This is an optimization exercise on Yosys and OpenROAD, whose aim is small area, a short achievable clock period and few clock cycles, not a production implementation.
Function was checked by simulation only, so behaviour that the tests miss may differ from the original.
Not every run is shown, and edits may drop behaviour that the tests do not exercise.
No activity file was given, so power comes from the tool's default toggle rates.

### design.v
`timescale 1ns / 1ps
module SimpleCPU(clk, rst, data_fromRAM, wrEn, addr_toRAM, data_toRAM, pCounter);
parameter SIZE = 14;
input clk, rst;
input wire [31:0] data_fromRAM;
output reg wrEn;
output reg [SIZE-1:0] addr_toRAM;
output reg [31:0] data_toRAM;
output reg [SIZE-1:0] pCounter;
reg [SIZE-1:0] pCounterNext;
reg [ 3:0] opcode, opcodeNext;
reg [13:0] operand1, operand2, operand1Next, operand2Next;
reg [31:0] num1, num2, num1Next, num2Next;
reg [ 2:0] state, stateNext;
always @(posedge clk) begin
  state    <= stateNext;
  pCounter <= pCounterNext;
  opcode   <= opcodeNext;
  operand1 <= operand1Next;
  operand2 <= operand2Next;
  num1     <= num1Next;
  num2     <= num2Next;
end
always @* begin
  stateNext    = state;
  pCounterNext = pCounter;
  opcodeNext   = opcode;
  operand1Next = operand1;
  operand2Next = operand2;
  num1Next     = num1;
  num2Next     = num2;
  addr_toRAM   = 0;
  wrEn         = 0;
  data_toRAM   = 0;
  if (rst) begin
    stateNext    = 0;
    pCounterNext = 0;
    opcodeNext   = 0;
    operand1Next = 0;
    operand2Next = 0;
    num1Next     = 0;
    num2Next     = 0;
    addr_toRAM   = 0;
    wrEn         = 0;
    data_toRAM   = 0;
  end else 
    case (state)
      0: begin          
         pCounterNext = pCounter;
         opcodeNext   = opcode;
         operand1Next = 0;
         operand2Next = 0;
         addr_toRAM   = pCounter;
         num1Next     = 0;
         num2Next     = 0;
         wrEn         = 0;
         data_toRAM   = 0;
         stateNext    = 1;
      end
      1: begin           
         pCounterNext = pCounter;
         opcodeNext   = data_fromRAM[31:28];
         operand1Next = data_fromRAM[27:14];
         operand2Next = data_fromRAM[13: 0];
         addr_toRAM   = data_fromRAM[27:14];
         num1Next     = 0;
         num2Next     = 0;
         wrEn         = 0;
         data_toRAM   = 0;
         if(opcodeNext == 4'b0001 || opcodeNext == 4'b0011 || opcodeNext == 4'b0101 || opcodeNext == 4'b0111 || opcodeNext == 4'b1001 || opcodeNext == 4'b1101 || opcodeNext == 4'b1111)  
	     stateNext = 5;
	 if(opcodeNext == 4'b0000 || opcodeNext == 4'b0010 || opcodeNext == 4'b0100 || opcodeNext == 4'b0110 || opcodeNext == 4'b1000 || opcodeNext == 4'b1010 || opcodeNext == 4'b1011 || opcodeNext == 4'b1100 || opcodeNext == 4'b1110)  
             stateNext = 2;
      end 
      2: begin          
         pCounterNext = pCounter;
         opcodeNext   = opcode;
         operand1Next = operand1;
         operand2Next = operand2;
         addr_toRAM   = operand2;
	 num1Next     = data_fromRAM;
	 num2Next     = 0;
	 wrEn         = 0;
	 data_toRAM   = 0;
	 if(opcodeNext == 4'b1010 || opcodeNext == 4'b1011)  
	    stateNext = 6;
	 else if(opcodeNext == 4'b1100)  
	    stateNext = 4;
	 else
            stateNext = 3;
      end
      3: begin          
	 pCounterNext = pCounter + 1;
	 opcodeNext   = opcode;
	 operand1Next = operand1;
	 operand2Next = operand2;
	 addr_toRAM   = operand1;
	 num1Next     = num1;
	 num2Next     = data_fromRAM;
	 wrEn = 1;
	 if(opcode == 4'b0000)        
	     data_toRAM = num1 + data_fromRAM;   
	 if(opcode == 4'b0010)        
	     data_toRAM = ~(num1 & num2Next);
	 if(opcode == 4'b0100) begin  
	     if(num2Next < 32)
		 data_toRAM = num1 >> num2Next;
	     else begin 
		 num2Next   = num2Next - 32;
		 data_toRAM = num1 << num2Next;
	     end
	 end
	 if(opcode == 4'b0110) begin  
	    if(num1 < num2Next)
	       data_toRAM = 1;
	    else
	       data_toRAM = 0;
	 end
	 if(opcodeNext == 4'b1000)    
	     data_toRAM = data_fromRAM;
	 if(opcode == 4'b1110)        
	     data_toRAM = num1 * data_fromRAM;
	 stateNext = 0;
      end
      4: begin    
	 opcodeNext   = opcode;
	 operand1Next = operand1;
	 operand2Next = operand2;
	 addr_toRAM   = operand1; 
	 num1Next     = num1;
	 num2Next     = data_fromRAM;
	 wrEn = 0;
	 if(data_fromRAM == 0)
	    pCounterNext = num1;				 
	 else 
	   pCounterNext = pCounter + 1;
	 stateNext = 0;	
      end
      5: begin 
         pCounterNext = pCounter + 1; 
         opcodeNext   = opcode;
         operand1Next = operand1;
         operand2Next = operand2;
         addr_toRAM   = operand1;
         num1Next     = data_fromRAM;
         num2Next     = operand2;
         wrEn         = 1;
	 if(opcodeNext == 4'b0001)   
	     data_toRAM = num1Next + operand2;
         else if(opcodeNext == 4'b0011)   
             data_toRAM = ~(num1Next & operand2);
	 if(opcodeNext == 4'b0101) begin  
	     if(operand2 < 32)       
	         data_toRAM = num1Next >> operand2;
             else begin
	         operand2Next = operand2 - 32;
	         data_toRAM = num1Next << operand2Next;
             end
	 end
	 if(opcodeNext == 4'b0111) begin  
             if(num1Next < operand2)
	         data_toRAM = 1;
	     else
	         data_toRAM = 0;
	 end
         if(opcodeNext == 4'b1001)        
             data_toRAM = operand2;			
	 if(opcodeNext == 4'b1101) begin    
	     wrEn         = 0;
             pCounterNext = data_fromRAM + operand2;
	     data_toRAM   = 32'hFFFF_FFFF;
	 end
         if(opcodeNext == 4'b1111)   
	     data_toRAM = num1Next * operand2;
	     stateNext  = 0;
      end
      6: begin
	 pCounterNext = pCounter;
         opcodeNext   = opcode;
         operand1Next = operand1;
         operand2Next = operand2;
	 if(opcode == 4'b1010) begin    
             addr_toRAM = data_fromRAM;
	     num1Next   = num1;
	     num2Next   = data_fromRAM;
	     wrEn       = 0;
	 end
         else begin   
             addr_toRAM = num1;
	     num1Next   = num1;
	     num2Next   = data_fromRAM;
             wrEn       = 0;
	 end
	     stateNext  = 7; 
      end
      7: begin 
         pCounterNext = pCounter + 1;
         opcodeNext   = opcode;
         operand1Next = operand1;
         operand2Next = operand2;
         num1Next     = num1;
         wrEn         = 1;
	 if(opcode == 4'b1010) begin   
	     addr_toRAM = operand1;
	     data_toRAM = data_fromRAM;
	 end
	     else begin   
	          addr_toRAM = num1;
	          data_toRAM = num2;
	     end
	 stateNext = 0; 
      end
      default: begin
         stateNext    = 0;
         pCounterNext = 0;
         opcodeNext   = 0;
         operand1Next = 0;
         operand2Next = 0;
         num1Next     = 0;
         num2Next     = 0;
         addr_toRAM   = 0;
         wrEn         = 0;
         data_toRAM   = 0;
       end
    endcase
end
endmodule
### run.sh
#!/bin/bash
# synth_recipe.tcl (not shown) runs the flow's synth.tcl, then flattens the netlist and writes it again
# the make line also repeats each setting of config.mk as NAME=value (left out here)
make -C /OpenROAD-flow-scripts/flow DESIGN_CONFIG=/design/flow/config.mk WORK_HOME=/design/flow/orfs CLKGATE_MAP_FILE= SYNTH_SCRIPT=/design/flow/synth_recipe.tcl finish
### config.mk
export PLATFORM = sky130hd
export DESIGN_NAME = SimpleCPU
export DESIGN_NICKNAME = SimpleCPU
export VERILOG_FILES = /design/flow/design.v
export SDC_FILE = /design/flow/constraint.sdc
export NUM_CORES = 4
export LEC_CHECK = 0
export CAP_MARGIN = 20
export CORE_MARGIN = 2
export CORE_UTILIZATION = 40
export SETUP_SLACK_MARGIN = 0.3
export SLEW_MARGIN = 20
### constraint.sdc
create_clock -name core_clock -period 15.0 [get_ports {clk}]
set_input_delay 3.0000 -clock core_clock [delete_from_list [all_inputs] [get_ports {clk}]]
set_output_delay 3.0000 -clock core_clock [all_outputs]
set_load 0.01 [all_outputs]
==> impl_metrics.csv, run 1 <==
group,metric,value,unit
hold_path,min_path_type,"reg -> reg",
drt,wire_per_inst,32.1,um
sta,fin_crit,14.68,ns
setup_path,crit_fanout,20,
power,power.switching,1390,uW
setup_path,reg2reg_to,"pCounter[12]$_SDFFE_PP0N_",
clock_tree,tritoncts,"yes",
yosys,synthMuxAreaShare,0.0679,
clock_tree,cts_max_path_buffers,2,
hold_path,hp-start,"operand1[12]$_SDFFE_PP0N_",
power,p_int,1100,uW
final_layout,n_fill_cell,11800,
yosys,synth_edf_count,0,
global_routing,antenna_found_initial,16,
clock_tree,insertion_delay,0.51,ns
clock_tree,numCtsBuffers,17,
setup_path,critPathCaptureType,"output port",
setup_path,timing.rr.start,"operand2[2]$_SDFFE_PP0P_",
sta,maxSlewViolCount,0,
yosys,synth.avg_cell_area,7.77,sq um
floorplanning,die_h,343,um
floorplanning,rows,124,
yosys,ys.flop_type,"dfxtp_1",
yosys,synth_top_family_by_area,"adder cells",
final_layout,utilization,0.431,
setup_path,crit_arrival,11.68,ns
setup_path,rrSetupSlack,10.39,ns
place,pre_cts_ws,0.485,ns
sta,layout_setup_ws,0.324,ns
floorplanning,die_x,343,um
drt,drc_errors,0,
floorplanning,start_util,0.402,
global_routing,overflow,0,
place,place.gp.congestion,1.08,
drt,ant_nets,0,
yosys,synthCells,5907,
hold_path,min_path_cells,2,
global_routing,grt_max_degree,78,
hold_path,hold_end,"operand1[12]$_SDFFE_PP0N_",
setup_path,worstPathRequired,12.00,ns
clock_tree,ctsResizeCount,0,
place,dp_hpwl,175,mm
floorplanning,ioPinCount,95,
final_layout,layoutNonFillerInstCount,7294,
sta,rsz0062_at_grt,"no",
clock_tree,cts_root_buf,"clkbuf_16",
sta,tightest_slew,1.24,ns
yosys,yosysTopAreaCell,"fa_1",
power,power_per_cell_area,50.6,mW/mm^2
run,cap_violations,0,
floorplanning,coreArea,0.114,sq mm
clock_tree,clock-sinks,113,
clock_tree,htreeDepth,4,
setup_path,worst-r2r-cell-count,10,
place,place_inst,7256,
yosys,netlist_top_cells_count,"nand2_1, inv_1, fa_1",
final_layout,multi_input_area,0.0391,sq mm
final_layout,synthToLayoutAreaGrowth,7.09,%
yosys,synth_xor_area_frac,0.0408,
yosys,ys_seq_area_frac,0.0493,
yosys,synthSimpleGateAreaFrac,0.204,
power,power_frac_clock,0.173,
drt,dr.pass1.iters,8,
power,switching_share,0.559,
yosys,syn-num-nets,6900,
global_routing,grt_pass1_vias,46100,
final_layout,drive_gt1_frac,0.0718,
power,ir_worst_vdd,0.0000968,V
final_layout,regArea,0.00228,sq mm
sta,clock.fmax,68.1,MHz
clock_tree,postCtsSetupBuffers,0,
drt,detail_route.vias_per_cell,6.35,
setup_path,critPathLaunchType,"input port",
sta,clock_skew,0.0128,ns
sta,final-hold-violation-count,0,
floorplanning,die_area,0.117,sq mm
final_layout,stdcell_area,0.0491,sq mm
drt,num_vias,46300,
power,combPwrFrac,0.685,
setup_path,crit_type,"in -> out",
clock_tree,clkTransAtPathRegs,0.07,ns
global_routing,grt_pass1_wl,335,mm
yosys,ys_types,90,
sta,min_period_over_period,0.978,
yosys,yosys_warnings,1,
sta,setup_tns,0,ns
yosys,yosys_register_bits,113,
yosys,synth_area_leaders,"fa_1, ha_1, nand2_1, inv_1, dfxtp_1",
outcome,outcome,"finished clean",
yosys,netlist_area,0.0459,sq mm
yosys,synth_compound_area_frac,0.166,
yosys,yosys.area_share.adder,0.373,
clock_tree,hold_buffers,0,
yosys,synth.top_cell.area_share,0.298,
sta,slew_headroom,0.175,
final_layout,nets,6756,
drt,drtIter0Drc,5828,
Testbench counts for the RTL of run 1, summed over its fixed seeds: cycles 171,297.
[run 1: cell usage in the layout (no fill, tap or decap), drive strengths merged, types with 77 or more instances in the layout]
cell type	count
a211oi	77
buf	238
nand3	80
and2	352
mux2i	147
nor3	99
ha	277
xnor2	151
a21oi	295
fa	682
a22oi	77
dfxtp	113
nand2	753
inv	722
o21ai	259
nor2	537
[run 1: routing by layer]
metal  vias to the layer above  GRT usage  part of all wire
met1                     23100      0.486              0.37
li1                      19300          -                 -
met3                       840      0.118              0.12
met2                      3085      0.603              0.43
met5                         -          0           0.00029
met4                        10      0.265             0.080
[run 1: through the flow]
step           power (uW)  hold WS [ns]
3_3_place_gp         1990         0.458
2_1_floorplan        1360         0.445
6_report             2490         0.482
3_5_place_dp         1990         0.465
5_1_grt              2610         0.494
4_1_cts              2430         0.475
[run 1: cell type report]
type / count / area share
timing repair buffer: 308 / 0.0510
sequential: 113 / 0.0465
inverter: 732 / 0.0560
clock buffer: 18 / 0.00894
tap: 1512 / 0.0385
multi-input combinational: 4591 / 0.796
antenna: 6 / 0.000306
clock inverter: 14 / 0.00267
[run 1: state kept, by name, summed over array words and instances (netlist names)]
signal	cells
num1	32
num2	32
opcode	4
operand1	14
operand2	14
pCounter	14
state	3
[run 1: power by group through the flow]
stage / Clock [uW] / Sequential, uW / Combinational [uW]
2_1_floorplan: 0 / 334 / 1030
3_3_place_gp: 0 / 358 / 1630
3_5_place_dp: 0 / 358 / 1640
4_1_cts: 432 / 352 / 1650
5_1_grt: 441 / 354 / 1810
6_report: 429 / 354 / 1700
[run 1: worst max-delay path: stages]
cell and delay [ns]:
buf_2 0.45, buf_4 0.42, ha_1 0.42, fa_1 0.51
fa_1 0.46, fa_1 0.55, fa_1 0.47, fa_1 0.50
inv_1 0.05, fa_1 0.50, inv_1 0.06, ha_1 0.37
nand4_1 0.16, nor3_1 0.23, nand4_1 0.24, a31oi_1 0.66
a41oi_1 0.27, a21oi_1 0.32, a31oi_1 0.27, nand3_1 0.16
a41oi_1 0.25, nor4_1 0.68, clkdlybuf4s50_1 0.67
[run 1: worst max path at each step]
stage               startpoint        endpoint  slack [ns]  cells past startpoint
6_report       data_fromRAM[8]  data_toRAM[31]        0.32                     23
3_5_place_dp   data_fromRAM[7]  data_toRAM[31]        0.48                     23
4_1_cts        data_fromRAM[7]  data_toRAM[31]        0.45                     25
3_3_place_gp   data_fromRAM[7]  data_toRAM[28]        0.58                     27
5_1_grt        data_fromRAM[7]  data_toRAM[26]        0.31                     28
2_1_floorplan  data_fromRAM[2]  data_toRAM[31]        1.25                     29
[run 1: logic make-up (layout without fill, tap and decap cells)]
group	Yosys count	count (layout)
xor+xnor	214	214
buf+inv	1203	1072
flops	113	113
compound gates	1170	1170
other cells	0	6
simple gates	2022	2022
fa+ha+maj	959	959
mux	226	226
Fig. 1: run 1, sequential cells coloured by netlist name
Scale: 2 px per um.
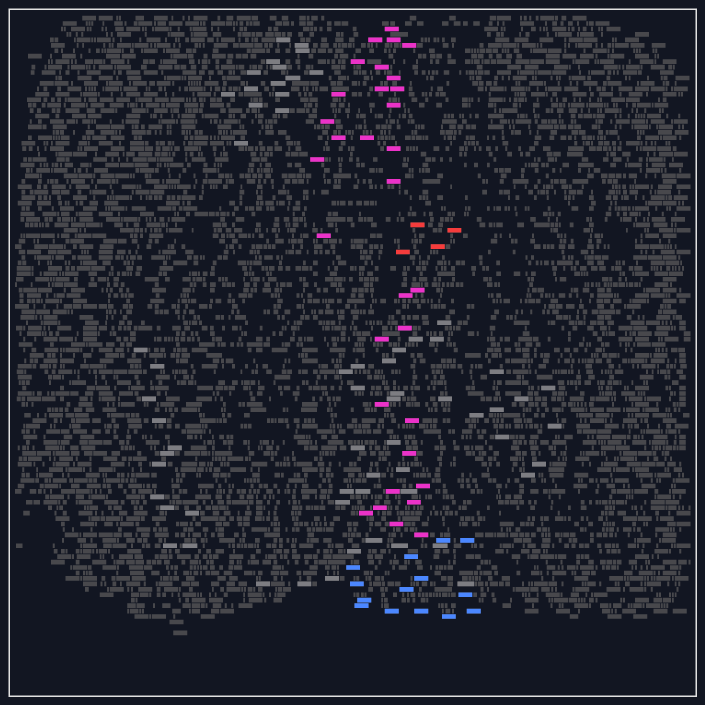
- pCounter: blue (flops 14; where bottom centre)
- opcode: red (flops 4)
- num2: magenta (flops 32; where a vertical strip down the middle)
- not coloured: 63

Fig. 2: run 1, signal routing as the flow saved it
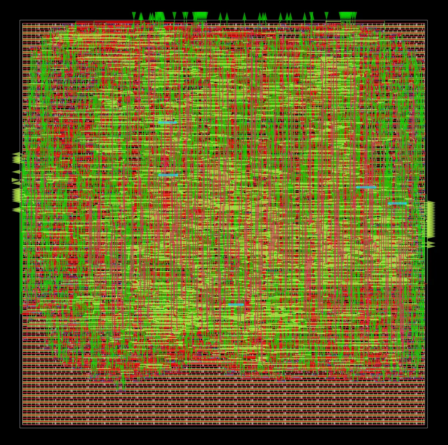
drt total wl: 234 mm
Total GRT Usage: 0.396
top sig layer: met5
met3 WL: 28.3 mm

Fig. 3: run 1, close-up of the layout
Window x 232 to 282, y 232 to 282 um. Cells in grey, sequential cells in the stronger grey; small squares are vias.
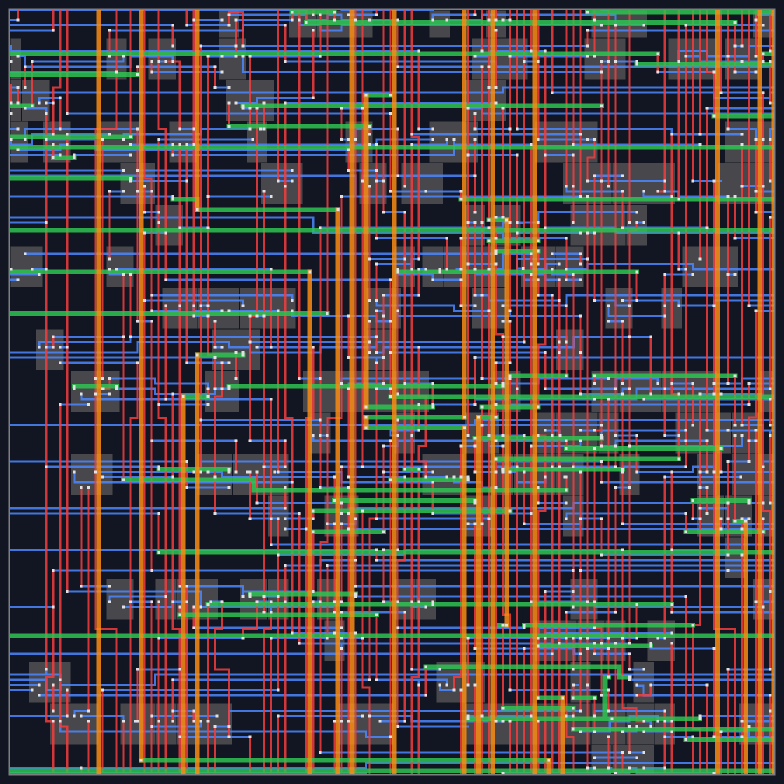
- M2: red
- M1: blue
- M3: green
- M4: orange
- cells with their middle in the window: 118
- most frequent: nor2_1 (19), nand2_1 (15), o21ai_0 (12)
- sequential cells in the window: 0

Fig. 4: run 1, nets reached from selected ports
Scale: 1.5 px per um.
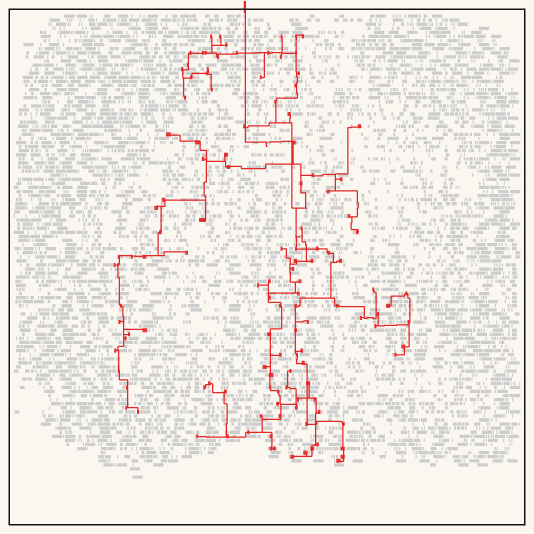
- rst: red (bits 1; direction input; edge top; end cells 126; buffers 3; wire 2140 um)

--- run 2 (changed files replaced; the others as in run 1) ---
==> design.v <==
`timescale 1ns / 1ps
module SimpleCPU(clk, rst, data_fromRAM, wrEn, addr_toRAM, data_toRAM, pCounter);
parameter SIZE = 14;
parameter K = 4;                
input clk, rst;
input wire [31:0] data_fromRAM;
output wire wrEn;
output wire [SIZE-1:0] addr_toRAM;
output wire [31:0] data_toRAM;
output wire [SIZE-1:0] pCounter;
localparam ARR = 4'd0,   
           FN  = 4'd1,   
           FC  = 4'd2,   
           RL  = 4'd3,   
           R2F = 4'd4,   
           I1  = 4'd5,   
           I2  = 4'd6,   
           Z1  = 4'd7,   
           Z2  = 4'd8,   
           ZA  = 4'd9,   
           ZT  = 4'd10,  
           ML  = 4'd11,  
           MI  = 4'd12;  
reg [3:0]  state;
reg [13:0] pc;         
reg        seq;        
reg        stale;      
reg [13:0] addr_r;
reg        we_r;
reg [31:0] dout;       
reg [13:0] wa;         
reg        wv;
reg [13:0] A_r;
reg [3:0]  op;
reg [31:0] X, Y;
reg        xarr, yarr, two, rdir, xh;
assign wrEn       = we_r & ~rst;
assign addr_toRAM = addr_r;
assign data_toRAM = dout;
assign pCounter   = pc;
wire [31:0] din = data_fromRAM;
wire [3:0]  dop = din[31:28];
wire [13:0] da  = din[27:14];
wire [13:0] db  = din[13:0];
wire [13:0] wa_e = we_r ? addr_r : wa;
wire        wv_e = we_r | wv;
wire        hitA = wv_e & (da == wa_e);
wire        hitB = wv_e & (db == wa_e);
wire [13:0] pc1   = pc + 14'd1;
wire [13:0] pcur  = seq ? pc1 : pc;
wire [13:0] pnext = pc + {12'd0, seq, ~seq};
wire        dz    = (dout == 32'd0);
wire d_imm   = dop[0] & (dop != 4'd11);
wire d_useA  = ~(dop == 4'd8 || dop == 4'd9 || dop == 4'd10 || dop == 4'd12);
wire d_useB  = ~dop[0] & (dop != 4'd12) | (dop == 4'd11);
wire d_mc    = (dop == 4'd4 || dop == 4'd5 || dop == 4'd14 || dop == 4'd15);
wire d_rA    = d_useA & ~hitA;
wire d_rB    = d_useB & ~hitB;
wire [31:0] xv = xarr ? din : X;
wire [31:0] yv = yarr ? din : Y;
wire        sub = (op == 4'd6) | (op == 4'd7);
wire [32:0] sum = {1'b0, xv} + {1'b0, yv ^ {32{sub}}} + {32'd0, sub};
reg  [31:0] res;
always @* begin
  case (op)
    4'd0, 4'd1: res = sum[31:0];
    4'd2, 4'd3: res = ~(xv & yv);
    4'd6, 4'd7: res = {31'd0, ~sum[32]};
    default:    res = yv;
  endcase
end
wire [13:0] wr_addr = (op == 4'd11) ? xv[13:0] : A_r;
wire [13:0] tgt_hit = dout[13:0] + db;
wire [13:0] tgt_rd  = din[13:0] + Y[13:0];
wire        m_shift = (op == 4'd4) | (op == 4'd5);
wire        s_big   = |yv[31:6];
wire [31:0] s_onehot = 32'd1 << yv[4:0];
wire [31:0] xv_rev;
wire [31:0] acc;
wire [31:0] acc_rev;
genvar gi;
generate
  for (gi = 0; gi < 32; gi = gi + 1) begin : g_rev
    assign xv_rev[gi]  = xv[31-gi];
    assign acc_rev[gi] = acc[31-gi];
  end
endgenerate
wire        ml_last = m_shift ? (s_big | (yv[4:0] < K)) : ((yv >> K) == 32'd0);
reg [31:0] pp;
integer j;
always @* begin
  pp = 32'd0;
  for (j = 0; j < K; j = j + 1)
    if (Y[j]) pp = pp + (X << j);
end
assign acc = dout + pp;
wire mi_last = ((Y >> K) == 32'd0);
wire mi_next_last = ((Y >> (2*K)) == 32'd0);
always @(posedge clk) begin
  if (rst) begin
    state  <= FN;
    pc     <= 14'd0;
    seq    <= 1'b0;
    stale  <= 1'b0;
    addr_r <= 14'd0;
    we_r   <= 1'b0;
    dout   <= 32'd0;
    wa     <= 14'd0;
    wv     <= 1'b0;
    A_r    <= 14'd0;
    op     <= 4'd0;
    X      <= 32'd0;
    Y      <= 32'd0;
    xarr   <= 1'b0;
    yarr   <= 1'b0;
    two    <= 1'b0;
    rdir   <= 1'b0;
    xh     <= 1'b0;
  end else begin
    we_r <= 1'b0;
    case (state)
      ARR: begin
        if (we_r) begin
          wa <= addr_r;
          wv <= 1'b1;
        end
        if (stale) begin
          pc     <= pcur;
          addr_r <= pcur;
          seq    <= 1'b0;
          stale  <= 1'b0;
          state  <= FN;
        end else begin
          op   <= dop;
          A_r  <= da;
          pc   <= pcur;
          xarr <= 1'b0;
          yarr <= 1'b0;
          two  <= 1'b0;
          xh   <= 1'b0;
          if (hitA) X <= dout;
          if (d_imm) Y <= {18'd0, db};
          else if (hitB) Y <= dout;
          case (dop)
            4'd10: begin  
              yarr <= 1'b1;
              if (hitB) begin
                addr_r <= dout[13:0];
                state  <= RL;
              end else begin
                addr_r <= db;
                state  <= I1;
              end
            end
            4'd12: begin  
              Y  <= 32'd0;
              xh <= hitA;
              if (hitB) begin
                if (!dz) begin
                  addr_r <= pnext;
                  seq    <= 1'b1;
                  state  <= FN;
                end else if (hitA) begin
                  addr_r <= dout[13:0];
                  pc     <= dout[13:0];
                  seq    <= 1'b0;
                  state  <= FN;
                end else begin
                  addr_r <= da;
                  state  <= ZA;
                end
              end else begin
                addr_r <= db;
                state  <= Z1;
              end
            end
            4'd13: begin  
              if (hitA) begin
                addr_r <= tgt_hit;
                pc     <= tgt_hit;
                seq    <= 1'b0;
                state  <= FN;
              end else begin
                addr_r <= da;
                state  <= ZA;
              end
            end
            default: begin
              if (d_rB && d_rA) begin
                addr_r <= db;
                two    <= 1'b1;
                xarr   <= 1'b1;
                state  <= R2F;
              end else if (d_rB) begin
                addr_r <= db;
                yarr   <= 1'b1;
                state  <= RL;
              end else if (d_rA) begin
                addr_r <= da;
                xarr   <= 1'b1;
                state  <= RL;
              end else if (d_mc) begin
                state  <= ML;
              end else begin
                addr_r <= pnext;
                seq    <= 1'b1;
                state  <= FC;
              end
            end
          endcase
        end
      end
      R2F: begin
        addr_r <= A_r;
        state  <= RL;
      end
      RL: begin
        if (two) Y <= din;
        if (m_shift || op == 4'd14 || op == 4'd15) begin
          state <= ML;
        end else begin
          addr_r <= pc1;
          seq    <= 1'b1;
          state  <= FC;
        end
      end
      FC: begin
        dout   <= res;
        wv     <= 1'b0;
        addr_r <= wr_addr;
        we_r   <= 1'b1;
        stale  <= (wr_addr == addr_r);
        state  <= ARR;
      end
      FN: begin
        state <= ARR;
      end
      I1: begin
        state <= I2;
      end
      I2: begin
        addr_r <= din[13:0];
        state  <= RL;
      end
      Z1: begin
        addr_r <= pc1;
        state  <= Z2;
      end
      Z2: begin
        if (din != 32'd0) begin
          seq   <= 1'b1;
          state <= ARR;
        end else if (xh) begin
          addr_r <= X[13:0];
          pc     <= X[13:0];
          seq    <= 1'b0;
          state  <= FN;
        end else begin
          addr_r <= A_r;
          state  <= ZA;
        end
      end
      ZA: begin
        state <= ZT;
      end
      ZT: begin
        addr_r <= tgt_rd;
        pc     <= tgt_rd;
        seq    <= 1'b0;
        state  <= FN;
      end
      ML: begin
        if (m_shift) begin
          Y    <= s_big ? 32'd0 : s_onehot;
          rdir <= ~yv[5];
          X    <= yv[5] ? xv : xv_rev;
        end else begin
          Y    <= yv;
          X    <= xv;
          rdir <= 1'b0;
        end
        dout <= 32'd0;
        wv   <= 1'b0;
        if (ml_last) begin
          addr_r <= pc1;
          seq    <= 1'b1;
        end
        state <= MI;
      end
      MI: begin
        X <= X << K;
        Y <= Y >> K;
        if (mi_last) begin
          dout   <= rdir ? acc_rev : acc;
          we_r   <= 1'b1;
          addr_r <= A_r;
          stale  <= (A_r == addr_r);
          state  <= ARR;
        end else begin
          dout <= acc;
          if (mi_next_last) begin
            addr_r <= pc1;
            seq    <= 1'b1;
          end
        end
      end
      default: begin
        state <= FN;
        addr_r <= pc;
        seq <= 1'b0;
      end
    endcase
  end
end
endmodule
Fig. 5: run 2, nets reached from selected ports
Scale: 2 px per um.
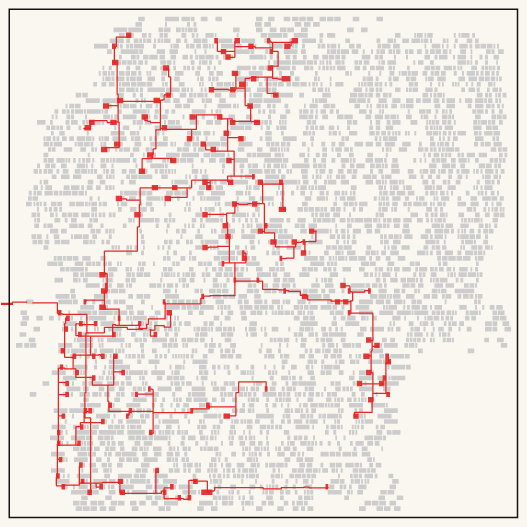
- rst: red (bits 1; direction input; edge left; end cells 162; buffers 2; wire 2070 um)

Fig. 6: run 2, signal routing as the flow saved it
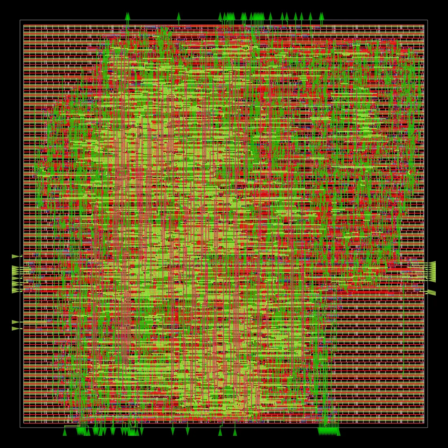
top sig layer: met4
DR WL/cell: 28.3 um
met3 WL: 16.7 mm
drt total wl: 123 mm

==> impl_metrics.csv, run 2 <==
group,metric,value,unit
yosys,netlist_area,0.0249,sq mm
final_layout,drive_gt1_frac,0.0754,
setup_path,crit_arrival,9.84,ns
final_layout,insertedDiodeCount,0,
hold_path,hold_end,"wa[12]$_SDFFE_PP0P_",
clock_tree,tritoncts,"yes",
setup_path,worst-r2r-cell-count,44,
yosys,ys.flop_type,"dfxtp_1",
yosys,yosys_warnings,1,
floorplanning,coreArea,0.0616,sq mm
hold_path,min_path_type,"reg -> reg",
final_layout,layout_commonest_cell,"nor2_1",
sta,min_period_over_period,0.630,
place,place.gp.congestion,1.04,
setup_path,cp_slowest_cell,"dfxtp_1",
yosys,syn-num-nets,3760,
setup_path,cp_top_family,"compound AO/OA/AOI/OAI gates",
setup_path,rrSetupSlack,5.55,ns
clock_tree,postCtsSetupBuffers,0,
sta,clock_skew,0.0215,ns
clock_tree,insertion_delay,0.49,ns
final_layout,synthToLayoutAreaGrowth,9.50,%
setup_path,critPathMaxStageDelay,0.57,ns
global_routing,grt_max_degree,116,
sta,rsz0062_at_grt,"no",
sta,tightest_slew,1.25,ns
setup_path,timing.rr.start,"X[1]$_SDFFE_PP0P_",
floorplanning,start_util,0.404,
floorplanning,die_x,253,um
sta,fin_crit,9.45,ns
yosys,async_reset_ff_frac,0,
sta,final-hold-violation-count,0,
sta,setup_tns,0,ns
place,dp_hpwl,91.0,mm
clock_tree,cts_root_buf,"clkbuf_16",
yosys,ys_types,106,
power,leakagePower,0.0110,uW
hold_path,min_path_cells,2,
global_routing,overflow,0,
hold_path,hp-start,"wa[12]$_SDFFE_PP0P_",
final_layout,mostFrequentLayoutCells,"nor2_1, nand2_1, a21oi_1, o21ai_0, ha_1",
setup_path,critPathLaunchType,"flop",
clock_tree,clock-sinks,169,
floorplanning,die_h,253,um
final_layout,nets,3720,
global_routing,grt_pass1_vias,26400,
yosys,synth_area_leaders,"dfxtp_1, ha_1, a21oi_1, xnor2_1, nor2_1",
yosys,yosys_register_bits,169,
drt,dr.pass1.iters,10,
drt,drtIter0Drc,4867,
yosys,netlist_top_cells_count,"nor2_1, nand2_1, a21oi_1",
yosys,ys_seq_area_frac,0.136,
sta,slew_headroom,0.148,
place,post_dp_cell_area,0.0267,sq mm
outcome,outcome,"finished clean",
clock_tree,clkTransAtPathRegs,0.08,ns
setup_path,path_buf_inv,2,
run,cap_violations,0,
setup_path,worstPathRequired,15.38,ns
clock_tree,hold_buffers,0,
sta,finalSetupViolCount,0,
sta,maxSlewViolCount,0,
setup_path,crit_fanout,9,
floorplanning,die_area,0.0642,sq mm
drt,detail_route.vias_per_cell,6.72,
clock_tree,cts_max_path_buffers,2,
yosys,synth_edf_count,0,
drt,drc_errors,0,
power,power_per_cell_area,98.6,mW/mm^2
yosys,synth_most_common_cell,"nor2_1",
clock_tree,numCtsBuffers,17,
floorplanning,rows,91,
yosys,synth.avg_cell_area,7.02,sq um
setup_path,crit_type,"reg -> reg",
drt,ant_nets,0,
final_layout,top_regs,"X (32), Y (32), dout (32)",
global_routing,antenna_found_initial,0,
clock_tree,htreeDepth,4,
setup_path,critPathCaptureType,"flop",
place,port_buffers,94,
yosys,synthCells,3541,
setup_path,reg2reg_to,"dout[31]$_SDFFE_PP0P_",
final_layout,n_fill_cell,6396,
yosys,yosysTopAreaCell,"dfxtp_1",
clock_tree,ctsResizeCount,0,
global_routing,grt_pass1_wl,177,mm
yosys,synth.top_cell.area_share,0.136,
sta,clock.fmax,106,MHz
global_routing,grt_usage,0.372,
final_layout,stdcell_area,0.0272,sq mm
floorplanning,ioPinCount,95,
power,ir_worst_vdd,0.0000782,V
drt,num_vias,29200,
Testbench counts for the RTL of run 2, summed over its fixed seeds: cycles 154,647.
Fig. 7: run 2, sequential cells coloured by netlist name
Scale: 3 px per um.
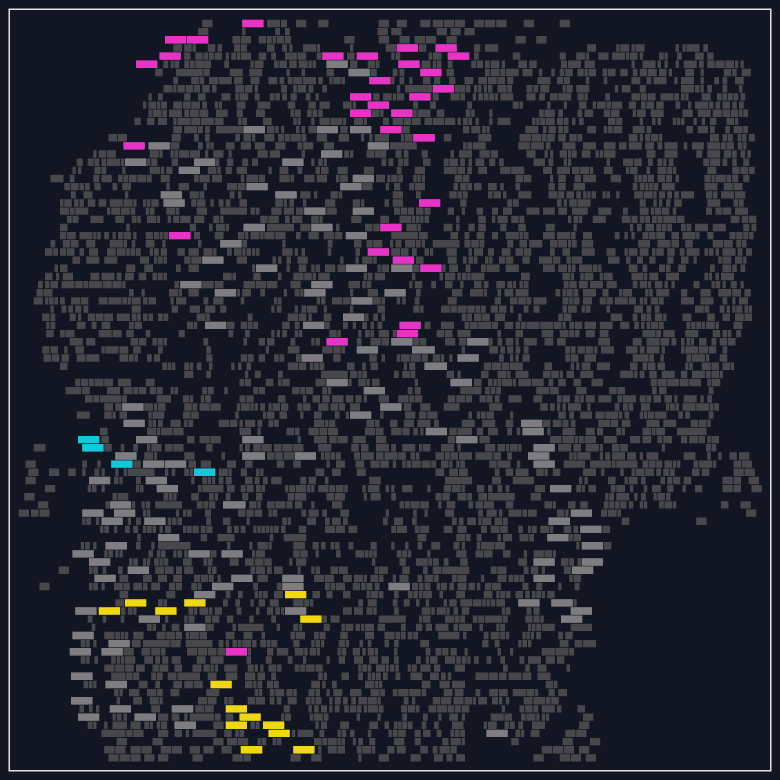
- dout: magenta (flops 32; where top centre)
- op: cyan (flops 4; where middle left)
- addr_r: yellow (flops 14)
Final Core Density: 0.442
register area: 0.00339 sq mm
Seq power: 654 uW

-- run 2: changes by cell type in the layout (fill, tap and decap cells not counted), sizes merged, moves of 100 or more --
cell   before  now
ha        277  177
and2      352   28
inv       722  119
buf       238  105
nor2      537  365
fa        682    8
nand2     753  358
-- run 2: worst max path at each step --
stage | cells past startpoint | end | from | slack [ns]
after floorplan | 48 | dout[0]$_SDFFE_PP0P_ | Y[0]$_SDFFE_PP0P_ | 6.18
after global placement | 44 | dout[0]$_SDFFE_PP0P_ | X[1]$_SDFFE_PP0P_ | 5.85
after detailed placement | 44 | dout[31]$_SDFFE_PP0P_ | X[1]$_SDFFE_PP0P_ | 5.70
after CTS | 44 | dout[31]$_SDFFE_PP0P_ | X[1]$_SDFFE_PP0P_ | 5.64
after global routing | 44 | dout[31]$_SDFFE_PP0P_ | X[1]$_SDFFE_PP0P_ | 4.67
final | 44 | dout[31]$_SDFFE_PP0P_ | X[1]$_SDFFE_PP0P_ | 5.55
-- run 2: cell families after synthesis --
logic type | share of synthesized area
adder cells (fa/ha/maj) | 0.0959
XOR/XNOR | 0.0870
AO/OA/AOI/OAI | 0.338
multiplexers | 0.0708
flip-flops | 0.136
AND/OR/NAND/NOR | 0.213
buffers and inverters | 0.0596
-- run 2: metal layers --
layer	share of wire	GRT usage	routed length, um
met4	0.067	0.206	8270
met5	0	0	0
met3	0.14	0.107	16700
met2	0.40	0.527	48600
met1	0.40	0.501	49400
-- run 2: where the power goes --
part,internal (uW),switching [uW]
logic,544,1030
registers,509,145
clock network,236,224
total,1290,1400
-- run 2: tightest hold or removal path: cells and delay by family, from the launching register on --
family	cells	cell delay [ns]
flip-flops	1	0.31
AND/OR/NAND/NOR	1	0.05
AO/OA/AOI/OAI	1	0.05
-- run 2: layout make-up --
class,instances,area (sq um),share of cell area
tap,837,1050,0.0384
clock buffer,20,447,0.0164
multi-input combinational,2999,20100,0.737
clock inverter,11,116,0.00427
timing repair buffer,198,1740,0.0637
sequential,169,3390,0.124
inverter,116,435,0.0160
-- run 2: metrics by stage --
step           worst slack, ns  hold WS (ns)  power, uW  utilization  cells
6_report                  5.55         0.457       2690        0.442   4350
4_1_cts                   5.64         0.459       2600        0.442   4350
2_1_floorplan             6.18         0.436       1580            -   3541
3_3_place_gp              5.85         0.443       2140        0.433   4319
5_1_grt                   4.67         0.473       2780        0.442   4350
3_5_place_dp              5.70         0.449       2140        0.433   4319
==> run 2 -> run 3 <==
--- a/design.v
+++ b/design.v
@@ -2,6 +2,7 @@
 module SimpleCPU(clk, rst, data_fromRAM, wrEn, addr_toRAM, data_toRAM, pCounter);
 parameter SIZE = 14;
 parameter K = 4;                
+parameter HIT = 1;              
 input clk, rst;
 input wire [31:0] data_fromRAM;
 output wire wrEn;
@@ -32,8 +33,8 @@
 reg        wv;
 reg [13:0] A_r;
 reg [3:0]  op;
-reg [31:0] X, Y;
-reg        xarr, yarr, two, rdir, xh;
+reg [31:0] X, Y;       
+reg        xin, yin, yd, two, rdir, xh;
 assign wrEn       = we_r & ~rst;
 assign addr_toRAM = addr_r;
 assign data_toRAM = dout;
@@ -43,7 +44,7 @@
 wire [13:0] da  = din[27:14];
 wire [13:0] db  = din[13:0];
 wire [13:0] wa_e = we_r ? addr_r : wa;
-wire        wv_e = we_r | wv;
+wire        wv_e = (we_r | wv) & (HIT != 0);
 wire        hitA = wv_e & (da == wa_e);
 wire        hitB = wv_e & (db == wa_e);
 wire [13:0] pc1   = pc + 14'd1;
@@ -56,8 +57,8 @@
 wire d_mc    = (dop == 4'd4 || dop == 4'd5 || dop == 4'd14 || dop == 4'd15);
 wire d_rA    = d_useA & ~hitA;
 wire d_rB    = d_useB & ~hitB;
-wire [31:0] xv = xarr ? din : X;
-wire [31:0] yv = yarr ? din : Y;
+wire [31:0] xv = xin ? din : dout;
+wire [31:0] yv = yin ? din : (yd ? dout : {18'd0, Y[13:0]});
 wire        sub = (op == 4'd6) | (op == 4'd7);
 wire [32:0] sum = {1'b0, xv} + {1'b0, yv ^ {32{sub}}} + {32'd0, sub};
 reg  [31:0] res;
@@ -71,7 +72,7 @@
 end
 wire [13:0] wr_addr = (op == 4'd11) ? xv[13:0] : A_r;
 wire [13:0] tgt_hit = dout[13:0] + db;
-wire [13:0] tgt_rd  = din[13:0] + Y[13:0];
+wire [13:0] tgt_rd  = din[13:0] + (op[0] ? Y[13:0] : 14'd0);
 wire        m_shift = (op == 4'd4) | (op == 4'd5);
 wire        s_big   = |yv[31:6];
 wire [31:0] s_onehot = 32'd1 << yv[4:0];
@@ -86,14 +87,17 @@
   end
 endgenerate
 wire        ml_last = m_shift ? (s_big | (yv[4:0] < K)) : ((yv >> K) == 32'd0);
-reg [31:0] pp;
+reg [31:0] cs_s, cs_c, cs_t;
 integer j;
 always @* begin
-  pp = 32'd0;
-  for (j = 0; j < K; j = j + 1)
-    if (Y[j]) pp = pp + (X << j);
+  cs_s = dout;
+  cs_c = Y[0] ? X : 32'd0;
+  for (j = 1; j < K; j = j + 1) begin
+    cs_t = Y[j] ? (X << j) : 32'd0;
+    {cs_s, cs_c} = {cs_s ^ cs_c ^ cs_t, ((cs_s & cs_c) | (cs_s & cs_t) | (cs_c & cs_t)) << 1};
+  end
 end
-assign acc = dout + pp;
+assign acc = cs_s + cs_c;
 wire mi_last = ((Y >> K) == 32'd0);
 wire mi_next_last = ((Y >> (2*K)) == 32'd0);
 always @(posedge clk) begin
@@ -111,8 +115,9 @@
     op     <= 4'd0;
     X      <= 32'd0;
     Y      <= 32'd0;
-    xarr   <= 1'b0;
-    yarr   <= 1'b0;
+    xin    <= 1'b0;
+    yin    <= 1'b0;
+    yd     <= 1'b0;
     two    <= 1'b0;
     rdir   <= 1'b0;
     xh     <= 1'b0;
@@ -133,17 +138,16 @@
         end else begin
           op   <= dop;
           A_r  <= da;
+          Y    <= {18'd0, db};
           pc   <= pcur;
-          xarr <= 1'b0;
-          yarr <= 1'b0;
+          xin  <= 1'b0;
+          yin  <= 1'b0;
+          yd   <= 1'b0;
           two  <= 1'b0;
-          xh   <= 1'b0;
-          if (hitA) X <= dout;
-          if (d_imm) Y <= {18'd0, db};
-          else if (hitB) Y <= dout;
+          xh   <= hitA;
           case (dop)
             4'd10: begin  
-              yarr <= 1'b1;
+              yin <= 1'b1;
               if (hitB) begin
                 addr_r <= dout[13:0];
                 state  <= RL;
@@ -153,8 +157,6 @@
               end
             end
             4'd12: begin  
-              Y  <= 32'd0;
-              xh <= hitA;
               if (hitB) begin
                 if (!dz) begin
                   addr_r <= pnext;
@@ -187,35 +189,42 @@
             end
             default: begin
               if (d_rB && d_rA) begin
-                addr_r <= db;
+                addr_r <= da;
                 two    <= 1'b1;
-                xarr   <= 1'b1;
+                yin    <= 1'b1;
                 state  <= R2F;
               end else if (d_rB) begin
                 addr_r <= db;
-                yarr   <= 1'b1;
+                yin    <= 1'b1;
                 state  <= RL;
               end else if (d_rA) begin
                 addr_r <= da;
-                xarr   <= 1'b1;
+                xin    <= 1'b1;
+                yd     <= d_useB;
                 state  <= RL;
-              end else if (d_mc) begin
-                state  <= ML;
               end else begin
-                addr_r <= pnext;
-                seq    <= 1'b1;
-                state  <= FC;
+                yd <= d_useB;
+                if (d_mc) begin
+                  state  <= ML;
+                end else begin
+                  addr_r <= pnext;
+                  seq    <= 1'b1;
+                  state  <= FC;
+                end
               end
             end
           endcase
         end
       end
       R2F: begin
-        addr_r <= A_r;
+        addr_r <= Y[13:0];
         state  <= RL;
       end
       RL: begin
-        if (two) Y <= din;
+        if (two) begin
+          dout <= din;
+          wv   <= 1'b0;
+        end
         if (m_shift || op == 4'd14 || op == 4'd15) begin
           state <= ML;
         end else begin
@@ -251,8 +260,8 @@
           seq   <= 1'b1;
           state <= ARR;
         end else if (xh) begin
-          addr_r <= X[13:0];
-          pc     <= X[13:0];
+          addr_r <= dout[13:0];
+          pc     <= dout[13:0];
           seq    <= 1'b0;
           state  <= FN;
         end else begin
@@ -305,9 +314,9 @@
         end
       end
       default: begin
-        state <= FN;
+        state  <= FN;
         addr_r <= pc;
-        seq <= 1'b0;
+        seq    <= 1'b0;
       end
     endcase
   end
Fig. 8: run 3, sequential cells coloured by netlist name
Scale: 3 px per um.
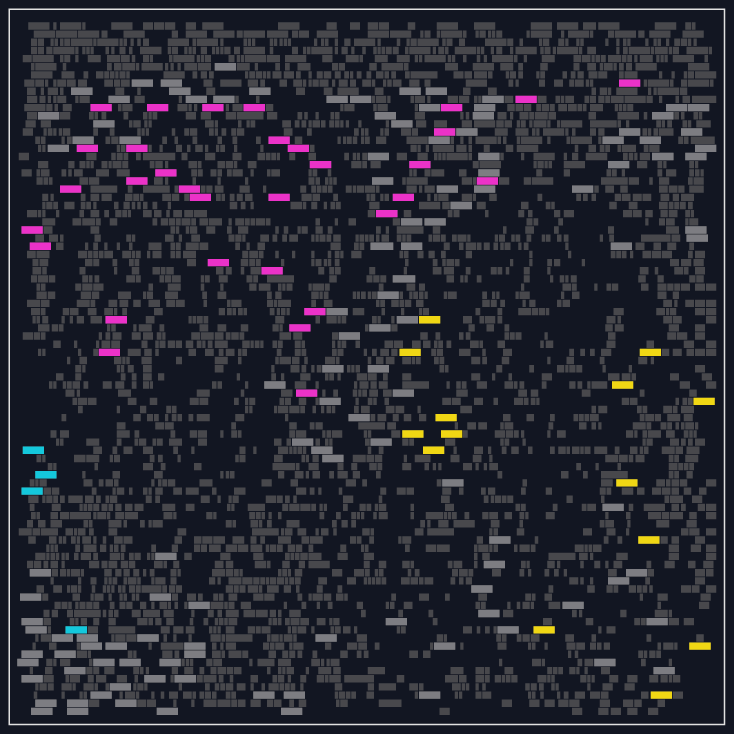
- op: cyan (flops 4)
- addr_r: yellow (flops 14)
- dout: magenta (flops 32)
- not coloured: 120

Fig. 9: run 3, M3 wires
Scale: 2 px per um.
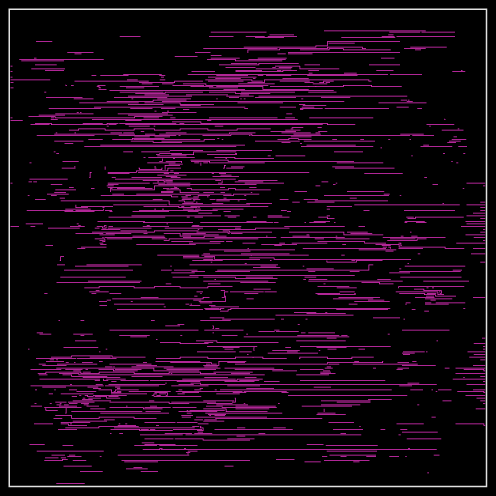
- nets with wire on the layer: 560
- main direction: horizontal

==> impl_metrics.csv, run 3 <==
group,metric,value,unit
outcome,outcome,"finished clean",
place,dp_hpwl,94.0,mm
yosys,yosys_warnings,1,
global_routing,grt_max_degree,70,
yosys,synth_area_leaders,"dfxtp_1, fa_1, nand2_1, a21oi_1, ha_1",
sta,maxSlewViolCount,0,
global_routing,overflow,0,
yosys,netlist_area,0.0219,sq mm
clock_tree,numCtsBuffers,17,
yosys,ys_types,96,
power,power_per_cell_area,96.3,mW/mm^2
yosys,synth_edf_count,0,
yosys,ys_seq_area_frac,0.156,
yosys,async_reset_ff_frac,0,
clock_tree,cts_max_path_buffers,2,
global_routing,grt_usage,0.442,
setup_path,reg2reg_to,"dout[4]$_SDFFE_PP0P_",
drt,wire_per_inst,34.1,um
yosys,synthCells,3078,
drt,ant_nets,0,
final_layout,layout_commonest_cell,"nand2_1",
setup_path,worst-r2r-cell-count,18,
floorplanning,die_area,0.0566,sq mm
hold_path,min_path_cells,2,
clock_tree,htreeDepth,4,
clock_tree,clkTransAtPathRegs,0.08,ns
sta,clock_skew,0.0168,ns
power,leakagePower,0.00929,uW
power,ir_worst_vdd,0.000101,V
clock_tree,postCtsSetupBuffers,0,
floorplanning,coreArea,0.0539,sq mm
drt,dr.pass1.iters,10,
sta,holdWs,0.457,ns
final_layout,regArea,0.00341,sq mm
sta,finalSetupViolCount,0,
clock_tree,clock-sinks,170,
yosys,yosysTopAreaCell,"dfxtp_1",
drt,drtIter0Drc,4161,
yosys,synth.top_cell.area_share,0.156,
clock_tree,ctsResizeCount,0,
run,cap_violations,0,
final_layout,synthToLayoutAreaGrowth,10.4,%
floorplanning,die_x,238,um
sta,tightest_slew,1.24,ns
global_routing,grt_pass1_vias,23800,
clock_tree,insertion_delay,0.51,ns
place,place.gp.congestion,1.01,
final_layout,mostFrequentLayoutCells,"nand2_1, nor2_1, a21oi_1, o21ai_0, dfxtp_1",
final_layout,nets,3262,
setup_path,crit_fanout,8,
clock_tree,tritoncts,"yes",
place,port_buffers,94,
drt,num_vias,25700,
setup_path,timing.rr.start,"Y[0]$_SDFFE_PP0P_",
final_layout,drive_gt1_frac,0.0661,
global_routing,grt_pass1_wl,179,mm
clock_tree,hold_buffers,0,
clock_tree,cts_root_buf,"clkbuf_16",
sta,final-hold-violation-count,0,
global_routing,antenna_found_initial,5,
yosys,synth.avg_cell_area,7.11,sq um
drt,drc_errors,0,
sta,slew_headroom,0.169,
final_layout,n_fill_cell,5579,
sta,fin_crit,7.26,ns
setup_path,crit_arrival,7.61,ns
power,total_power,2330,uW
yosys,yosys_register_bits,170,
hold_path,hold_end,"wa[9]$_SDFFE_PP0P_",
setup_path,rrSetupSlack,8.99,ns
sta,clock.fmax,138,MHz
floorplanning,rows,85,
final_layout,top_regs,"X (32), Y (32), dout (32)",
setup_path,worstPathRequired,15.35,ns
yosys,syn-num-nets,3296,
setup_path,critPathLaunchType,"input port",
sta,setup_tns,0,ns
hold_path,min_path_type,"reg -> reg",
drt,wl,128,mm
yosys,netlist_top_cells_count,"nand2_1, nor2_1, a21oi_1",
floorplanning,start_util,0.406,
sta,min_period_over_period,0.484,
setup_path,crit_type,"in -> reg",
yosys,ys.flop_type,"dfxtp_1",
sta,rsz0062_at_grt,"no",
setup_path,critPathCaptureType,"flop",
drt,detail_route.vias_per_cell,6.86,
final_layout,multi_input_area,0.0170,sq mm
floorplanning,ioPinCount,95,
floorplanning,die_h,238,um
hold_path,hp-start,"wa[9]$_SDFFE_PP0P_",
yosys,synth_most_common_cell,"nand2_1",
Testbench counts for the RTL of run 3, summed over its fixed seeds: cycles 154,647.
Fig. 10: run 3, nets reached from selected ports
Scale: 2 px per um.
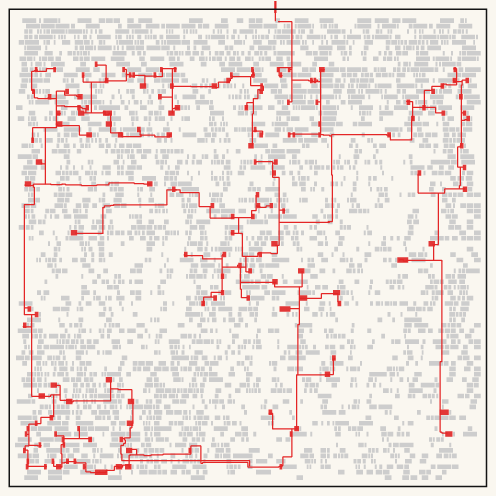
- rst: red (bits 1; direction input; edge top; end cells 153; buffers 3; wire 2290 um)

## run 3: cell types whose count changed after synthesis, sizes merged, moves of 36 or more
cell / previous run / this run
a211oi: 86 / 39
a21o: 94 / 28
a21oi: 332 / 260
and2: 28 / 89
fa: 8 / 92
ha: 177 / 92
inv: 115 / 168
mux2i: 114 / 78
nand2: 358 / 403
nor2: 365 / 289
xnor2: 159 / 98
## run 3: worst max-delay path: stages
cell             delay (ns)
clkdlybuf4s50_1        0.74
mux2i_1                0.80
xor2_1                 0.15
ha_1                   0.45
a21oi_1                0.27
a21boi_0               0.16
a311oi_1               0.35
nor2_1                 0.07
a211oi_1               0.53
o2bb2ai_1              0.36
nor3_1                 0.11
or3_1                  0.33
a31oi_1                0.17
a211oi_1               0.09
## run 3: cell families after synthesis
logic type	Yosys count	synth area share
AOI/OAI and AO/OA	933	0.281
xor gates and xnor gates	183	0.0732
adders and majority gates	184	0.137
buffers and inverters	411	0.0734
DFF	170	0.156
muxes	97	0.0473
and+or+nand+nor	1100	0.233
## run 3: routing by layer
layer | vias to the layer above | track usage | part of all wire
met2 | 1945 | 0.640 | 0.41
met3 | 427 | 0.106 | 0.12
met4 | 0 | 0.308 | 0.081
met1 | 12400 | 0.579 | 0.39
met5 | - | 0 | 0
li1 | 11000 | - | -
## run 3: through the flow
stage	setup slack (ns)	area, sq um	util	cells
detailed placement	7.42	23600	0.437	3721
global placement	7.49	23600	0.437	3721
CTS	7.95	24100	0.448	3753
finish	7.74	24200	0.448	3754
floorplan	8.34	21900	-	3078
global route	7.67	24200	0.448	3753
## run 3: how the worst max path moves through the flow
stage	depth (start not counted)	slack [ns]	end	startpoint
global placement	14	7.49	dout[27]$_SDFFE_PP0P_	data_fromRAM[13]
floorplan	3	8.34	wrEn	rst
detailed placement	14	7.42	dout[27]$_SDFFE_PP0P_	data_fromRAM[13]
CTS	14	7.95	dout[27]$_SDFFE_PP0P_	data_fromRAM[13]
global route	14	7.67	dout[27]$_SDFFE_PP0P_	data_fromRAM[13]
finish	14	7.74	dout[27]$_SDFFE_PP0P_	data_fromRAM[13]
## run 3: where the power goes
group          internal (uW)  leakage, uW  switching (uW)
Combinational            385      0.00763             839
Sequential               494      0.00138             124
Clock                    235     0.000277             250
Total                   1110      0.00929            1210
## run 3: area by class of cell
class | instances | area share
diodes | 1 | 0.000104
clock buffers | 18 | 0.0178
clock inverters | 14 | 0.00647
inverters | 169 | 0.0263
multi-input cells | 2497 | 0.704
flip-flops and latches | 170 | 0.141
well taps | 696 | 0.0360
repair buffers | 189 | 0.0684
==> run 3 -> run 4 <==
--- a/design.v
+++ b/design.v
@@ -35,7 +35,8 @@
 reg [3:0]  op;
 reg [31:0] X, Y;       
 reg        xin, yin, yd, two, rdir, xh;
-assign wrEn       = we_r & ~rst;
+reg        rst_q;      
+assign wrEn       = we_r & ~rst & ~rst_q;
 assign addr_toRAM = addr_r;
 assign data_toRAM = dout;
 assign pCounter   = pc;
@@ -71,7 +72,6 @@
   endcase
 end
 wire [13:0] wr_addr = (op == 4'd11) ? xv[13:0] : A_r;
-wire [13:0] tgt_hit = dout[13:0] + db;
 wire [13:0] tgt_rd  = din[13:0] + (op[0] ? Y[13:0] : 14'd0);
 wire        m_shift = (op == 4'd4) | (op == 4'd5);
 wire        s_big   = |yv[31:6];
@@ -100,8 +100,10 @@
 assign acc = cs_s + cs_c;
 wire mi_last = ((Y >> K) == 32'd0);
 wire mi_next_last = ((Y >> (2*K)) == 32'd0);
+always @(posedge clk)
+  rst_q <= rst;
 always @(posedge clk) begin
-  if (rst) begin
+  if (rst_q) begin
     state  <= FN;
     pc     <= 14'd0;
     seq    <= 1'b0;
@@ -177,15 +179,8 @@
               end
             end
             4'd13: begin  
-              if (hitA) begin
-                addr_r <= tgt_hit;
-                pc     <= tgt_hit;
-                seq    <= 1'b0;
-                state  <= FN;
-              end else begin
-                addr_r <= da;
-                state  <= ZA;
-              end
+              addr_r <= da;
+              state  <= ZA;
             end
             default: begin
               if (d_rB && d_rA) begin
==> flow/run.sh (new file) <==
#!/bin/bash
set -euo pipefail
bash standard.sh SETUP_SLACK_MARGIN=8.5 finish > standard_flow.log 2>&1
==> standard.sh (new file) <==
#!/bin/bash
# synth_recipe.tcl (not shown) runs the flow's synth.tcl, then flattens the netlist and writes it again
# the make line also repeats each setting of config.mk as NAME=value (left out here)
make -C /OpenROAD-flow-scripts/flow DESIGN_CONFIG=/design/flow/config.mk WORK_HOME=/design/flow/orfs CLKGATE_MAP_FILE= SYNTH_SCRIPT=/design/flow/synth_recipe.tcl "${@:-finish}"
removed: run.sh
Fig. 11: run 4, nets reached from selected ports
Scale: 2 px per um.
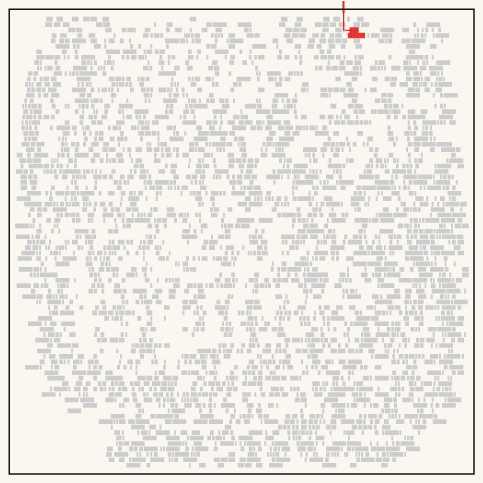
- rst: red (bits 1; direction input; edge top; end cells 2; buffers 1; wire 15.4 um)
io pins: 95
port buffer count: 94

Fig. 12: run 4, sequential cells coloured by netlist name
Scale: 3 px per um.
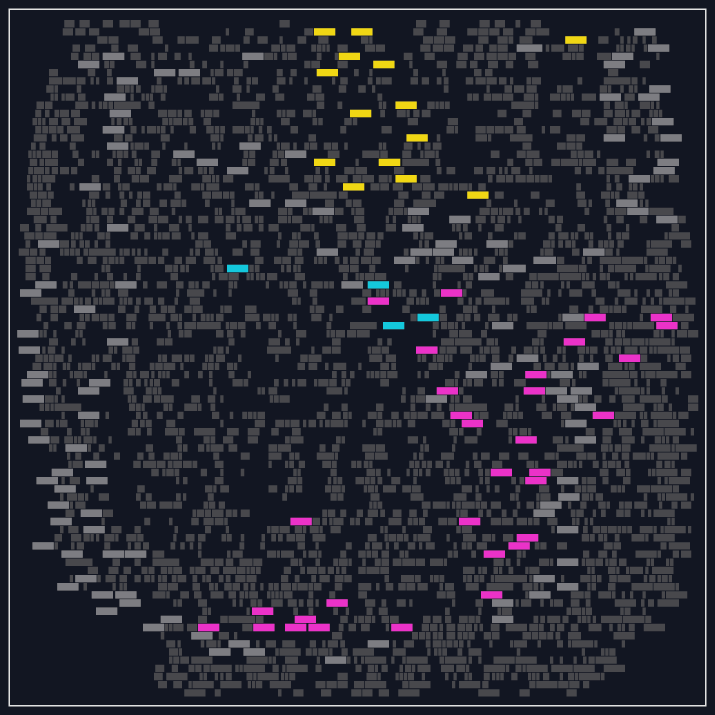
- addr_r: yellow (flops 14; where top centre)
- dout: magenta (flops 32)
- op: cyan (flops 4; where centre)

==> impl_metrics.csv, run 4 <==
group,metric,value,unit
sta,fin_crit,6.65,ns
clock_tree,insertion_delay,0.52,ns
sta,setup_tns,0,ns
setup_path,crit_arrival,7.11,ns
clock_tree,htreeDepth,4,
clock_tree,numCtsBuffers,17,
power,p_seq_frac,0.269,
sta,min_period_over_period,0.443,
drt,wire_per_inst,30.6,um
floorplanning,die_area,0.0537,sq mm
global_routing,grt_pass1_wl,154,mm
floorplanning,die_x,232,um
setup_path,crit_type,"in -> reg",
setup_path,crit_fanout,8,
power,ir_worst_vdd,0.000104,V
clock_tree,cts_root_buf,"clkbuf_16",
floorplanning,die_h,232,um
yosys,ys_types,89,
sta,layout_setup_ws,8.35,ns
drt,detail_route.vias_per_cell,6.71,
setup_path,critPathLaunchType,"input port",
yosys,synthCells,2860,
sta,tightest_slew,1.19,ns
yosys,async_reset_ff_frac,0,
yosys,syn-num-nets,3064,
power,switching_share,0.510,
final_layout,mostFrequentLayoutCells,"nand2_1, nor2_1, o21ai_0, a21oi_1, inv_1",
yosys,ys.flop_type,"dfxtp_1",
global_routing,grt_usage,0.394,
floorplanning,rows,83,
setup_path,critPathCaptureType,"flop",
yosys,netlist_area,0.0207,sq mm
sta,holdWs,0.456,ns
yosys,synth.avg_cell_area,7.25,sq um
clock_tree,clkTransAtPathRegs,0.07,ns
floorplanning,coreArea,0.0513,sq mm
floorplanning,start_util,0.404,
power,p_int,1180,uW
clock_tree,tritoncts,"yes",
yosys,yosys_warnings,1,
outcome,outcome,"finished clean",
drt,ant_nets,0,
sta,clock_skew,0.0162,ns
sta,slew_headroom,0.196,
clock_tree,cts_max_path_buffers,2,
global_routing,antenna_found_initial,1,
clock_tree,hold_buffers,0,
power,power_frac_clock,0.207,
drt,dr.pass1.iters,6,
sta,finalSetupViolCount,0,
yosys,synth_edf_count,0,
power,power_per_cell_area,104,mW/mm^2
run,cap_violations,0,
hold_path,min_path_type,"reg -> reg",
yosys,synth.top_cell.area_share,0.165,
final_layout,top_regs,"X (32), Y (32), dout (32)",
power,power.switching,1230,uW
final_layout,synthToLayoutAreaGrowth,11.4,%
place,place.gp.congestion,1.05,
drt,drc_errors,0,
sta,maxSlewViolCount,0,
clock_tree,clock-sinks,171,
final_layout,layout_commonest_cell,"nand2_1",
sta,final-hold-violation-count,0,
setup_path,worstPathRequired,15.47,ns
global_routing,overflow,0,
sta,clock.fmax,150,MHz
yosys,yosys_register_bits,171,
sta,rsz0062_at_grt,"yes",
place,dp_hpwl,79.5,mm
power,leakagePower,0.00865,uW
power,combPwrFrac,0.523,
drt,drtIter0Drc,3697,
yosys,synth_most_common_cell,"nand2_1",
final_layout,drive_gt1_frac,0.0716,
global_routing,grt_pass1_vias,21600,
yosys,synth_area_leaders,"dfxtp_1, fa_1, nand2_1, o21ai_0, ha_1",
yosys,netlist_top_cells_count,"nand2_1, nor2_1, o21ai_0",
global_routing,grt_max_degree,68,
power,total_power,2400,uW
yosys,yosysTopAreaCell,"dfxtp_1",
yosys,ys_seq_area_frac,0.165,
final_layout,nets,3041,
place,pre_cts_ws,7.08,ns
Testbench counts for the RTL of run 4, summed over its fixed seeds: cycles 154,775.
Fig. 13: run 4, M3 wires
Scale: 2 px per um.
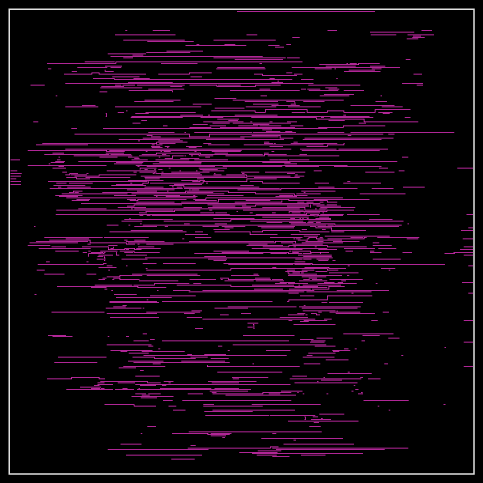
- share of all routed wire: 13%
- longest straight run: 159 um
- nets with wire on the layer: 462
- main direction: horizontal
Vias: 23700
met3 usage: 0.127
drt total wl: 108 mm

run 4: cell types whose count changed in the layout (fill, tap and decap cells not counted), moves of 16 or more:
cell     change
a21oi_1     -68
nor2_1      -51
nand2_1     -21
xor2_1      -21
a221o_1     +20
o22ai_1     -20
nand3_1     -19
inv_1       +18
nor2b_1     -16
run 4: critical path: stages:
cell	delay [ns]
clkdlybuf4s50_1	0.74
a21oi_1	0.71
xor2_1	0.14
ha_1	0.27
a21oi_1	0.23
o21ai_0	0.14
a211oi_1	0.25
o21a_1	0.19
o221ai_1	0.18
a2111oi_1	0.50
nor3_1	0.15
a2111oi_0	0.45
a211o_1	0.15
run 4: cell type report:
| cell class | count | area [sq um] |
|---|---|---|
| sequential | 171 | 3430 |
| tap | 680 | 851 |
| timing repair buffer | 177 | 1550 |
| multi-input combinational | 2285 | 15900 |
| inverter | 185 | 694 |
| clock inverter | 14 | 178 |
| antenna | 1 | 2.50 |
| fill | 5372 | 28200 |
| clock buffer | 18 | 439 |
run 4: cell families after synthesis:
group,count (synthesis),share of synthesized area
muxes,101,0.0509
buffers and inverters,404,0.0758
and+or+nand+nor,980,0.221
AOI/OAI and AO/OA,865,0.280
DFF,171,0.165
xor gates and xnor gates,169,0.0714
adders and majority gates,170,0.136
run 4: metal layers:
| metal | vias up | global-route usage | wire length, um |
|---|---|---|---|
| met3 | 319 | 0.127 | 13900 |
| met5 | - | 0.00460 | 31 |
| met4 | 2 | 0.190 | 6040 |
| li1 | 10200 | - | - |
| met2 | 1625 | 0.550 | 43100 |
| met1 | 11500 | 0.542 | 45000 |
run 4: per-stage QoR:
stage | area [sq um] | instances | utilization
finish | 23100 | 3531 | 0.450
detailed placement | 22300 | 3496 | 0.435
global placement | 22300 | 3496 | 0.435
floorplan | 20700 | 2860 | -
global route | 23100 | 3530 | 0.450
CTS | 23000 | 3528 | 0.448
run 4: final timing paths:
path,startpoint,end,slack (ns),cells past startpoint
max,data_fromRAM[18],dout[0]$_SDFFE_PP0P_,8.35,13
min,wa[4]$_SDFFE_PP0P_,wa[4]$_SDFFE_PP0P_,0.46,2
max reg2reg,Y[1]$_SDFFE_PP0P_,dout[6]$_SDFFE_PP0P_,8.90,18
min reg2reg,wa[4]$_SDFFE_PP0P_,wa[4]$_SDFFE_PP0P_,0.46,2
run 4: what timing repair did:
action,in CTS,in global routing
endpoints found under the setup margin,28,34
pin swaps,1,2
resized for setup,23,16
buffers inserted,0,1
run 4: power by group through the flow:
| stage | clock network (uW) | logic [uW] | registers [uW] |
|---|---|---|---|
| global route | 518 | 1310 | 648 |
| detailed placement | 0 | 1190 | 648 |
| finish | 498 | 1260 | 648 |
| global placement | 0 | 1190 | 647 |
| CTS | 501 | 1200 | 638 |
| floorplan | 0 | 727 | 583 |
==> run 4 -> run 5 <==
--- a/design.v
+++ b/design.v
@@ -44,10 +44,9 @@
 wire [3:0]  dop = din[31:28];
 wire [13:0] da  = din[27:14];
 wire [13:0] db  = din[13:0];
-wire [13:0] wa_e = we_r ? addr_r : wa;
-wire        wv_e = (we_r | wv) & (HIT != 0);
-wire        hitA = wv_e & (da == wa_e);
-wire        hitB = wv_e & (db == wa_e);
+wire        wv_e = wv & (HIT != 0);
+wire        hitA = wv_e & (da == wa);
+wire        hitB = wv_e & (db == wa);
 wire [13:0] pc1   = pc + 14'd1;
 wire [13:0] pcur  = seq ? pc1 : pc;
 wire [13:0] pnext = pc + {12'd0, seq, ~seq};
@@ -86,20 +85,41 @@
     assign acc_rev[gi] = acc[31-gi];
   end
 endgenerate
-wire        ml_last = m_shift ? (s_big | (yv[4:0] < K)) : ((yv >> K) == 32'd0);
-reg [31:0] cs_s, cs_c, cs_t;
+wire [31:0] y_load  = m_shift ? (s_big ? 32'd0 : s_onehot) : yv;
+wire signed [31:0] y_loads = y_load;
+wire [31:0] yl_k    = y_loads >>> K;
+wire        ml_last = (yl_k == {32{y_load[K-1]}});
+reg        cb;
+reg [31:0] cs_s, cs_c, cs_t, cs_n;
+reg        b2, b1, b0, bneg, bone, btwo;
 integer j;
 always @* begin
   cs_s = dout;
-  cs_c = Y[0] ? X : 32'd0;
-  for (j = 1; j < K; j = j + 1) begin
-    cs_t = Y[j] ? (X << j) : 32'd0;
-    {cs_s, cs_c} = {cs_s ^ cs_c ^ cs_t, ((cs_s & cs_c) | (cs_s & cs_t) | (cs_c & cs_t)) << 1};
+  cs_c = 32'd0;
+  cs_n = 32'd0;
+  for (j = 0; j < K/2; j = j + 1) begin
+    b2 = Y[2*j+1];
+    b1 = Y[2*j];
+    b0 = (j == 0) ? cb : Y[2*j-1];
+    bneg = b2 & ~(b1 & b0);
+    bone = b1 ^ b0;
+    btwo = (b2 & ~b1 & ~b0) | (~b2 & b1 & b0);
+    cs_t = ((bone ? X : 32'd0) | (btwo ? (X << 1) : 32'd0)) << (2*j);
+    cs_t = cs_t ^ {32{bneg}};
+    cs_n[j] = bneg;
+    if (j == 0) begin
+      cs_c = cs_t;
+    end else begin
+      {cs_s, cs_c} = {cs_s ^ cs_c ^ cs_t, (((cs_s & cs_c) | (cs_s & cs_t) | (cs_c & cs_t)) << 1) | {31'd0, cs_n[j-1]}};
+    end
   end
 end
-assign acc = cs_s + cs_c;
-wire mi_last = ((Y >> K) == 32'd0);
-wire mi_next_last = ((Y >> (2*K)) == 32'd0);
+assign acc = cs_s + cs_c + {31'd0, cs_n[K/2-1]};
+wire signed [31:0] Ys = Y;
+wire [31:0] y_k  = Ys >>> K;
+wire [31:0] y_2k = Ys >>> (2*K);
+wire mi_last      = (y_k  == {32{Y[K-1]}});
+wire mi_next_last = (y_2k == {32{Y[2*K-1]}});
 always @(posedge clk)
   rst_q <= rst;
 always @(posedge clk) begin
@@ -123,14 +143,11 @@
     two    <= 1'b0;
     rdir   <= 1'b0;
     xh     <= 1'b0;
+    cb     <= 1'b0;
   end else begin
     we_r <= 1'b0;
     case (state)
       ARR: begin
-        if (we_r) begin
-          wa <= addr_r;
-          wv <= 1'b1;
-        end
         if (stale) begin
           pc     <= pcur;
           addr_r <= pcur;
@@ -230,7 +247,8 @@
       end
       FC: begin
         dout   <= res;
-        wv     <= 1'b0;
+        wa     <= wr_addr;
+        wv     <= 1'b1;
         addr_r <= wr_addr;
         we_r   <= 1'b1;
         stale  <= (wr_addr == addr_r);
@@ -274,12 +292,12 @@
         state  <= FN;
       end
       ML: begin
+        Y    <= y_load;
+        cb   <= 1'b0;
         if (m_shift) begin
-          Y    <= s_big ? 32'd0 : s_onehot;
           rdir <= ~yv[5];
           X    <= yv[5] ? xv : xv_rev;
         end else begin
-          Y    <= yv;
           X    <= xv;
           rdir <= 1'b0;
         end
@@ -292,10 +310,13 @@
         state <= MI;
       end
       MI: begin
-        X <= X << K;
-        Y <= Y >> K;
+        X  <= X << K;
+        Y  <= y_k;
+        cb <= Y[K-1];
         if (mi_last) begin
           dout   <= rdir ? acc_rev : acc;
+          wa     <= A_r;
+          wv     <= 1'b1;
           we_r   <= 1'b1;
           addr_r <= A_r;
           stale  <= (A_r == addr_r);
Fig. 14: run 5, sequential cells coloured by netlist name
Scale: 3 px per um.
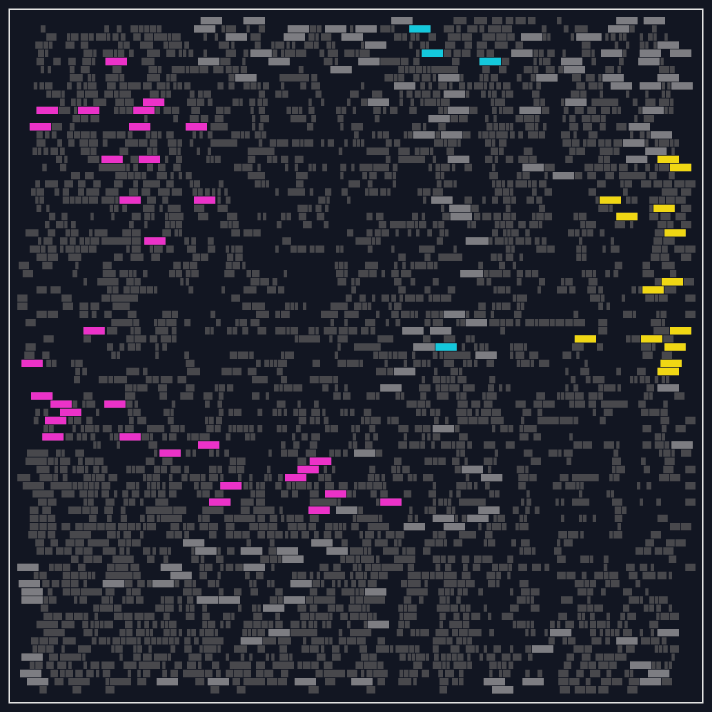
- op: cyan (flops 4)
- dout: magenta (flops 32)
- addr_r: yellow (flops 14; where middle right)
- not coloured: 122
register area: 0.00345 sq mm
sequential cell area share: 0.149

Fig. 15: run 5, signal routing as the flow saved it
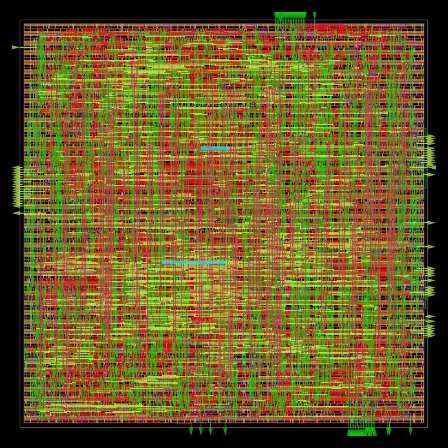
drt total wl: 125 mm
met3 WL: 13.6 mm

==> impl_metrics.csv, run 5 <==
group,metric,value,unit
outcome,outcome,"finished clean",
clock_tree,clock-sinks,172,
sta,rsz0062_at_grt,"yes",
final_layout,top_regs,"X (32), Y (32), dout (32)",
yosys,netlist_area,0.0206,sq mm
setup_path,worstPathRequired,15.41,ns
yosys,synthCells,2888,
hold_path,min_path_cells,2,
final_layout,drive_gt1_frac,0.0933,
sta,tightest_slew,1.18,ns
drt,drtIter0Drc,3685,
drt,dr_wl_met2,52.6,mm
setup_path,critPathLaunchType,"input port",
yosys,yosysTopAreaCell,"dfxtp_1",
sta,final-hold-violation-count,0,
setup_path,crit_arrival,6.96,ns
sta,fin_crit,6.55,ns
setup_path,reg2reg_to,"dout[30]$_SDFFE_PP0P_",
floorplanning,die_area,0.0532,sq mm
setup_path,critPathCaptureType,"flop",
place,place.gp.congestion,1.06,
yosys,ys_seq_area_frac,0.168,
final_layout,nets,3030,
global_routing,grt_pass1_vias,23500,
sta,setup_tns,0,ns
final_layout,synthToLayoutAreaGrowth,12.7,%
sta,slew_headroom,0.206,
place,dp_hpwl,91.2,mm
yosys,ys.flop_type,"dfxtp_1",
yosys,synth_xor_area_frac,0.101,
sta,clock.fmax,153,MHz
clock_tree,htreeDepth,4,
yosys,ys_types,91,
yosys,synth_most_common_cell,"nand2_1",
final_layout,layout_commonest_cell,"nand2_1",
setup_path,crit_chain,"clkdlybuf4s50_1 -> buf_4 -> nand2_1 -> o21a_2 -> inv_1 -> ha_1 -> a211o_1 -> nor3_2 -> a2111oi_4 -> o21ai_2 -> a31oi_2 -> a221oi_1 -> mux2i_1 -> a221o_1",
yosys,synth.top_cell.area_share,0.168,
final_layout,utilization,0.453,
global_routing,grt_usage,0.461,
yosys,synthMuxAreaShare,0.0426,
yosys,synth.avg_cell_area,7.12,sq um
run,cap_violations,0,
floorplanning,coreArea,0.0511,sq mm
clock_tree,cts_root_buf,"clkbuf_16",
yosys,async_reset_ff_frac,0,
setup_path,critPathMaxStageDelay,0.44,ns
setup_path,crit_type,"in -> reg",
hold_path,hp-start,"two$_SDFFE_PP0P_",
drt,ant_nets,0,
yosys,synth_compound_area_frac,0.327,
hold_path,hold_end,"two$_SDFFE_PP0P_",
floorplanning,ioPinCount,95,
yosys,synthSimpleGateAreaFrac,0.210,
clock_tree,cts_max_path_buffers,2,
setup_path,timing.rr.start,"Y[0]$_SDFFE_PP0P_",
sta,min_period_over_period,0.437,
final_layout,mostFrequentLayoutCells,"nand2_1, nor2_1, a21oi_1, dfxtp_1, xnor2_1",
drt,wire_per_inst,35.0,um
setup_path,rrSetupSlack,8.63,ns
yosys,yosys_warnings,1,
yosys,yosys.area_share.adder,0.0839,
clock_tree,hold_buffers,0,
sta,maxSlewViolCount,0,
power,power_per_cell_area,161,mW/mm^2
floorplanning,rows,83,
global_routing,overflow,0,
setup_path,cp_slowest_cell,"ha_1",
hold_path,min_path_type,"reg -> reg",
place,port_buffers,94,
drt,drc_errors,0,
floorplanning,die_h,231,um
yosys,yosys_register_bits,172,
global_routing,antenna_found_initial,5,
sta,clock_skew,0.0207,ns
clock_tree,insertion_delay,0.52,ns
Testbench counts for the RTL of run 5, summed over its fixed seeds: cycles 154,534.
Fig. 16: run 5, M3 wires
Scale: 2 px per um.
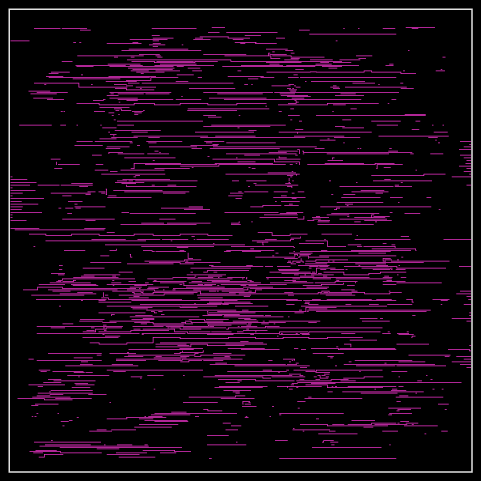
- nets with wire on the layer: 523
- wire length on this layer: 13600 um
- main direction: horizontal
Vias: 25100
met3 usage: 0.123

==> run 5: cell count changes in the layout (fill, tap and decap cells not counted), sizes merged, moves of 21 or more <==
cell and delta:
o211ai +28, nand3 +21, inv -82, a21oi +48, mux2i -22, a222oi -31
nand2 -36, a22oi +97, and2 -68, xnor2 +51, buf +44, fa -56
o21ai -44
==> run 5: worst max path at each step <==
| stage | start | endpoint | slack [ns] | depth (start not counted) |
|---|---|---|---|---|
| after floorplan | data_fromRAM[1] | dout[30]$_SDFFE_PP0P_ | 8.65 | 17 |
| after global placement | data_fromRAM[0] | dout[30]$_SDFFE_PP0P_ | 6.91 | 16 |
| after detailed placement | data_fromRAM[0] | dout[30]$_SDFFE_PP0P_ | 6.88 | 16 |
| after CTS | data_fromRAM[11] | dout[30]$_SDFFE_PP0P_ | 8.38 | 14 |
| after global routing | data_fromRAM[11] | dout[30]$_SDFFE_PP0P_ | 8.34 | 14 |
| final | data_fromRAM[11] | dout[30]$_SDFFE_PP0P_ | 8.45 | 14 |
==> run 5: cell type report <==
| cell class | instances | area (sq um) |
|---|---|---|
| diodes | 3 | 7.51 |
| clock inverters | 15 | 186 |
| fillers | 5374 | 27900 |
| repair buffers | 219 | 1880 |
| multi-input cells | 2365 | 16000 |
| clock buffers | 17 | 425 |
| flip-flops and latches | 172 | 3450 |
| inverters | 105 | 398 |
| well taps | 680 | 851 |
==> run 5: cells by family (layout without fill, tap and decap cells) <==
family	Yosys count	after routing
buf+inv	351	356
fa+ha+maj	117	117
flops	172	172
simple gates	936	936
compound gates	993	993
other cells	0	3
mux	82	82
xor+xnor	237	237
==> run 5: repair_timing <==
item                                   4_1_cts  5_1_grt
setup buffers                                4        2
setup endpoints to repair                   38       39
pin swaps                                    2        1
resized for setup                           36       36
endpoints found under the hold margin        0        0
==> run 5: through the flow <==
stage               area, sq um  setup WS (ns)  instances  power (uW)
CTS                       23000           8.38       3570        3580
global placement          22300           6.91       3534        3070
floorplan                 20600           8.65       2888        2080
global route              23100           8.34       3573        3830
finish                    23200           8.45       3576        3720
detailed placement        22300           6.88       3534        3070
==> run 5: critical path: cells and delay by family <==
kind,cells,cell delay [ns]
adder cells (fa/ha/maj),1,0.44
AO/OA/AOI/OAI,7,1.97
buffers and inverters,3,0.89
multiplexers,1,0.13
AND/OR/NAND/NOR,2,0.49
==> run 5: power by group <==
group	total [uW]	switching (uW)	internal, uW
clock network	495	268	228
logic	2540	1740	805
registers	681	160	521
==> run 5: routing by layer <==
metal / global-route usage / up-vias
li1: - / 10600
met1: 0.544 / 12000
met2: 0.690 / 1890
met3: 0.123 / 567
met4: 0.399 / 4
met5: 0.00460 / -
==> run 5 -> run 6 <==
--- a/design.v
+++ b/design.v
@@ -36,7 +36,7 @@
 reg [31:0] X, Y;       
 reg        xin, yin, yd, two, rdir, xh;
 reg        rst_q;      
-assign wrEn       = we_r & ~rst & ~rst_q;
+assign wrEn       = we_r & ~rst;
 assign addr_toRAM = addr_r;
 assign data_toRAM = dout;
 assign pCounter   = pc;
@@ -71,7 +71,7 @@
   endcase
 end
 wire [13:0] wr_addr = (op == 4'd11) ? xv[13:0] : A_r;
-wire [13:0] tgt_rd  = din[13:0] + (op[0] ? Y[13:0] : 14'd0);
+wire [13:0] tgt_rd  = sum[13:0];    
 wire        m_shift = (op == 4'd4) | (op == 4'd5);
 wire        s_big   = |yv[31:6];
 wire [31:0] s_onehot = 32'd1 << yv[4:0];
@@ -122,6 +122,11 @@
 wire mi_next_last = (y_2k == {32{Y[2*K-1]}});
 always @(posedge clk)
   rst_q <= rst;
+always @(posedge clk)
+  if (state == ML)
+    X <= (m_shift & ~yv[5]) ? xv_rev : xv;
+  else
+    X <= X << K;
 always @(posedge clk) begin
   if (rst_q) begin
     state  <= FN;
@@ -135,7 +140,6 @@
     wv     <= 1'b0;
     A_r    <= 14'd0;
     op     <= 4'd0;
-    X      <= 32'd0;
     Y      <= 32'd0;
     xin    <= 1'b0;
     yin    <= 1'b0;
@@ -150,7 +154,6 @@
       ARR: begin
         if (stale) begin
           pc     <= pcur;
-          addr_r <= pcur;
           seq    <= 1'b0;
           stale  <= 1'b0;
           state  <= FN;
@@ -176,6 +179,8 @@
               end
             end
             4'd12: begin  
+              Y   <= 32'd0;
+              xin <= 1'b1;
               if (hitB) begin
                 if (!dz) begin
                   addr_r <= pnext;
@@ -196,6 +201,7 @@
               end
             end
             4'd13: begin  
+              xin    <= 1'b1;
               addr_r <= da;
               state  <= ZA;
             end
@@ -250,7 +256,7 @@
         wa     <= wr_addr;
         wv     <= 1'b1;
         addr_r <= wr_addr;
-        we_r   <= 1'b1;
+        we_r   <= ~rst;
         stale  <= (wr_addr == addr_r);
         state  <= ARR;
       end
@@ -294,13 +300,7 @@
       ML: begin
         Y    <= y_load;
         cb   <= 1'b0;
-        if (m_shift) begin
-          rdir <= ~yv[5];
-          X    <= yv[5] ? xv : xv_rev;
-        end else begin
-          X    <= xv;
-          rdir <= 1'b0;
-        end
+        rdir <= m_shift & ~yv[5];
         dout <= 32'd0;
         wv   <= 1'b0;
         if (ml_last) begin
@@ -310,14 +310,13 @@
         state <= MI;
       end
       MI: begin
-        X  <= X << K;
         Y  <= y_k;
         cb <= Y[K-1];
         if (mi_last) begin
           dout   <= rdir ? acc_rev : acc;
           wa     <= A_r;
           wv     <= 1'b1;
-          we_r   <= 1'b1;
+          we_r   <= ~rst;
           addr_r <= A_r;
           stale  <= (A_r == addr_r);
           state  <= ARR;
@@ -331,7 +330,6 @@
       end
       default: begin
         state  <= FN;
-        addr_r <= pc;
         seq    <= 1'b0;
       end
     endcase
==> flow/run.sh (replaced) <==
#!/bin/bash
set -euo pipefail
bash standard.sh SETUP_SLACK_MARGIN=9 finish > standard_flow.log 2>&1
Fig. 17: run 6, M3 wires
Scale: 2 px per um.
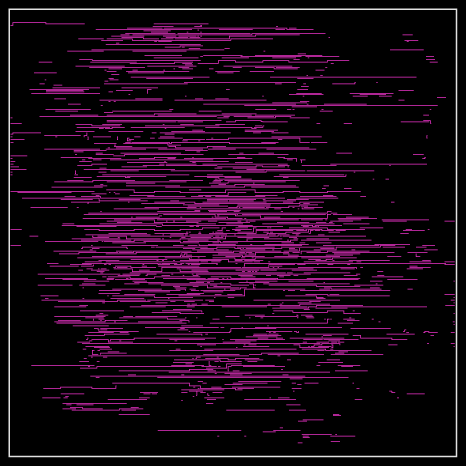
- wire length on this layer: 15300 um
- nets with wire on the layer: 573
- share of all routed wire: 13%
- longest straight run: 119 um
- main direction: horizontal
Vias: 24400
met3 usage: 0.161

Fig. 18: run 6, sequential cells coloured by netlist name
Scale: 3 px per um.
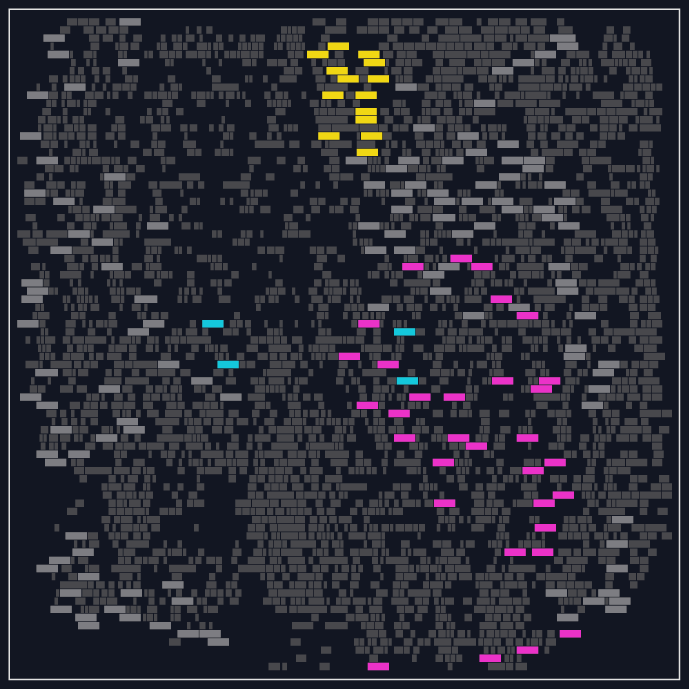
- dout: magenta (flops 32)
- op: cyan (flops 4; where centre)
- addr_r: yellow (flops 14; where top centre)
- not coloured: 122
Seq power: 662 uW
Final Core Density: 0.507
register area: 0.00345 sq mm

==> impl_metrics.csv, run 6 <==
group,metric,value,unit
yosys,yosys_warnings,1,
hold_path,hp-start,"op[0]$_SDFFE_PP0P_",
setup_path,crit_type,"in -> out",
hold_path,hold_end,"op[0]$_SDFFE_PP0P_",
yosys,ys_seq_area_frac,0.180,
outcome,outcome,"finished clean",
run,cap_violations,0,
setup_path,worstPathRequired,12.00,ns
clock_tree,htreeDepth,4,
sta,maxSlewViolCount,0,
power,leakagePower,0.00927,uW
sta,finalSetupViolCount,0,
yosys,netlist_top_cells_count,"nand2_1, nor2_1, a21oi_1",
drt,drtIter0Drc,4250,
place,place.gp.congestion,1.05,
sta,fin_crit,6.31,ns
clock_tree,cts_max_path_buffers,2,
clock_tree,numCtsBuffers,17,
sta,final-hold-violation-count,0,
setup_path,timing.rr.start,"Y[0]$_SDFFE_PP0P_",
power,total_power,3300,uW
drt,drc_errors,0,
floorplanning,die_area,0.0497,sq mm
final_layout,top_regs,"X (32), Y (32), dout (32)",
yosys,synth_area_leaders,"dfxtp_1, nand2_1, a21oi_1, nor2_1, xnor2_1",
floorplanning,coreArea,0.0475,sq mm
global_routing,antenna_found_initial,4,
setup_path,crit_chain,"buf_8 -> nor2b_4 -> buf_6",
final_layout,drive_gt1_frac,0.178,
clock_tree,tritoncts,"yes",
hold_path,min_path_type,"reg -> reg",
global_routing,grt_most_used_layer,"met2",
setup_path,path_buf_inv,2,
floorplanning,die_h,223,um
sta,tightest_slew,1.28,ns
yosys,yosys_register_bits,172,
power,power_per_cell_area,137,mW/mm^2
setup_path,crit_fanout,2,
floorplanning,ioPinCount,95,
drt,wire_per_inst,32.6,um
global_routing,overflow,0,
sta,setup_tns,0,ns
global_routing,grt.met1_usage,0.540,
yosys,synth_edf_count,0,
yosys,synthCells,2697,
floorplanning,start_util,0.403,
yosys,netlist_area,0.0192,sq mm
global_routing,met2_usage,0.638,
final_layout,mostFrequentLayoutCells,"nand2_1, nor2_1, buf_4, a21oi_1, dfxtp_1",
sta,rsz0062_at_grt,"yes",
global_routing,grt_pass1_wl,159,mm
drt,wl,114,mm
sta,clock_skew,0.0224,ns
final_layout,nets,2982,
sta,clock.fmax,159,MHz
setup_path,cp_top_family,"buffers and inverters",
yosys,synth_top_family_by_area,"compound AO/OA/AOI/OAI gates",
yosys,yosys.area_share.adder,0.0793,
global_routing,grt_pass1_vias,22400,
final_layout,n_fill_cell,4654,
setup_path,reg2reg_to,"dout[29]$_SDFFE_PP0P_",
sta,min_period_over_period,0.420,
yosys,synth.top_cell.area_share,0.180,
yosys,ys.flop_type,"dfxtp_1",
global_routing,grt_max_degree,68,
Testbench counts for the RTL of run 6, summed over its fixed seeds: cycles 154,534.
Fig. 19: run 6, close-up of the layout
Window x 142 to 192, y 142 to 192 um. Cells in grey, sequential cells in the stronger grey; small squares are vias.
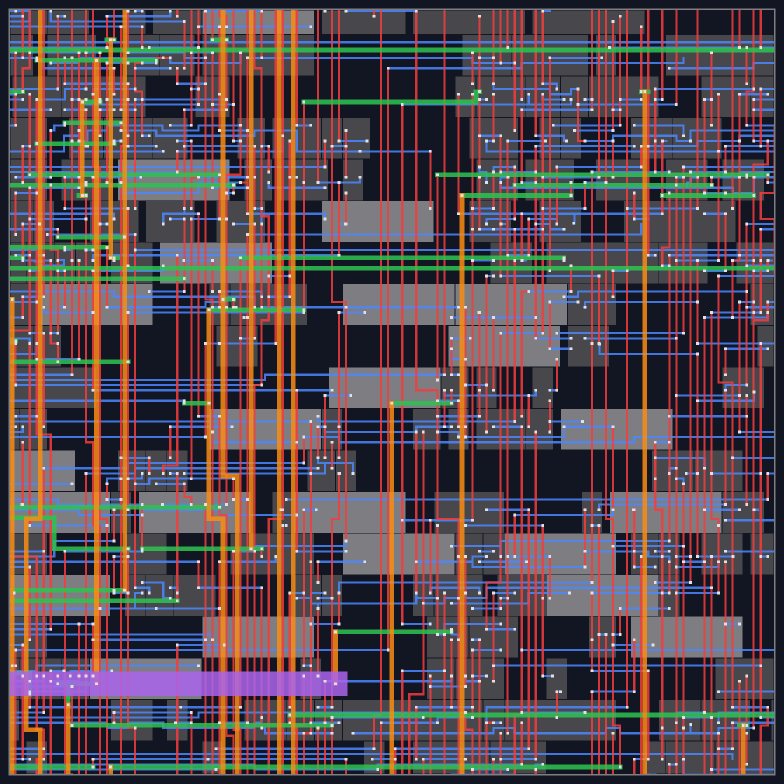
- M5: purple
- M4: orange
- M2: red
- M3: green
- M1: blue
- sequential cells in the window: 23
- most frequent: dfxtp_1 (22), nand2_1 (19), a22oi_1 (16)
- netlist names of flops here include: X (13), wa (6), A_r (3)
- cells with their middle in the window: 170

## run 6: cell count changes in the layout (fill, tap and decap cells not counted), sizes merged, moves of 21 or more
| cell | delta |
|---|---|
| buf | +130 |
| nand2 | -60 |
| a22oi | -54 |
| xnor2 | -47 |
| a211oi | +30 |
| a21oi | -30 |
| o211ai | -27 |
| xor2 | +24 |
| nand3 | -22 |
| o21ai | +21 |
## run 6: metrics by stage
stage                     hold slack [ns]  instances  worst slack [ns]  instance area (sq um)
after floorplan                     0.437       2697              8.81                  19300
after global placement              0.444       3293              7.23                  21000
after detailed placement            0.454       3293              7.22                  21000
after CTS                           0.466       3418              8.69                  23100
after global routing                0.521       3475              8.69                  24100
final                               0.472       3480              8.69                  24100
## run 6: repair_timing
action                     4_1_cts  5_1_grt
cloned                           1        1
gates resized for setup        210      147
buffers inserted                92       54
pin swaps                       60       63
setup endpoints to repair       62       52
## run 6: metal layers
| layer | vias to the layer above | wire length [um] |
|---|---|---|
| met5 | - | 70 |
| met4 | 4 | 9770 |
| met3 | 536 | 15300 |
| met2 | 1899 | 46600 |
| met1 | 11600 | 41800 |
| li1 | 10300 | - |
## run 6: worst max path at each step
stage                                  end  cells past startpoint              from  slack [ns]
global placement    addr_r[2]$_SDFFE_PP0P_                     12  data_fromRAM[31]        7.23
finish                                wrEn                      3               rst        8.69
detailed placement  addr_r[1]$_SDFFE_PP0P_                     12  data_fromRAM[31]        7.22
floorplan           addr_r[6]$_SDFFE_PP0P_                     13  data_fromRAM[15]        8.81
global route                          wrEn                      3               rst        8.69
CTS                                   wrEn                      3               rst        8.69
## run 6: worst reg2reg max path, stage by stage, from the launching register on
cell and delay (ns):
dfxtp_1 0.66, ha_4 0.22, nand2b_2 0.40, buf_4 0.41, xnor2_1 0.15, fa_1 0.49, inv_1 0.04, ha_1 0.36
a21o_1 0.19, a21o_1 0.18, a2111oi_0 0.59, o21ai_0 0.23, a211oi_1 0.31, o21ai_0 0.29, a31oi_1 0.27, xnor2_1 0.15
a221oi_2 0.50, o32ai_1 0.13
## run 6: cell families after synthesis
logic type,count (synthesis)
adders and majority gates,101
buffers and inverters,316
muxes,77
and+or+nand+nor,879
xor gates and xnor gates,214
AOI/OAI and AO/OA,938
DFF,172
## run 6: report_power, final
part / leakage (uW) / internal (uW) / total [uW] / switching (uW)
registers: 0.00140 / 512 / 662 / 150
clock network: 0.000308 / 262 / 504 / 242
logic: 0.00756 / 758 / 2130 / 1370
## run 6: cell type report
cell class	instances	area share
clock buffers	19	0.0188
multi-input cells	2210	0.652
repair buffers	344	0.130
flip-flops and latches	172	0.143
well taps	615	0.0319
diodes	5	0.000519
inverters	102	0.0160
clock inverters	13	0.00711
==> run 6 -> run 7 <==
--- a/design.v
+++ b/design.v
@@ -74,7 +74,7 @@
 wire [13:0] tgt_rd  = sum[13:0];    
 wire        m_shift = (op == 4'd4) | (op == 4'd5);
 wire        s_big   = |yv[31:6];
-wire [31:0] s_onehot = 32'd1 << yv[4:0];
+wire [31:0] s_onehot = 32'd1 << yv[2:0];    
 wire [31:0] xv_rev;
 wire [31:0] acc;
 wire [31:0] acc_rev;
@@ -122,9 +122,10 @@
 wire mi_next_last = (y_2k == {32{Y[2*K-1]}});
 always @(posedge clk)
   rst_q <= rst;
+wire [31:0] x_load = (m_shift & ~yv[5]) ? xv_rev : xv;
 always @(posedge clk)
   if (state == ML)
-    X <= (m_shift & ~yv[5]) ? xv_rev : xv;
+    X <= m_shift ? (x_load << {yv[4:3], 3'd0}) : x_load;
   else
     X <= X << K;
 always @(posedge clk) begin
Fig. 20: run 7, sequential cells coloured by netlist name
Scale: 3 px per um.
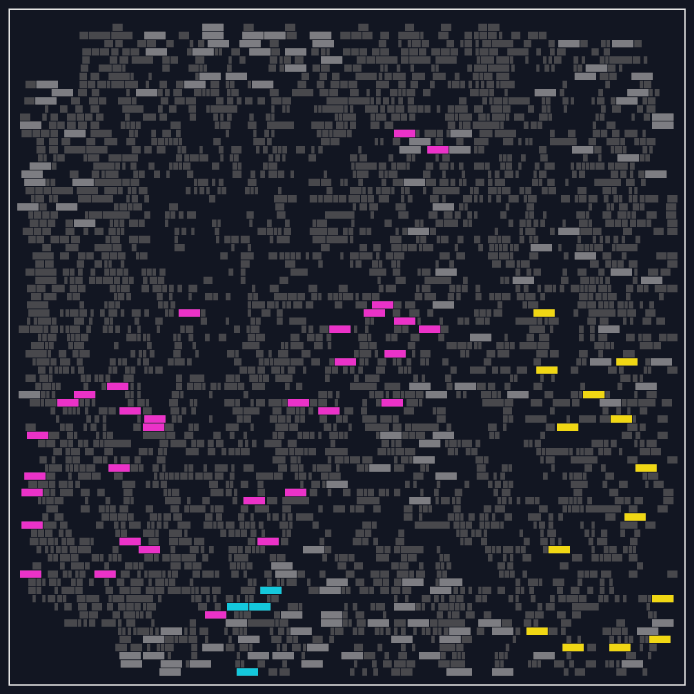
- dout: magenta (flops 32)
- op: cyan (flops 4)
- addr_r: yellow (flops 14)

Fig. 21: run 7, M3 wires
Scale: 2 px per um.
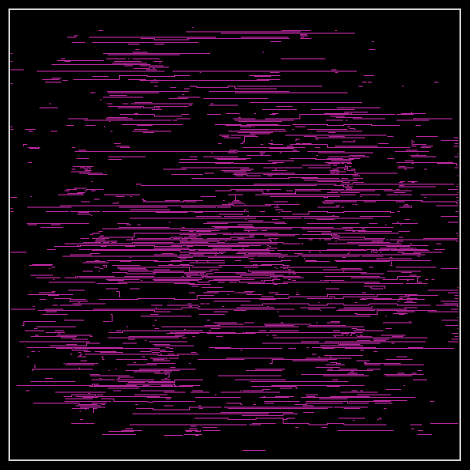
- main direction: horizontal
- nets with wire on the layer: 573
- longest straight run: 96.1 um
- share of all routed wire: 12%
met3 usage: 0.144
drt total wl: 119 mm

==> impl_metrics.csv, run 7 <==
group,metric,value,unit
floorplanning,ioPinCount,95,
yosys,yosysTopAreaCell,"dfxtp_1",
setup_path,startpoint,"rst",
setup_path,rrSetupSlack,9.27,ns
sta,layout_setup_ws,8.70,ns
hold_path,min_path_type,"reg -> reg",
final_layout,n_fill_cell,4975,
power,leakagePower,0.00822,uW
setup_path,crit_arrival,3.30,ns
drt,detail_route.vias_per_cell,7.16,
power,total_power,3340,uW
global_routing,overflow,0,
yosys,async_reset_ff_frac,0,
sta,min_period_over_period,0.420,
clock_tree,tritoncts,"yes",
yosys,netlist_area,0.0195,sq mm
yosys,ys_seq_area_frac,0.177,
drt,dr.pass1.iters,8,
floorplanning,die_h,225,um
setup_path,crit_path_end,"wrEn",
sta,tightest_slew,1.32,ns
floorplanning,die_x,225,um
yosys,synthSimpleGateAreaFrac,0.207,
place,place.gp.congestion,1.10,
final_layout,layout_commonest_cell,"nand2_1",
place,port_buffers,94,
power,ir_worst_vdd,0.000109,V
setup_path,timing.rr.start,"Y[1]$_SDFFE_PP0P_",
drt,drc_errors,0,
drt,num_vias,24300,
drt,wire_per_inst,35.2,um
yosys,synth_edf_count,0,
yosys,syn-num-nets,2894,
sta,final-hold-violation-count,0,
clock_tree,cts_root_buf,"clkbuf_16",
floorplanning,die_area,0.0505,sq mm
run,cap_violations,0,
clock_tree,numCtsBuffers,17,
yosys,yosys_warnings,1,
yosys,yosys.area_share.adder,0.0779,
setup_path,critPathLaunchType,"input port",
yosys,synth.avg_cell_area,7.07,sq um
clock_tree,htreeDepth,4,
setup_path,crit_type,"in -> out",
setup_path,worstPathRequired,12.00,ns
yosys,synth.top_cell.area_share,0.177,
yosys,synth_top_family_by_area,"compound AO/OA/AOI/OAI gates",
clock_tree,insertion_delay,0.53,ns
sta,clock_skew,0.0163,ns
floorplanning,rows,80,
final_layout,utilization,0.464,
setup_path,critPathCaptureType,"output port",
yosys,yosys_register_bits,172,
final_layout,synthToLayoutAreaGrowth,14.1,%
floorplanning,coreArea,0.0479,sq mm
sta,setup_tns,0,ns
final_layout,top_regs,"X (32), Y (32), dout (32)",
final_layout,drive_gt1_frac,0.106,
clock_tree,hold_buffers,0,
global_routing,grt_max_degree,67,
sta,holdWs,0.472,ns
global_routing,grt_pass1_wl,167,mm
yosys,synthCells,2759,
sta,clock.fmax,159,MHz
sta,finalSetupViolCount,0,
setup_path,reg2reg_to,"dout[29]$_SDFFE_PP0P_",
sta,fin_crit,6.30,ns
global_routing,grt_pass1_vias,22200,
global_routing,grt_usage,0.463,
drt,ant_nets,0,
sta,rsz0062_at_grt,"yes",
yosys,synth_most_common_cell,"nand2_1",
sta,slew_headroom,0.114,
clock_tree,clock-sinks,172,
setup_path,worst-r2r-cell-count,18,
yosys,synth_area_leaders,"dfxtp_1, xnor2_1, a21oi_1, nand2_1, nor2_1",
floorplanning,start_util,0.407,
clock_tree,cts_max_path_buffers,2,
hold_path,min_path_cells,2,
drt,drtIter0Drc,3465,
final_layout,mostFrequentLayoutCells,"nand2_1, nor2_1, a21oi_1, dfxtp_1, o21ai_0",
place,dp_hpwl,89.5,mm
final_layout,nets,2892,
outcome,outcome,"finished clean",
setup_path,crit_fanout,2,
clock_tree,clkTransAtPathRegs,0.08,ns
yosys,synthMuxAreaShare,0.0420,
yosys,synth_xor_area_frac,0.0984,
yosys,ys_types,93,
sta,maxSlewViolCount,0,
yosys,netlist_top_cells_count,"nand2_1, nor2_1, a21oi_1",
power,power_per_cell_area,150,mW/mm^2
global_routing,antenna_found_initial,6,
yosys,synth_compound_area_frac,0.331,
yosys,ys.flop_type,"dfxtp_1",
place,pre_cts_ws,7.49,ns
Testbench counts for the RTL of run 7, summed over its fixed seeds: cycles 149,944.
Fig. 22: run 7, close-up of the layout
Window x 144 to 194, y 144 to 194 um. Cells in grey, sequential cells in the stronger grey; small squares are vias.
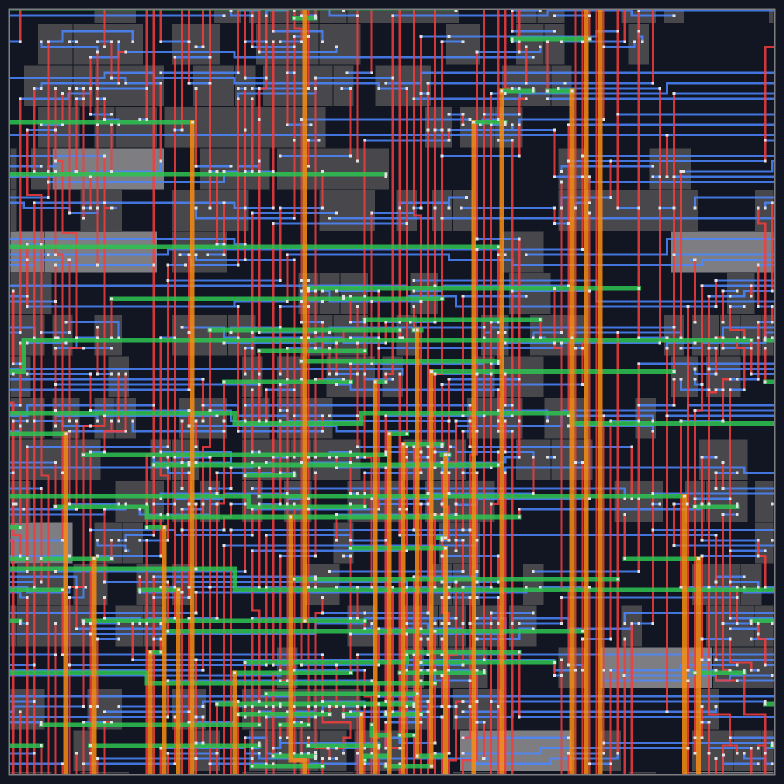
- M1: blue
- M3: green
- M4: orange
- M2: red
- sequential cells in the window: 6
- netlist names of flops here include: Y (2), pc (2)
- cells with their middle in the window: 166
- most frequent: nor2_1 (25), nand2_1 (24)

[run 7: changes by cell type after synthesis, moves of 14 or more]
| cell | delta |
|---|---|
| o211ai_1 | -14 |
| a222oi_1 | -19 |
| a21oi_1 | +47 |
| a221oi_1 | +21 |
| xor2_1 | -47 |
| a22oi_1 | +14 |
| nand3_1 | +18 |
| a211oi_1 | -25 |
| xnor2_1 | +52 |
[run 7: per-layer routing]
layer	part of all wire	global-route usage
met1	0.36	0.552
met2	0.42	0.686
met3	0.12	0.144
met4	0.098	0.372
met5	0.00015	0
[run 7: critical path, stage by stage]
cell and delay [ns]:
buf_8 0.10, nor2b_4 0.10, buf_6 0.10
[run 7: kinds of logic after synthesis]
group | count (synthesis)
AO/OA/AOI/OAI | 974
flip-flops | 172
adder cells (fa/ha/maj) | 101
buffers and inverters | 338
multiplexers | 79
AND/OR/NAND/NOR | 876
XOR/XNOR | 219
[run 7: where the power goes]
group / switching [uW] / leakage, uW / internal [uW]
Clock: 260 / 0.000279 / 222
Sequential: 123 / 0.00140 / 514
Combinational: 1520 / 0.00654 / 701
[run 7: per-stage QoR]
| stage | cell area [sq um] | cells |
|---|---|---|
| after CTS | 22100 | 3377 |
| after global routing | 22200 | 3386 |
| after detailed placement | 21100 | 3331 |
| after global placement | 21100 | 3331 |
| after floorplan | 19500 | 2759 |
| final | 22200 | 3389 |
[run 7: worst min path at each step]
| stage | start | endpoint | slack (ns) |
|---|---|---|---|
| finish | op[0]$_SDFFE_PP0P_ | op[0]$_SDFFE_PP0P_ | 0.47 |
| global route | op[0]$_SDFFE_PP0P_ | op[0]$_SDFFE_PP0P_ | 0.49 |
| CTS | op[0]$_SDFFE_PP0P_ | op[0]$_SDFFE_PP0P_ | 0.47 |
| detailed placement | op[0]$_SDFFE_PP0P_ | op[0]$_SDFFE_PP0P_ | 0.46 |
| global placement | op[0]$_SDFFE_PP0P_ | op[0]$_SDFFE_PP0P_ | 0.45 |
| floorplan | op[0]$_SDFFE_PP0P_ | op[0]$_SDFFE_PP0P_ | 0.43 |
[run 7: timing repair]
item / CTS / global route
pin swaps: 10 / 8
buffers inserted: 12 / 6
resized for setup: 118 / 67
endpoints found under the setup margin: 69 / 45
cloned: 2 / 1
[run 7: area by class of cell]
class	count	area (sq um)	share of cell area
Antenna cell	4	10.0	0.000450
Clock buffer	17	425	0.0191
Clock inverter	15	154	0.00692
Inverter	113	424	0.0191
Multi-Input combinational cell	2250	15200	0.684
Sequential cell	172	3450	0.155
Tap cell	615	769	0.0346
Timing Repair Buffer	203	1790	0.0806
==> run 7 -> run 8 <==
--- a/design.v
+++ b/design.v
@@ -24,7 +24,6 @@
            MI  = 4'd12;  
 reg [3:0]  state;
 reg [13:0] pc;         
-reg        seq;        
 reg        stale;      
 reg [13:0] addr_r;
 reg        we_r;
@@ -48,8 +47,6 @@
 wire        hitA = wv_e & (da == wa);
 wire        hitB = wv_e & (db == wa);
 wire [13:0] pc1   = pc + 14'd1;
-wire [13:0] pcur  = seq ? pc1 : pc;
-wire [13:0] pnext = pc + {12'd0, seq, ~seq};
 wire        dz    = (dout == 32'd0);
 wire d_imm   = dop[0] & (dop != 4'd11);
 wire d_useA  = ~(dop == 4'd8 || dop == 4'd9 || dop == 4'd10 || dop == 4'd12);
@@ -132,7 +129,6 @@
   if (rst_q) begin
     state  <= FN;
     pc     <= 14'd0;
-    seq    <= 1'b0;
     stale  <= 1'b0;
     addr_r <= 14'd0;
     we_r   <= 1'b0;
@@ -154,15 +150,12 @@
     case (state)
       ARR: begin
         if (stale) begin
-          pc     <= pcur;
-          seq    <= 1'b0;
           stale  <= 1'b0;
           state  <= FN;
         end else begin
           op   <= dop;
           A_r  <= da;
           Y    <= {18'd0, db};
-          pc   <= pcur;
           xin  <= 1'b0;
           yin  <= 1'b0;
           yd   <= 1'b0;
@@ -184,13 +177,12 @@
               xin <= 1'b1;
               if (hitB) begin
                 if (!dz) begin
-                  addr_r <= pnext;
-                  seq    <= 1'b1;
+                  addr_r <= pc1;
+                  pc     <= pc1;
                   state  <= FN;
                 end else if (hitA) begin
                   addr_r <= dout[13:0];
                   pc     <= dout[13:0];
-                  seq    <= 1'b0;
                   state  <= FN;
                 end else begin
                   addr_r <= da;
@@ -226,8 +218,8 @@
                 if (d_mc) begin
                   state  <= ML;
                 end else begin
-                  addr_r <= pnext;
-                  seq    <= 1'b1;
+                  addr_r <= pc1;
+                  pc     <= pc1;
                   state  <= FC;
                 end
               end
@@ -248,7 +240,7 @@
           state <= ML;
         end else begin
           addr_r <= pc1;
-          seq    <= 1'b1;
+          pc     <= pc1;
           state  <= FC;
         end
       end
@@ -277,12 +269,11 @@
       end
       Z2: begin
         if (din != 32'd0) begin
-          seq   <= 1'b1;
+          pc    <= pc1;
           state <= ARR;
         end else if (xh) begin
           addr_r <= dout[13:0];
           pc     <= dout[13:0];
-          seq    <= 1'b0;
           state  <= FN;
         end else begin
           addr_r <= A_r;
@@ -295,7 +286,6 @@
       ZT: begin
         addr_r <= tgt_rd;
         pc     <= tgt_rd;
-        seq    <= 1'b0;
         state  <= FN;
       end
       ML: begin
@@ -306,7 +296,7 @@
         wv   <= 1'b0;
         if (ml_last) begin
           addr_r <= pc1;
-          seq    <= 1'b1;
+          pc     <= pc1;
         end
         state <= MI;
       end
@@ -325,13 +315,12 @@
           dout <= acc;
           if (mi_next_last) begin
             addr_r <= pc1;
-            seq    <= 1'b1;
+            pc     <= pc1;
           end
         end
       end
       default: begin
         state  <= FN;
-        seq    <= 1'b0;
       end
     endcase
   end
==> flow/run.sh (replaced) <==
#!/bin/bash
set -euo pipefail
bash standard.sh SETUP_SLACK_MARGIN=9 "BUFFER_PORTS_ARGS=-buffer_cell sky130_fd_sc_hd__buf_1" finish > standard_flow.log 2>&1
Fig. 23: run 8, close-up of the layout
Window x 140 to 190, y 140 to 190 um. Cells in grey, sequential cells in the stronger grey; small squares are vias.
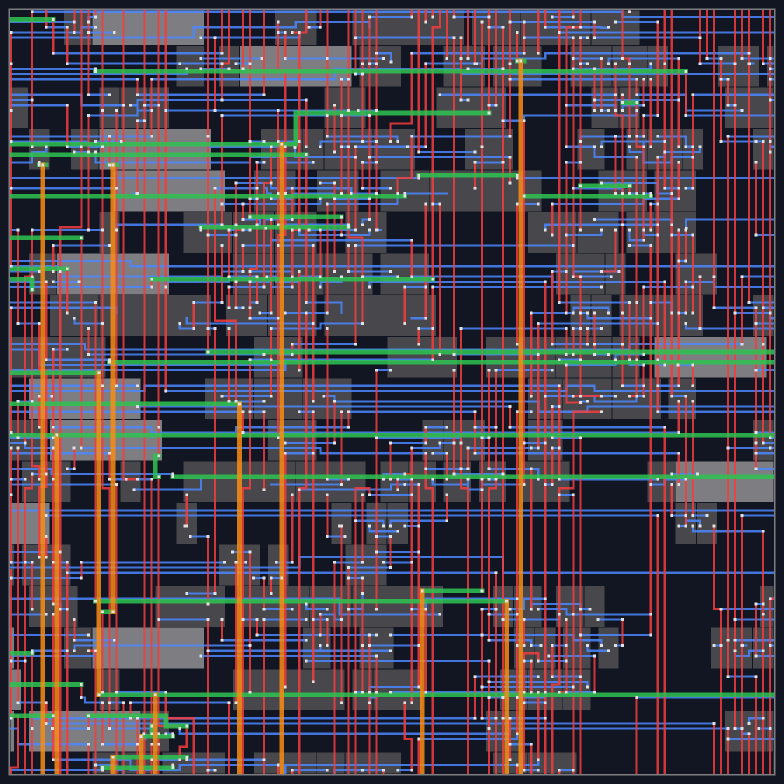
- M1: blue
- M2: red
- M3: green
- M4: orange
- most frequent: a22oi_1 (20), xnor2_1 (18), nand2_1 (13)
- sequential cells in the window: 11
- cells with their middle in the window: 154
- netlist names of flops here include: X (10), dout (1)

Fig. 24: run 8, M3 wires
Scale: 2 px per um.
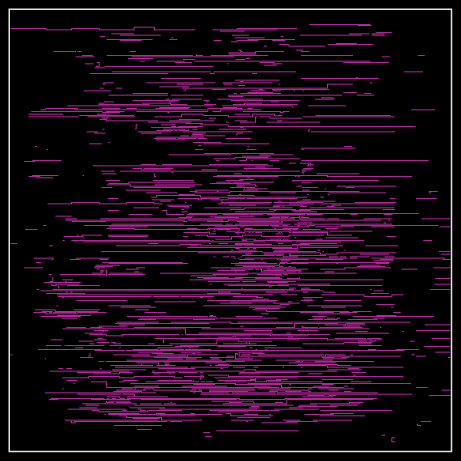
- share of all routed wire: 14%
- main direction: horizontal
- nets with wire on the layer: 487

==> impl_metrics.csv, run 8 <==
group,metric,value,unit
outcome,outcome,"finished clean",
drt,drc_errors,0,
yosys,yosys_warnings,1,
final_layout,multi_input_area,0.0146,sq mm
yosys,ys_seq_area_frac,0.183,
run,cap_violations,0,
clock_tree,clock-sinks,171,
final_layout,mostFrequentLayoutCells,"nand2_1, nor2_1, a21oi_1, o21ai_0, dfxtp_1",
clock_tree,clkTransAtPathRegs,0.08,ns
global_routing,grt_pass1_vias,20200,
sta,clock.fmax,158,MHz
global_routing,grt_max_degree,71,
sta,final-hold-violation-count,0,
final_layout,layoutNonFillerInstCount,3261,
global_routing,grt_usage,0.440,
setup_path,worst-r2r-cell-count,16,
sta,slew_headroom,0.181,
yosys,synth_area_leaders,"dfxtp_1, xnor2_1, nand2_1, a21oi_1, o21ai_0",
yosys,synth_edf_count,0,
clock_tree,cts_root_buf,"clkbuf_16",
place,port_buffers,94,
yosys,synth_most_common_cell,"nand2_1",
floorplanning,die_h,220,um
floorplanning,start_util,0.404,
setup_path,startpoint,"rst",
drt,ant_nets,0,
hold_path,min_path_cells,2,
setup_path,rrSetupSlack,9.08,ns
sta,setup_tns,0,ns
final_layout,top_regs,"X (32), Y (32), dout (32)",
sta,tightest_slew,1.22,ns
global_routing,grt_pass1_wl,151,mm
hold_path,min_path_type,"reg -> reg",
setup_path,critPathLaunchType,"input port",
setup_path,worstPathRequired,12.00,ns
setup_path,cp_slowest_cell,"nor2b_4",
yosys,synth.avg_cell_area,7.16,sq um
global_routing,antenna_found_initial,4,
drt,detail_route.vias_per_cell,7.04,
yosys,synthCells,2613,
final_layout,synthToLayoutAreaGrowth,12.7,%
clock_tree,htreeDepth,4,
floorplanning,ioPinCount,95,
clock_tree,insertion_delay,0.52,ns
sta,rsz0062_at_grt,"yes",
setup_path,crit_path_end,"wrEn",
yosys,syn-num-nets,2745,
place,place_inst,3202,
clock_tree,numCtsBuffers,17,
yosys,ys_types,88,
drt,dr.pass1.iters,7,
place,dp_hpwl,81.7,mm
final_layout,nets,2768,
setup_path,crit_fanout,2,
drt,drtIter0Drc,3786,
setup_path,reg2reg_to,"dout[11]$_SDFFE_PP0P_",
floorplanning,die_x,220,um
final_layout,drive_gt1_frac,0.114,
power,leakagePower,0.00791,uW
floorplanning,coreArea,0.0464,sq mm
yosys,async_reset_ff_frac,0,
yosys,yosysTopAreaCell,"dfxtp_1",
setup_path,crit_type,"in -> out",
final_layout,regArea,0.00343,sq mm
place,place.gp.congestion,1.04,
yosys,netlist_area,0.0187,sq mm
clock_tree,cts_max_path_buffers,2,
sta,clock_skew,0.0137,ns
floorplanning,rows,79,
setup_path,critPathMaxStageDelay,0.12,ns
sta,fin_crit,6.33,ns
clock_tree,tritoncts,"yes",
final_layout,n_fill_cell,4856,
yosys,yosys_register_bits,171,
setup_path,critPathCaptureType,"output port",
yosys,netlist_top_cells_count,"nand2_1, nor2_1, a21oi_1",
sta,finalSetupViolCount,0,
power,power_per_cell_area,140,mW/mm^2
floorplanning,die_area,0.0485,sq mm
sta,maxSlewViolCount,0,
global_routing,overflow,0,
sta,min_period_over_period,0.422,
clock_tree,hold_buffers,0,
setup_path,crit_chain,"buf_8 -> nor2b_4 -> buf_6",
yosys,ys.flop_type,"dfxtp_1",
setup_path,crit_arrival,3.33,ns
yosys,synth.top_cell.area_share,0.183,
power,ir_worst_vdd,0.0000884,V
setup_path,timing.rr.start,"Y[3]$_SDFFE_PP0P_",
final_layout,layout_commonest_cell,"nand2_1",
Testbench counts for the RTL of run 8, summed over its fixed seeds: cycles 149,944.
Fig. 25: run 8, signal routing as the flow saved it
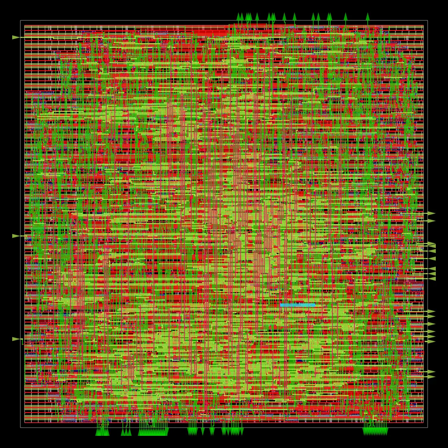
drt total wl: 110 mm
Vias: 23000
top sig layer: met5
DR WL/cell: 33.8 um

[run 8: cell types whose count changed in the layout (fill, tap and decap cells not counted), moves of 15 or more]
cell | previous run | this run
buf_1 | 0 | 80
clkdlybuf4s50_1 | 62 | 0
a21oi_1 | 254 | 215
nor2_1 | 265 | 232
o22ai_1 | 52 | 24
o21ai_0 | 163 | 190
nand2_1 | 281 | 307
nand3_1 | 66 | 45
inv_1 | 111 | 92
buf_4 | 100 | 117
and3_1 | 22 | 7
[run 8: power by group]
group | leakage, uW | internal, uW | switching [uW] | total [uW]
sequential | 0.00139 | 505 | 134 | 639
combinational | 0.00623 | 581 | 1260 | 1850
clock | 0.000282 | 221 | 251 | 472
total | 0.00791 | 1310 | 1650 | 2960
[run 8: final cells by class]
class                      instances  area share
antenna                            5    0.000593
clock buffer                      17      0.0202
clock inverter                    15     0.00706
inverter                          97      0.0174
multi-input combinational       2135       0.692
sequential                       171       0.163
tap                              607      0.0360
timing repair buffer             214      0.0644
[run 8: cells by family (layout without fill, tap and decap cells)]
family,count (synthesis),after routing,synth area share
AOI/OAI and AO/OA,933,934,0.332
and+or+nand+nor,807,807,0.194
buffers and inverters,308,343,0.0654
xor gates and xnor gates,208,208,0.0985
DFF,171,171,0.183
adders and majority gates,98,98,0.0787
muxes,88,88,0.0482
other,0,5,0
[run 8: critical path, delay by kind of cell]
| family | cells | cell delay (ns) |
|---|---|---|
| buf+inv | 2 | 0.21 |
| simple gates | 1 | 0.12 |
[run 8: metrics by stage]
step           hold WS (ns)  total power (uW)  instance area [sq um]  setup slack [ns]  utilization
6_report              0.470              2960                  21100              8.67        0.455
3_3_place_gp          0.445              2300                  19800              7.64        0.428
4_1_cts               0.470              2800                  20700              8.70        0.447
2_1_floorplan         0.433              1630                  18800              8.89            -
3_5_place_dp          0.460              2300                  19900              7.60        0.428
5_1_grt               0.502              3030                  21100              8.67        0.455
[run 8: worst min-delay path by stage]
stage / endpoint / from / slack (ns)
after floorplan: two$_SDFFE_PP0P_ / two$_SDFFE_PP0P_ / 0.43
after global placement: op[0]$_SDFFE_PP0P_ / op[0]$_SDFFE_PP0P_ / 0.44
final: two$_SDFFE_PP0P_ / two$_SDFFE_PP0P_ / 0.47
after global routing: op[0]$_SDFFE_PP0P_ / op[0]$_SDFFE_PP0P_ / 0.50
after CTS: op[0]$_SDFFE_PP0P_ / op[0]$_SDFFE_PP0P_ / 0.47
after detailed placement: op[0]$_SDFFE_PP0P_ / op[0]$_SDFFE_PP0P_ / 0.46
[run 8: layer usage]
layer,track usage,share of wire,up-vias
met5,0,0.00015,-
met4,0.200,0.057,2
met3,0.165,0.14,364
met2,0.602,0.39,1823
met1,0.605,0.41,11100
li1,-,-,9657
[run 8: repair_timing]
item	CTS	global route
setup buffers	10	10
pin swaps	7	20
endpoints found under the setup margin	56	55
gates cloned	0	2
resized for setup	57	63
==> run 8 -> run 9 <==
--- a/design.v
+++ b/design.v
@@ -55,7 +55,7 @@
 wire d_rA    = d_useA & ~hitA;
 wire d_rB    = d_useB & ~hitB;
 wire [31:0] xv = xin ? din : dout;
-wire [31:0] yv = yin ? din : (yd ? dout : {18'd0, Y[13:0]});
+wire [31:0] yv = yin ? din : (yd ? dout : Y);
 wire        sub = (op == 4'd6) | (op == 4'd7);
 wire [32:0] sum = {1'b0, xv} + {1'b0, yv ^ {32{sub}}} + {32'd0, sub};
 reg  [31:0] res;
@@ -200,9 +200,9 @@
             end
             default: begin
               if (d_rB && d_rA) begin
-                addr_r <= da;
+                addr_r <= db;
                 two    <= 1'b1;
-                yin    <= 1'b1;
+                xin    <= 1'b1;
                 state  <= R2F;
               end else if (d_rB) begin
                 addr_r <= db;
@@ -228,14 +228,12 @@
         end
       end
       R2F: begin
-        addr_r <= Y[13:0];
+        addr_r <= A_r;
         state  <= RL;
       end
       RL: begin
-        if (two) begin
-          dout <= din;
-          wv   <= 1'b0;
-        end
+        if (two)
+          Y <= din;
         if (m_shift || op == 4'd14 || op == 4'd15) begin
           state <= ML;
         end else begin
Fig. 26: run 9, nets reached from selected ports
Scale: 2 px per um.
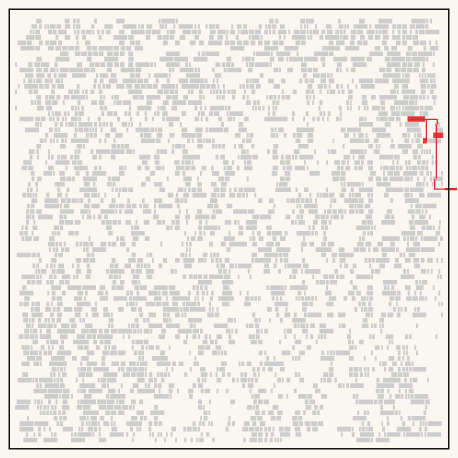
- rst: red (bits 1; direction input; edge right; end cells 3; buffers 2; wire 65.1 um)

Fig. 27: run 9, sequential cells coloured by netlist name
Scale: 3 px per um.
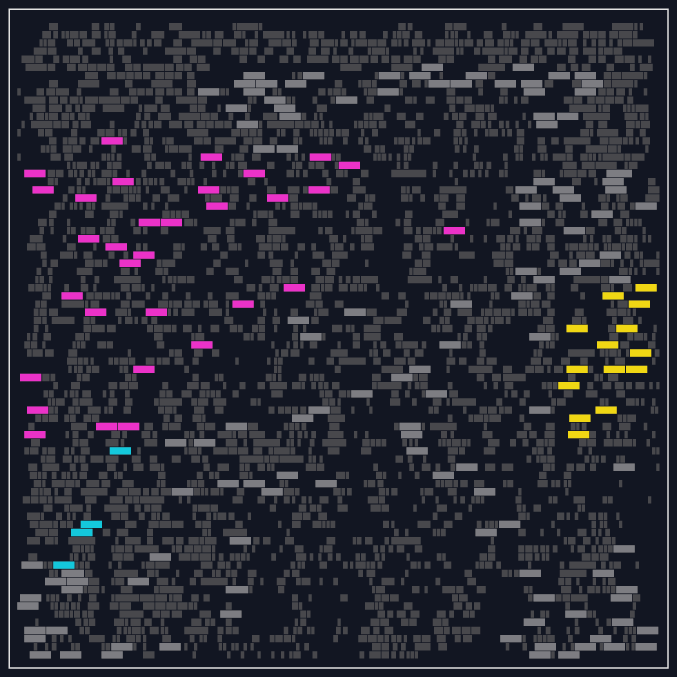
- op: cyan (flops 4; where lower left)
- dout: magenta (flops 32)
- addr_r: yellow (flops 14; where middle right)
- not coloured: 121
register area: 0.00343 sq mm
Final Core Density: 0.462
Seq power: 613 uW
sequential cell area share: 0.163

==> impl_metrics.csv, run 9 <==
group,metric,value,unit
outcome,outcome,"finished clean",
drt,dr.pass1.iters,7,
yosys,yosys.area_share.adder,0.0797,
clock_tree,htreeDepth,4,
drt,drc_errors,0,
global_routing,grt_usage,0.452,
final_layout,nets,2739,
global_routing,antenna_found_initial,4,
setup_path,cp_top_family,"buffers and inverters",
yosys,synth_xor_area_frac,0.0971,
setup_path,crit_fanout,2,
floorplanning,die_h,219,um
clock_tree,clock-sinks,171,
drt,detail_route.vias_per_cell,7.03,
drt,ant_nets,0,
setup_path,crit_arrival,3.30,ns
place,place_inst,3162,
global_routing,grt_max_degree,62,
run,cap_violations,0,
yosys,synthCells,2565,
yosys,synth_area_leaders,"dfxtp_1, nor2_1, a21oi_1, xnor2_1, nand2_1",
floorplanning,ioPinCount,95,
sta,clock_skew,0.0187,ns
final_layout,top_regs,"X (32), Y (32), dout (32)",
yosys,ys_seq_area_frac,0.185,
clock_tree,insertion_delay,0.52,ns
floorplanning,start_util,0.407,
floorplanning,coreArea,0.0455,sq mm
final_layout,layoutNonFillerInstCount,3220,
floorplanning,die_x,219,um
drt,dr_wl_met2,42.4,mm
sta,clock.fmax,159,MHz
yosys,synth_most_common_cell,"nor2_1",
drt,num_vias,22600,
global_routing,overflow,0,
final_layout,multi_input_area,0.0145,sq mm
clock_tree,cts_root_buf,"clkbuf_16",
place,place.gp.congestion,1.03,
clock_tree,numCtsBuffers,17,
final_layout,insertedDiodeCount,0,
setup_path,worstPathRequired,12.00,ns
setup_path,path_buf_inv,2,
yosys,synth_compound_area_frac,0.319,
drt,drtIter0Drc,4022,
place,port_buffers,94,
setup_path,crit_chain,"buf_8 -> nor2b_4 -> buf_6",
yosys,async_reset_ff_frac,0,
yosys,yosys_warnings,1,
place,dp_hpwl,84.9,mm
setup_path,crit_type,"in -> out",
sta,maxSlewViolCount,0,
setup_path,critPathCaptureType,"output port",
yosys,synthMuxAreaShare,0.0607,
final_layout,synthToLayoutAreaGrowth,13.5,%
yosys,ys_types,80,
yosys,netlist_top_cells_count,"nor2_1, nand2_1, a21oi_1",
sta,fin_crit,6.30,ns
clock_tree,tritoncts,"yes",
clock_tree,cts_max_path_buffers,2,
final_layout,n_fill_cell,4740,
yosys,synth_top_family_by_area,"compound AO/OA/AOI/OAI gates",
power,power_per_cell_area,141,mW/mm^2
clock_tree,clkTransAtPathRegs,0.08,ns
yosys,synth.avg_cell_area,7.21,sq um
sta,slew_headroom,0.239,
yosys,yosysTopAreaCell,"dfxtp_1",
final_layout,drive_gt1_frac,0.117,
sta,holdWs,0.474,ns
sta,final-hold-violation-count,0,
setup_path,cp_slowest_cell,"buf_8",
drt,wl_met3,14.2,mm
floorplanning,rows,78,
yosys,syn-num-nets,2697,
floorplanning,die_area,0.0480,sq mm
final_layout,layout_commonest_cell,"nor2_1",
drt,wl,110,mm
yosys,synth.top_cell.area_share,0.185,
sta,finalSetupViolCount,0,
global_routing,grt_pass1_wl,154,mm
yosys,yosys_register_bits,171,
sta,min_period_over_period,0.420,
final_layout,mostFrequentLayoutCells,"nor2_1, nand2_1, a21oi_1, dfxtp_1, o21ai_0",
sta,setup_tns,0,ns
yosys,synthSimpleGateAreaFrac,0.198,
power,leakagePower,0.00800,uW
yosys,ys.flop_type,"dfxtp_1",
sta,rsz0062_at_grt,"yes",
yosys,netlist_area,0.0185,sq mm
yosys,synth_edf_count,0,
global_routing,grt_pass1_vias,20200,
hold_path,min_path_type,"reg -> reg",
setup_path,critPathLaunchType,"input port",
drt,top_layer,"met5",
power,ir_worst_vdd,0.0000796,V
setup_path,critPathMaxStageDelay,0.10,ns
sta,tightest_slew,1.13,ns
Testbench counts for the RTL of run 9, summed over its fixed seeds: cycles 149,944.
Fig. 28: run 9, signal routing as the flow saved it
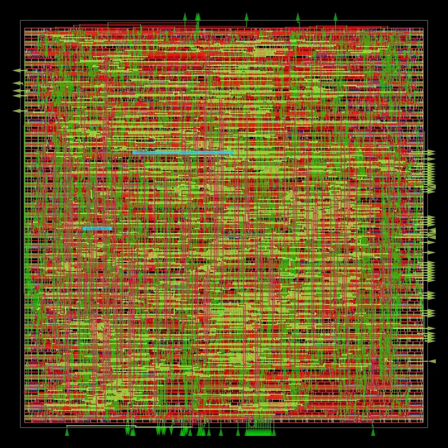
DR WL/cell: 34.2 um
M1 wire length: 45.1 mm

-- run 9: changes by cell type in the layout (fill, tap and decap cells not counted), moves of 16 or more --
| cell | delta |
|---|---|
| nand3_1 | +16 |
| nor2_1 | +56 |
| xnor2_1 | -25 |
| mux2i_1 | -19 |
| o21ai_0 | -30 |
| nand2_1 | -69 |
| xor2_1 | +33 |
-- run 9: cell families after synthesis --
| logic type | after synthesis |
|---|---|
| xor+xnor | 205 |
| mux | 103 |
| flops | 171 |
| fa+ha+maj | 98 |
| simple gates | 810 |
| compound gates | 891 |
| buf+inv | 287 |
-- run 9: path summary, 6_finish.rpt --
path                                   startpoint                    end  slack, ns  depth (start not counted)
worst max-delay path                          rst                   wrEn       8.70                          3
worst min-delay path            rdir$_SDFFE_PP0P_      rdir$_SDFFE_PP0P_       0.47                          2
worst max register to register  Y[1]$_SDFFE_PP0P_  dout[19]$_SDFFE_PP0N_       9.34                         17
worst min register to register  rdir$_SDFFE_PP0P_      rdir$_SDFFE_PP0P_       0.47                          2
-- run 9: layer usage --
metal / GRT usage / vias up
li1: - / 9532
met1: 0.620 / 10900
met2: 0.617 / 1745
met3: 0.129 / 432
met4: 0.281 / 4
met5: 0.00833 / -
-- run 9: cell type report --
cell class,instances,share of cell area
Tap cell,600,0.0357
Timing Repair Buffer,213,0.0646
Sequential cell,171,0.163
Inverter,97,0.0175
Clock buffer,19,0.0221
Multi-Input combinational cell,2107,0.692
Clock inverter,13,0.00506
-- run 9: power by group --
part | switching (uW) | internal, uW
combinational | 1290 | 592
clock | 244 | 230
sequential | 108 | 505
-- run 9: repair_timing --
action	CTS	global route
gates cloned	1	0
buffers inserted	5	20
pin swaps	3	12
setup endpoints to repair	56	44
hold buffers	0	0
resized for setup	84	40
endpoints found under the hold margin	0	0
-- run 9: metrics by stage --
| stage | power (uW) | area, sq um | setup WS, ns |
|---|---|---|---|
| floorplan | 1630 | 18600 | 8.89 |
| global placement | 2310 | 19700 | 7.66 |
| detailed placement | 2310 | 19700 | 7.60 |
| CTS | 2830 | 20700 | 8.70 |
| global route | 3060 | 21000 | 8.68 |
| finish | 2970 | 21000 | 8.70 |
-- run 9: tightest hold or removal path, delay by kind of cell, from the launching register on --
kind,cells,cell delay (ns)
flip-flops,1,0.32
AO/OA/AOI/OAI,1,0.06
AND/OR/NAND/NOR,1,0.05

## separate check: timing with driven ports
In the flow no input, the clock included, has a driving cell. The finished layouts below were timed again as built, in two steps. Step 1: set_driving_cell puts a clkbuf_16 on clk and a buf_2 on each other input, an assumption about the parent block. Step 2 adds t to the input delays and takes it off the output delays; t is the mean of the earliest and latest rising clock arrival at the registers after step 1. Input paths then give back, and output paths get back, about the clock's delay inside the block. Three values: no drivers, after step 1, after step 2; two values: the first two.
run	shift t [ns]	setup WS [ns]	latest minus earliest clock arrival (ns)
run 1	0.569	0.324 / 0.293 / 0.293	0.017 / 0.017
run 2	0.544	5.547 / 5.547 / 5.547	0.022 / 0.021
run 3	0.561	7.739 / 7.740 / 7.179	0.016 / 0.016
run 4	0.562	8.355 / 8.384 / 7.822	0.016 / 0.017
run 5	0.577	8.448 / 8.492 / 7.914	0.021 / 0.021
run 6	0.584	8.695 / 8.640 / 8.363	0.023 / 0.022
run 7	0.585	8.704 / 8.660 / 8.455	0.016 / 0.016
run 8	0.570	8.667 / 8.624 / 8.446	0.013 / 0.014
run 9	0.567	8.700 / 8.658 / 8.455	0.018 / 0.019
After both steps every run listed still meets setup and hold. The setup slack of run 3, which loses most, moves by +0.001 ns with the drivers and by -0.560 ns with both steps.
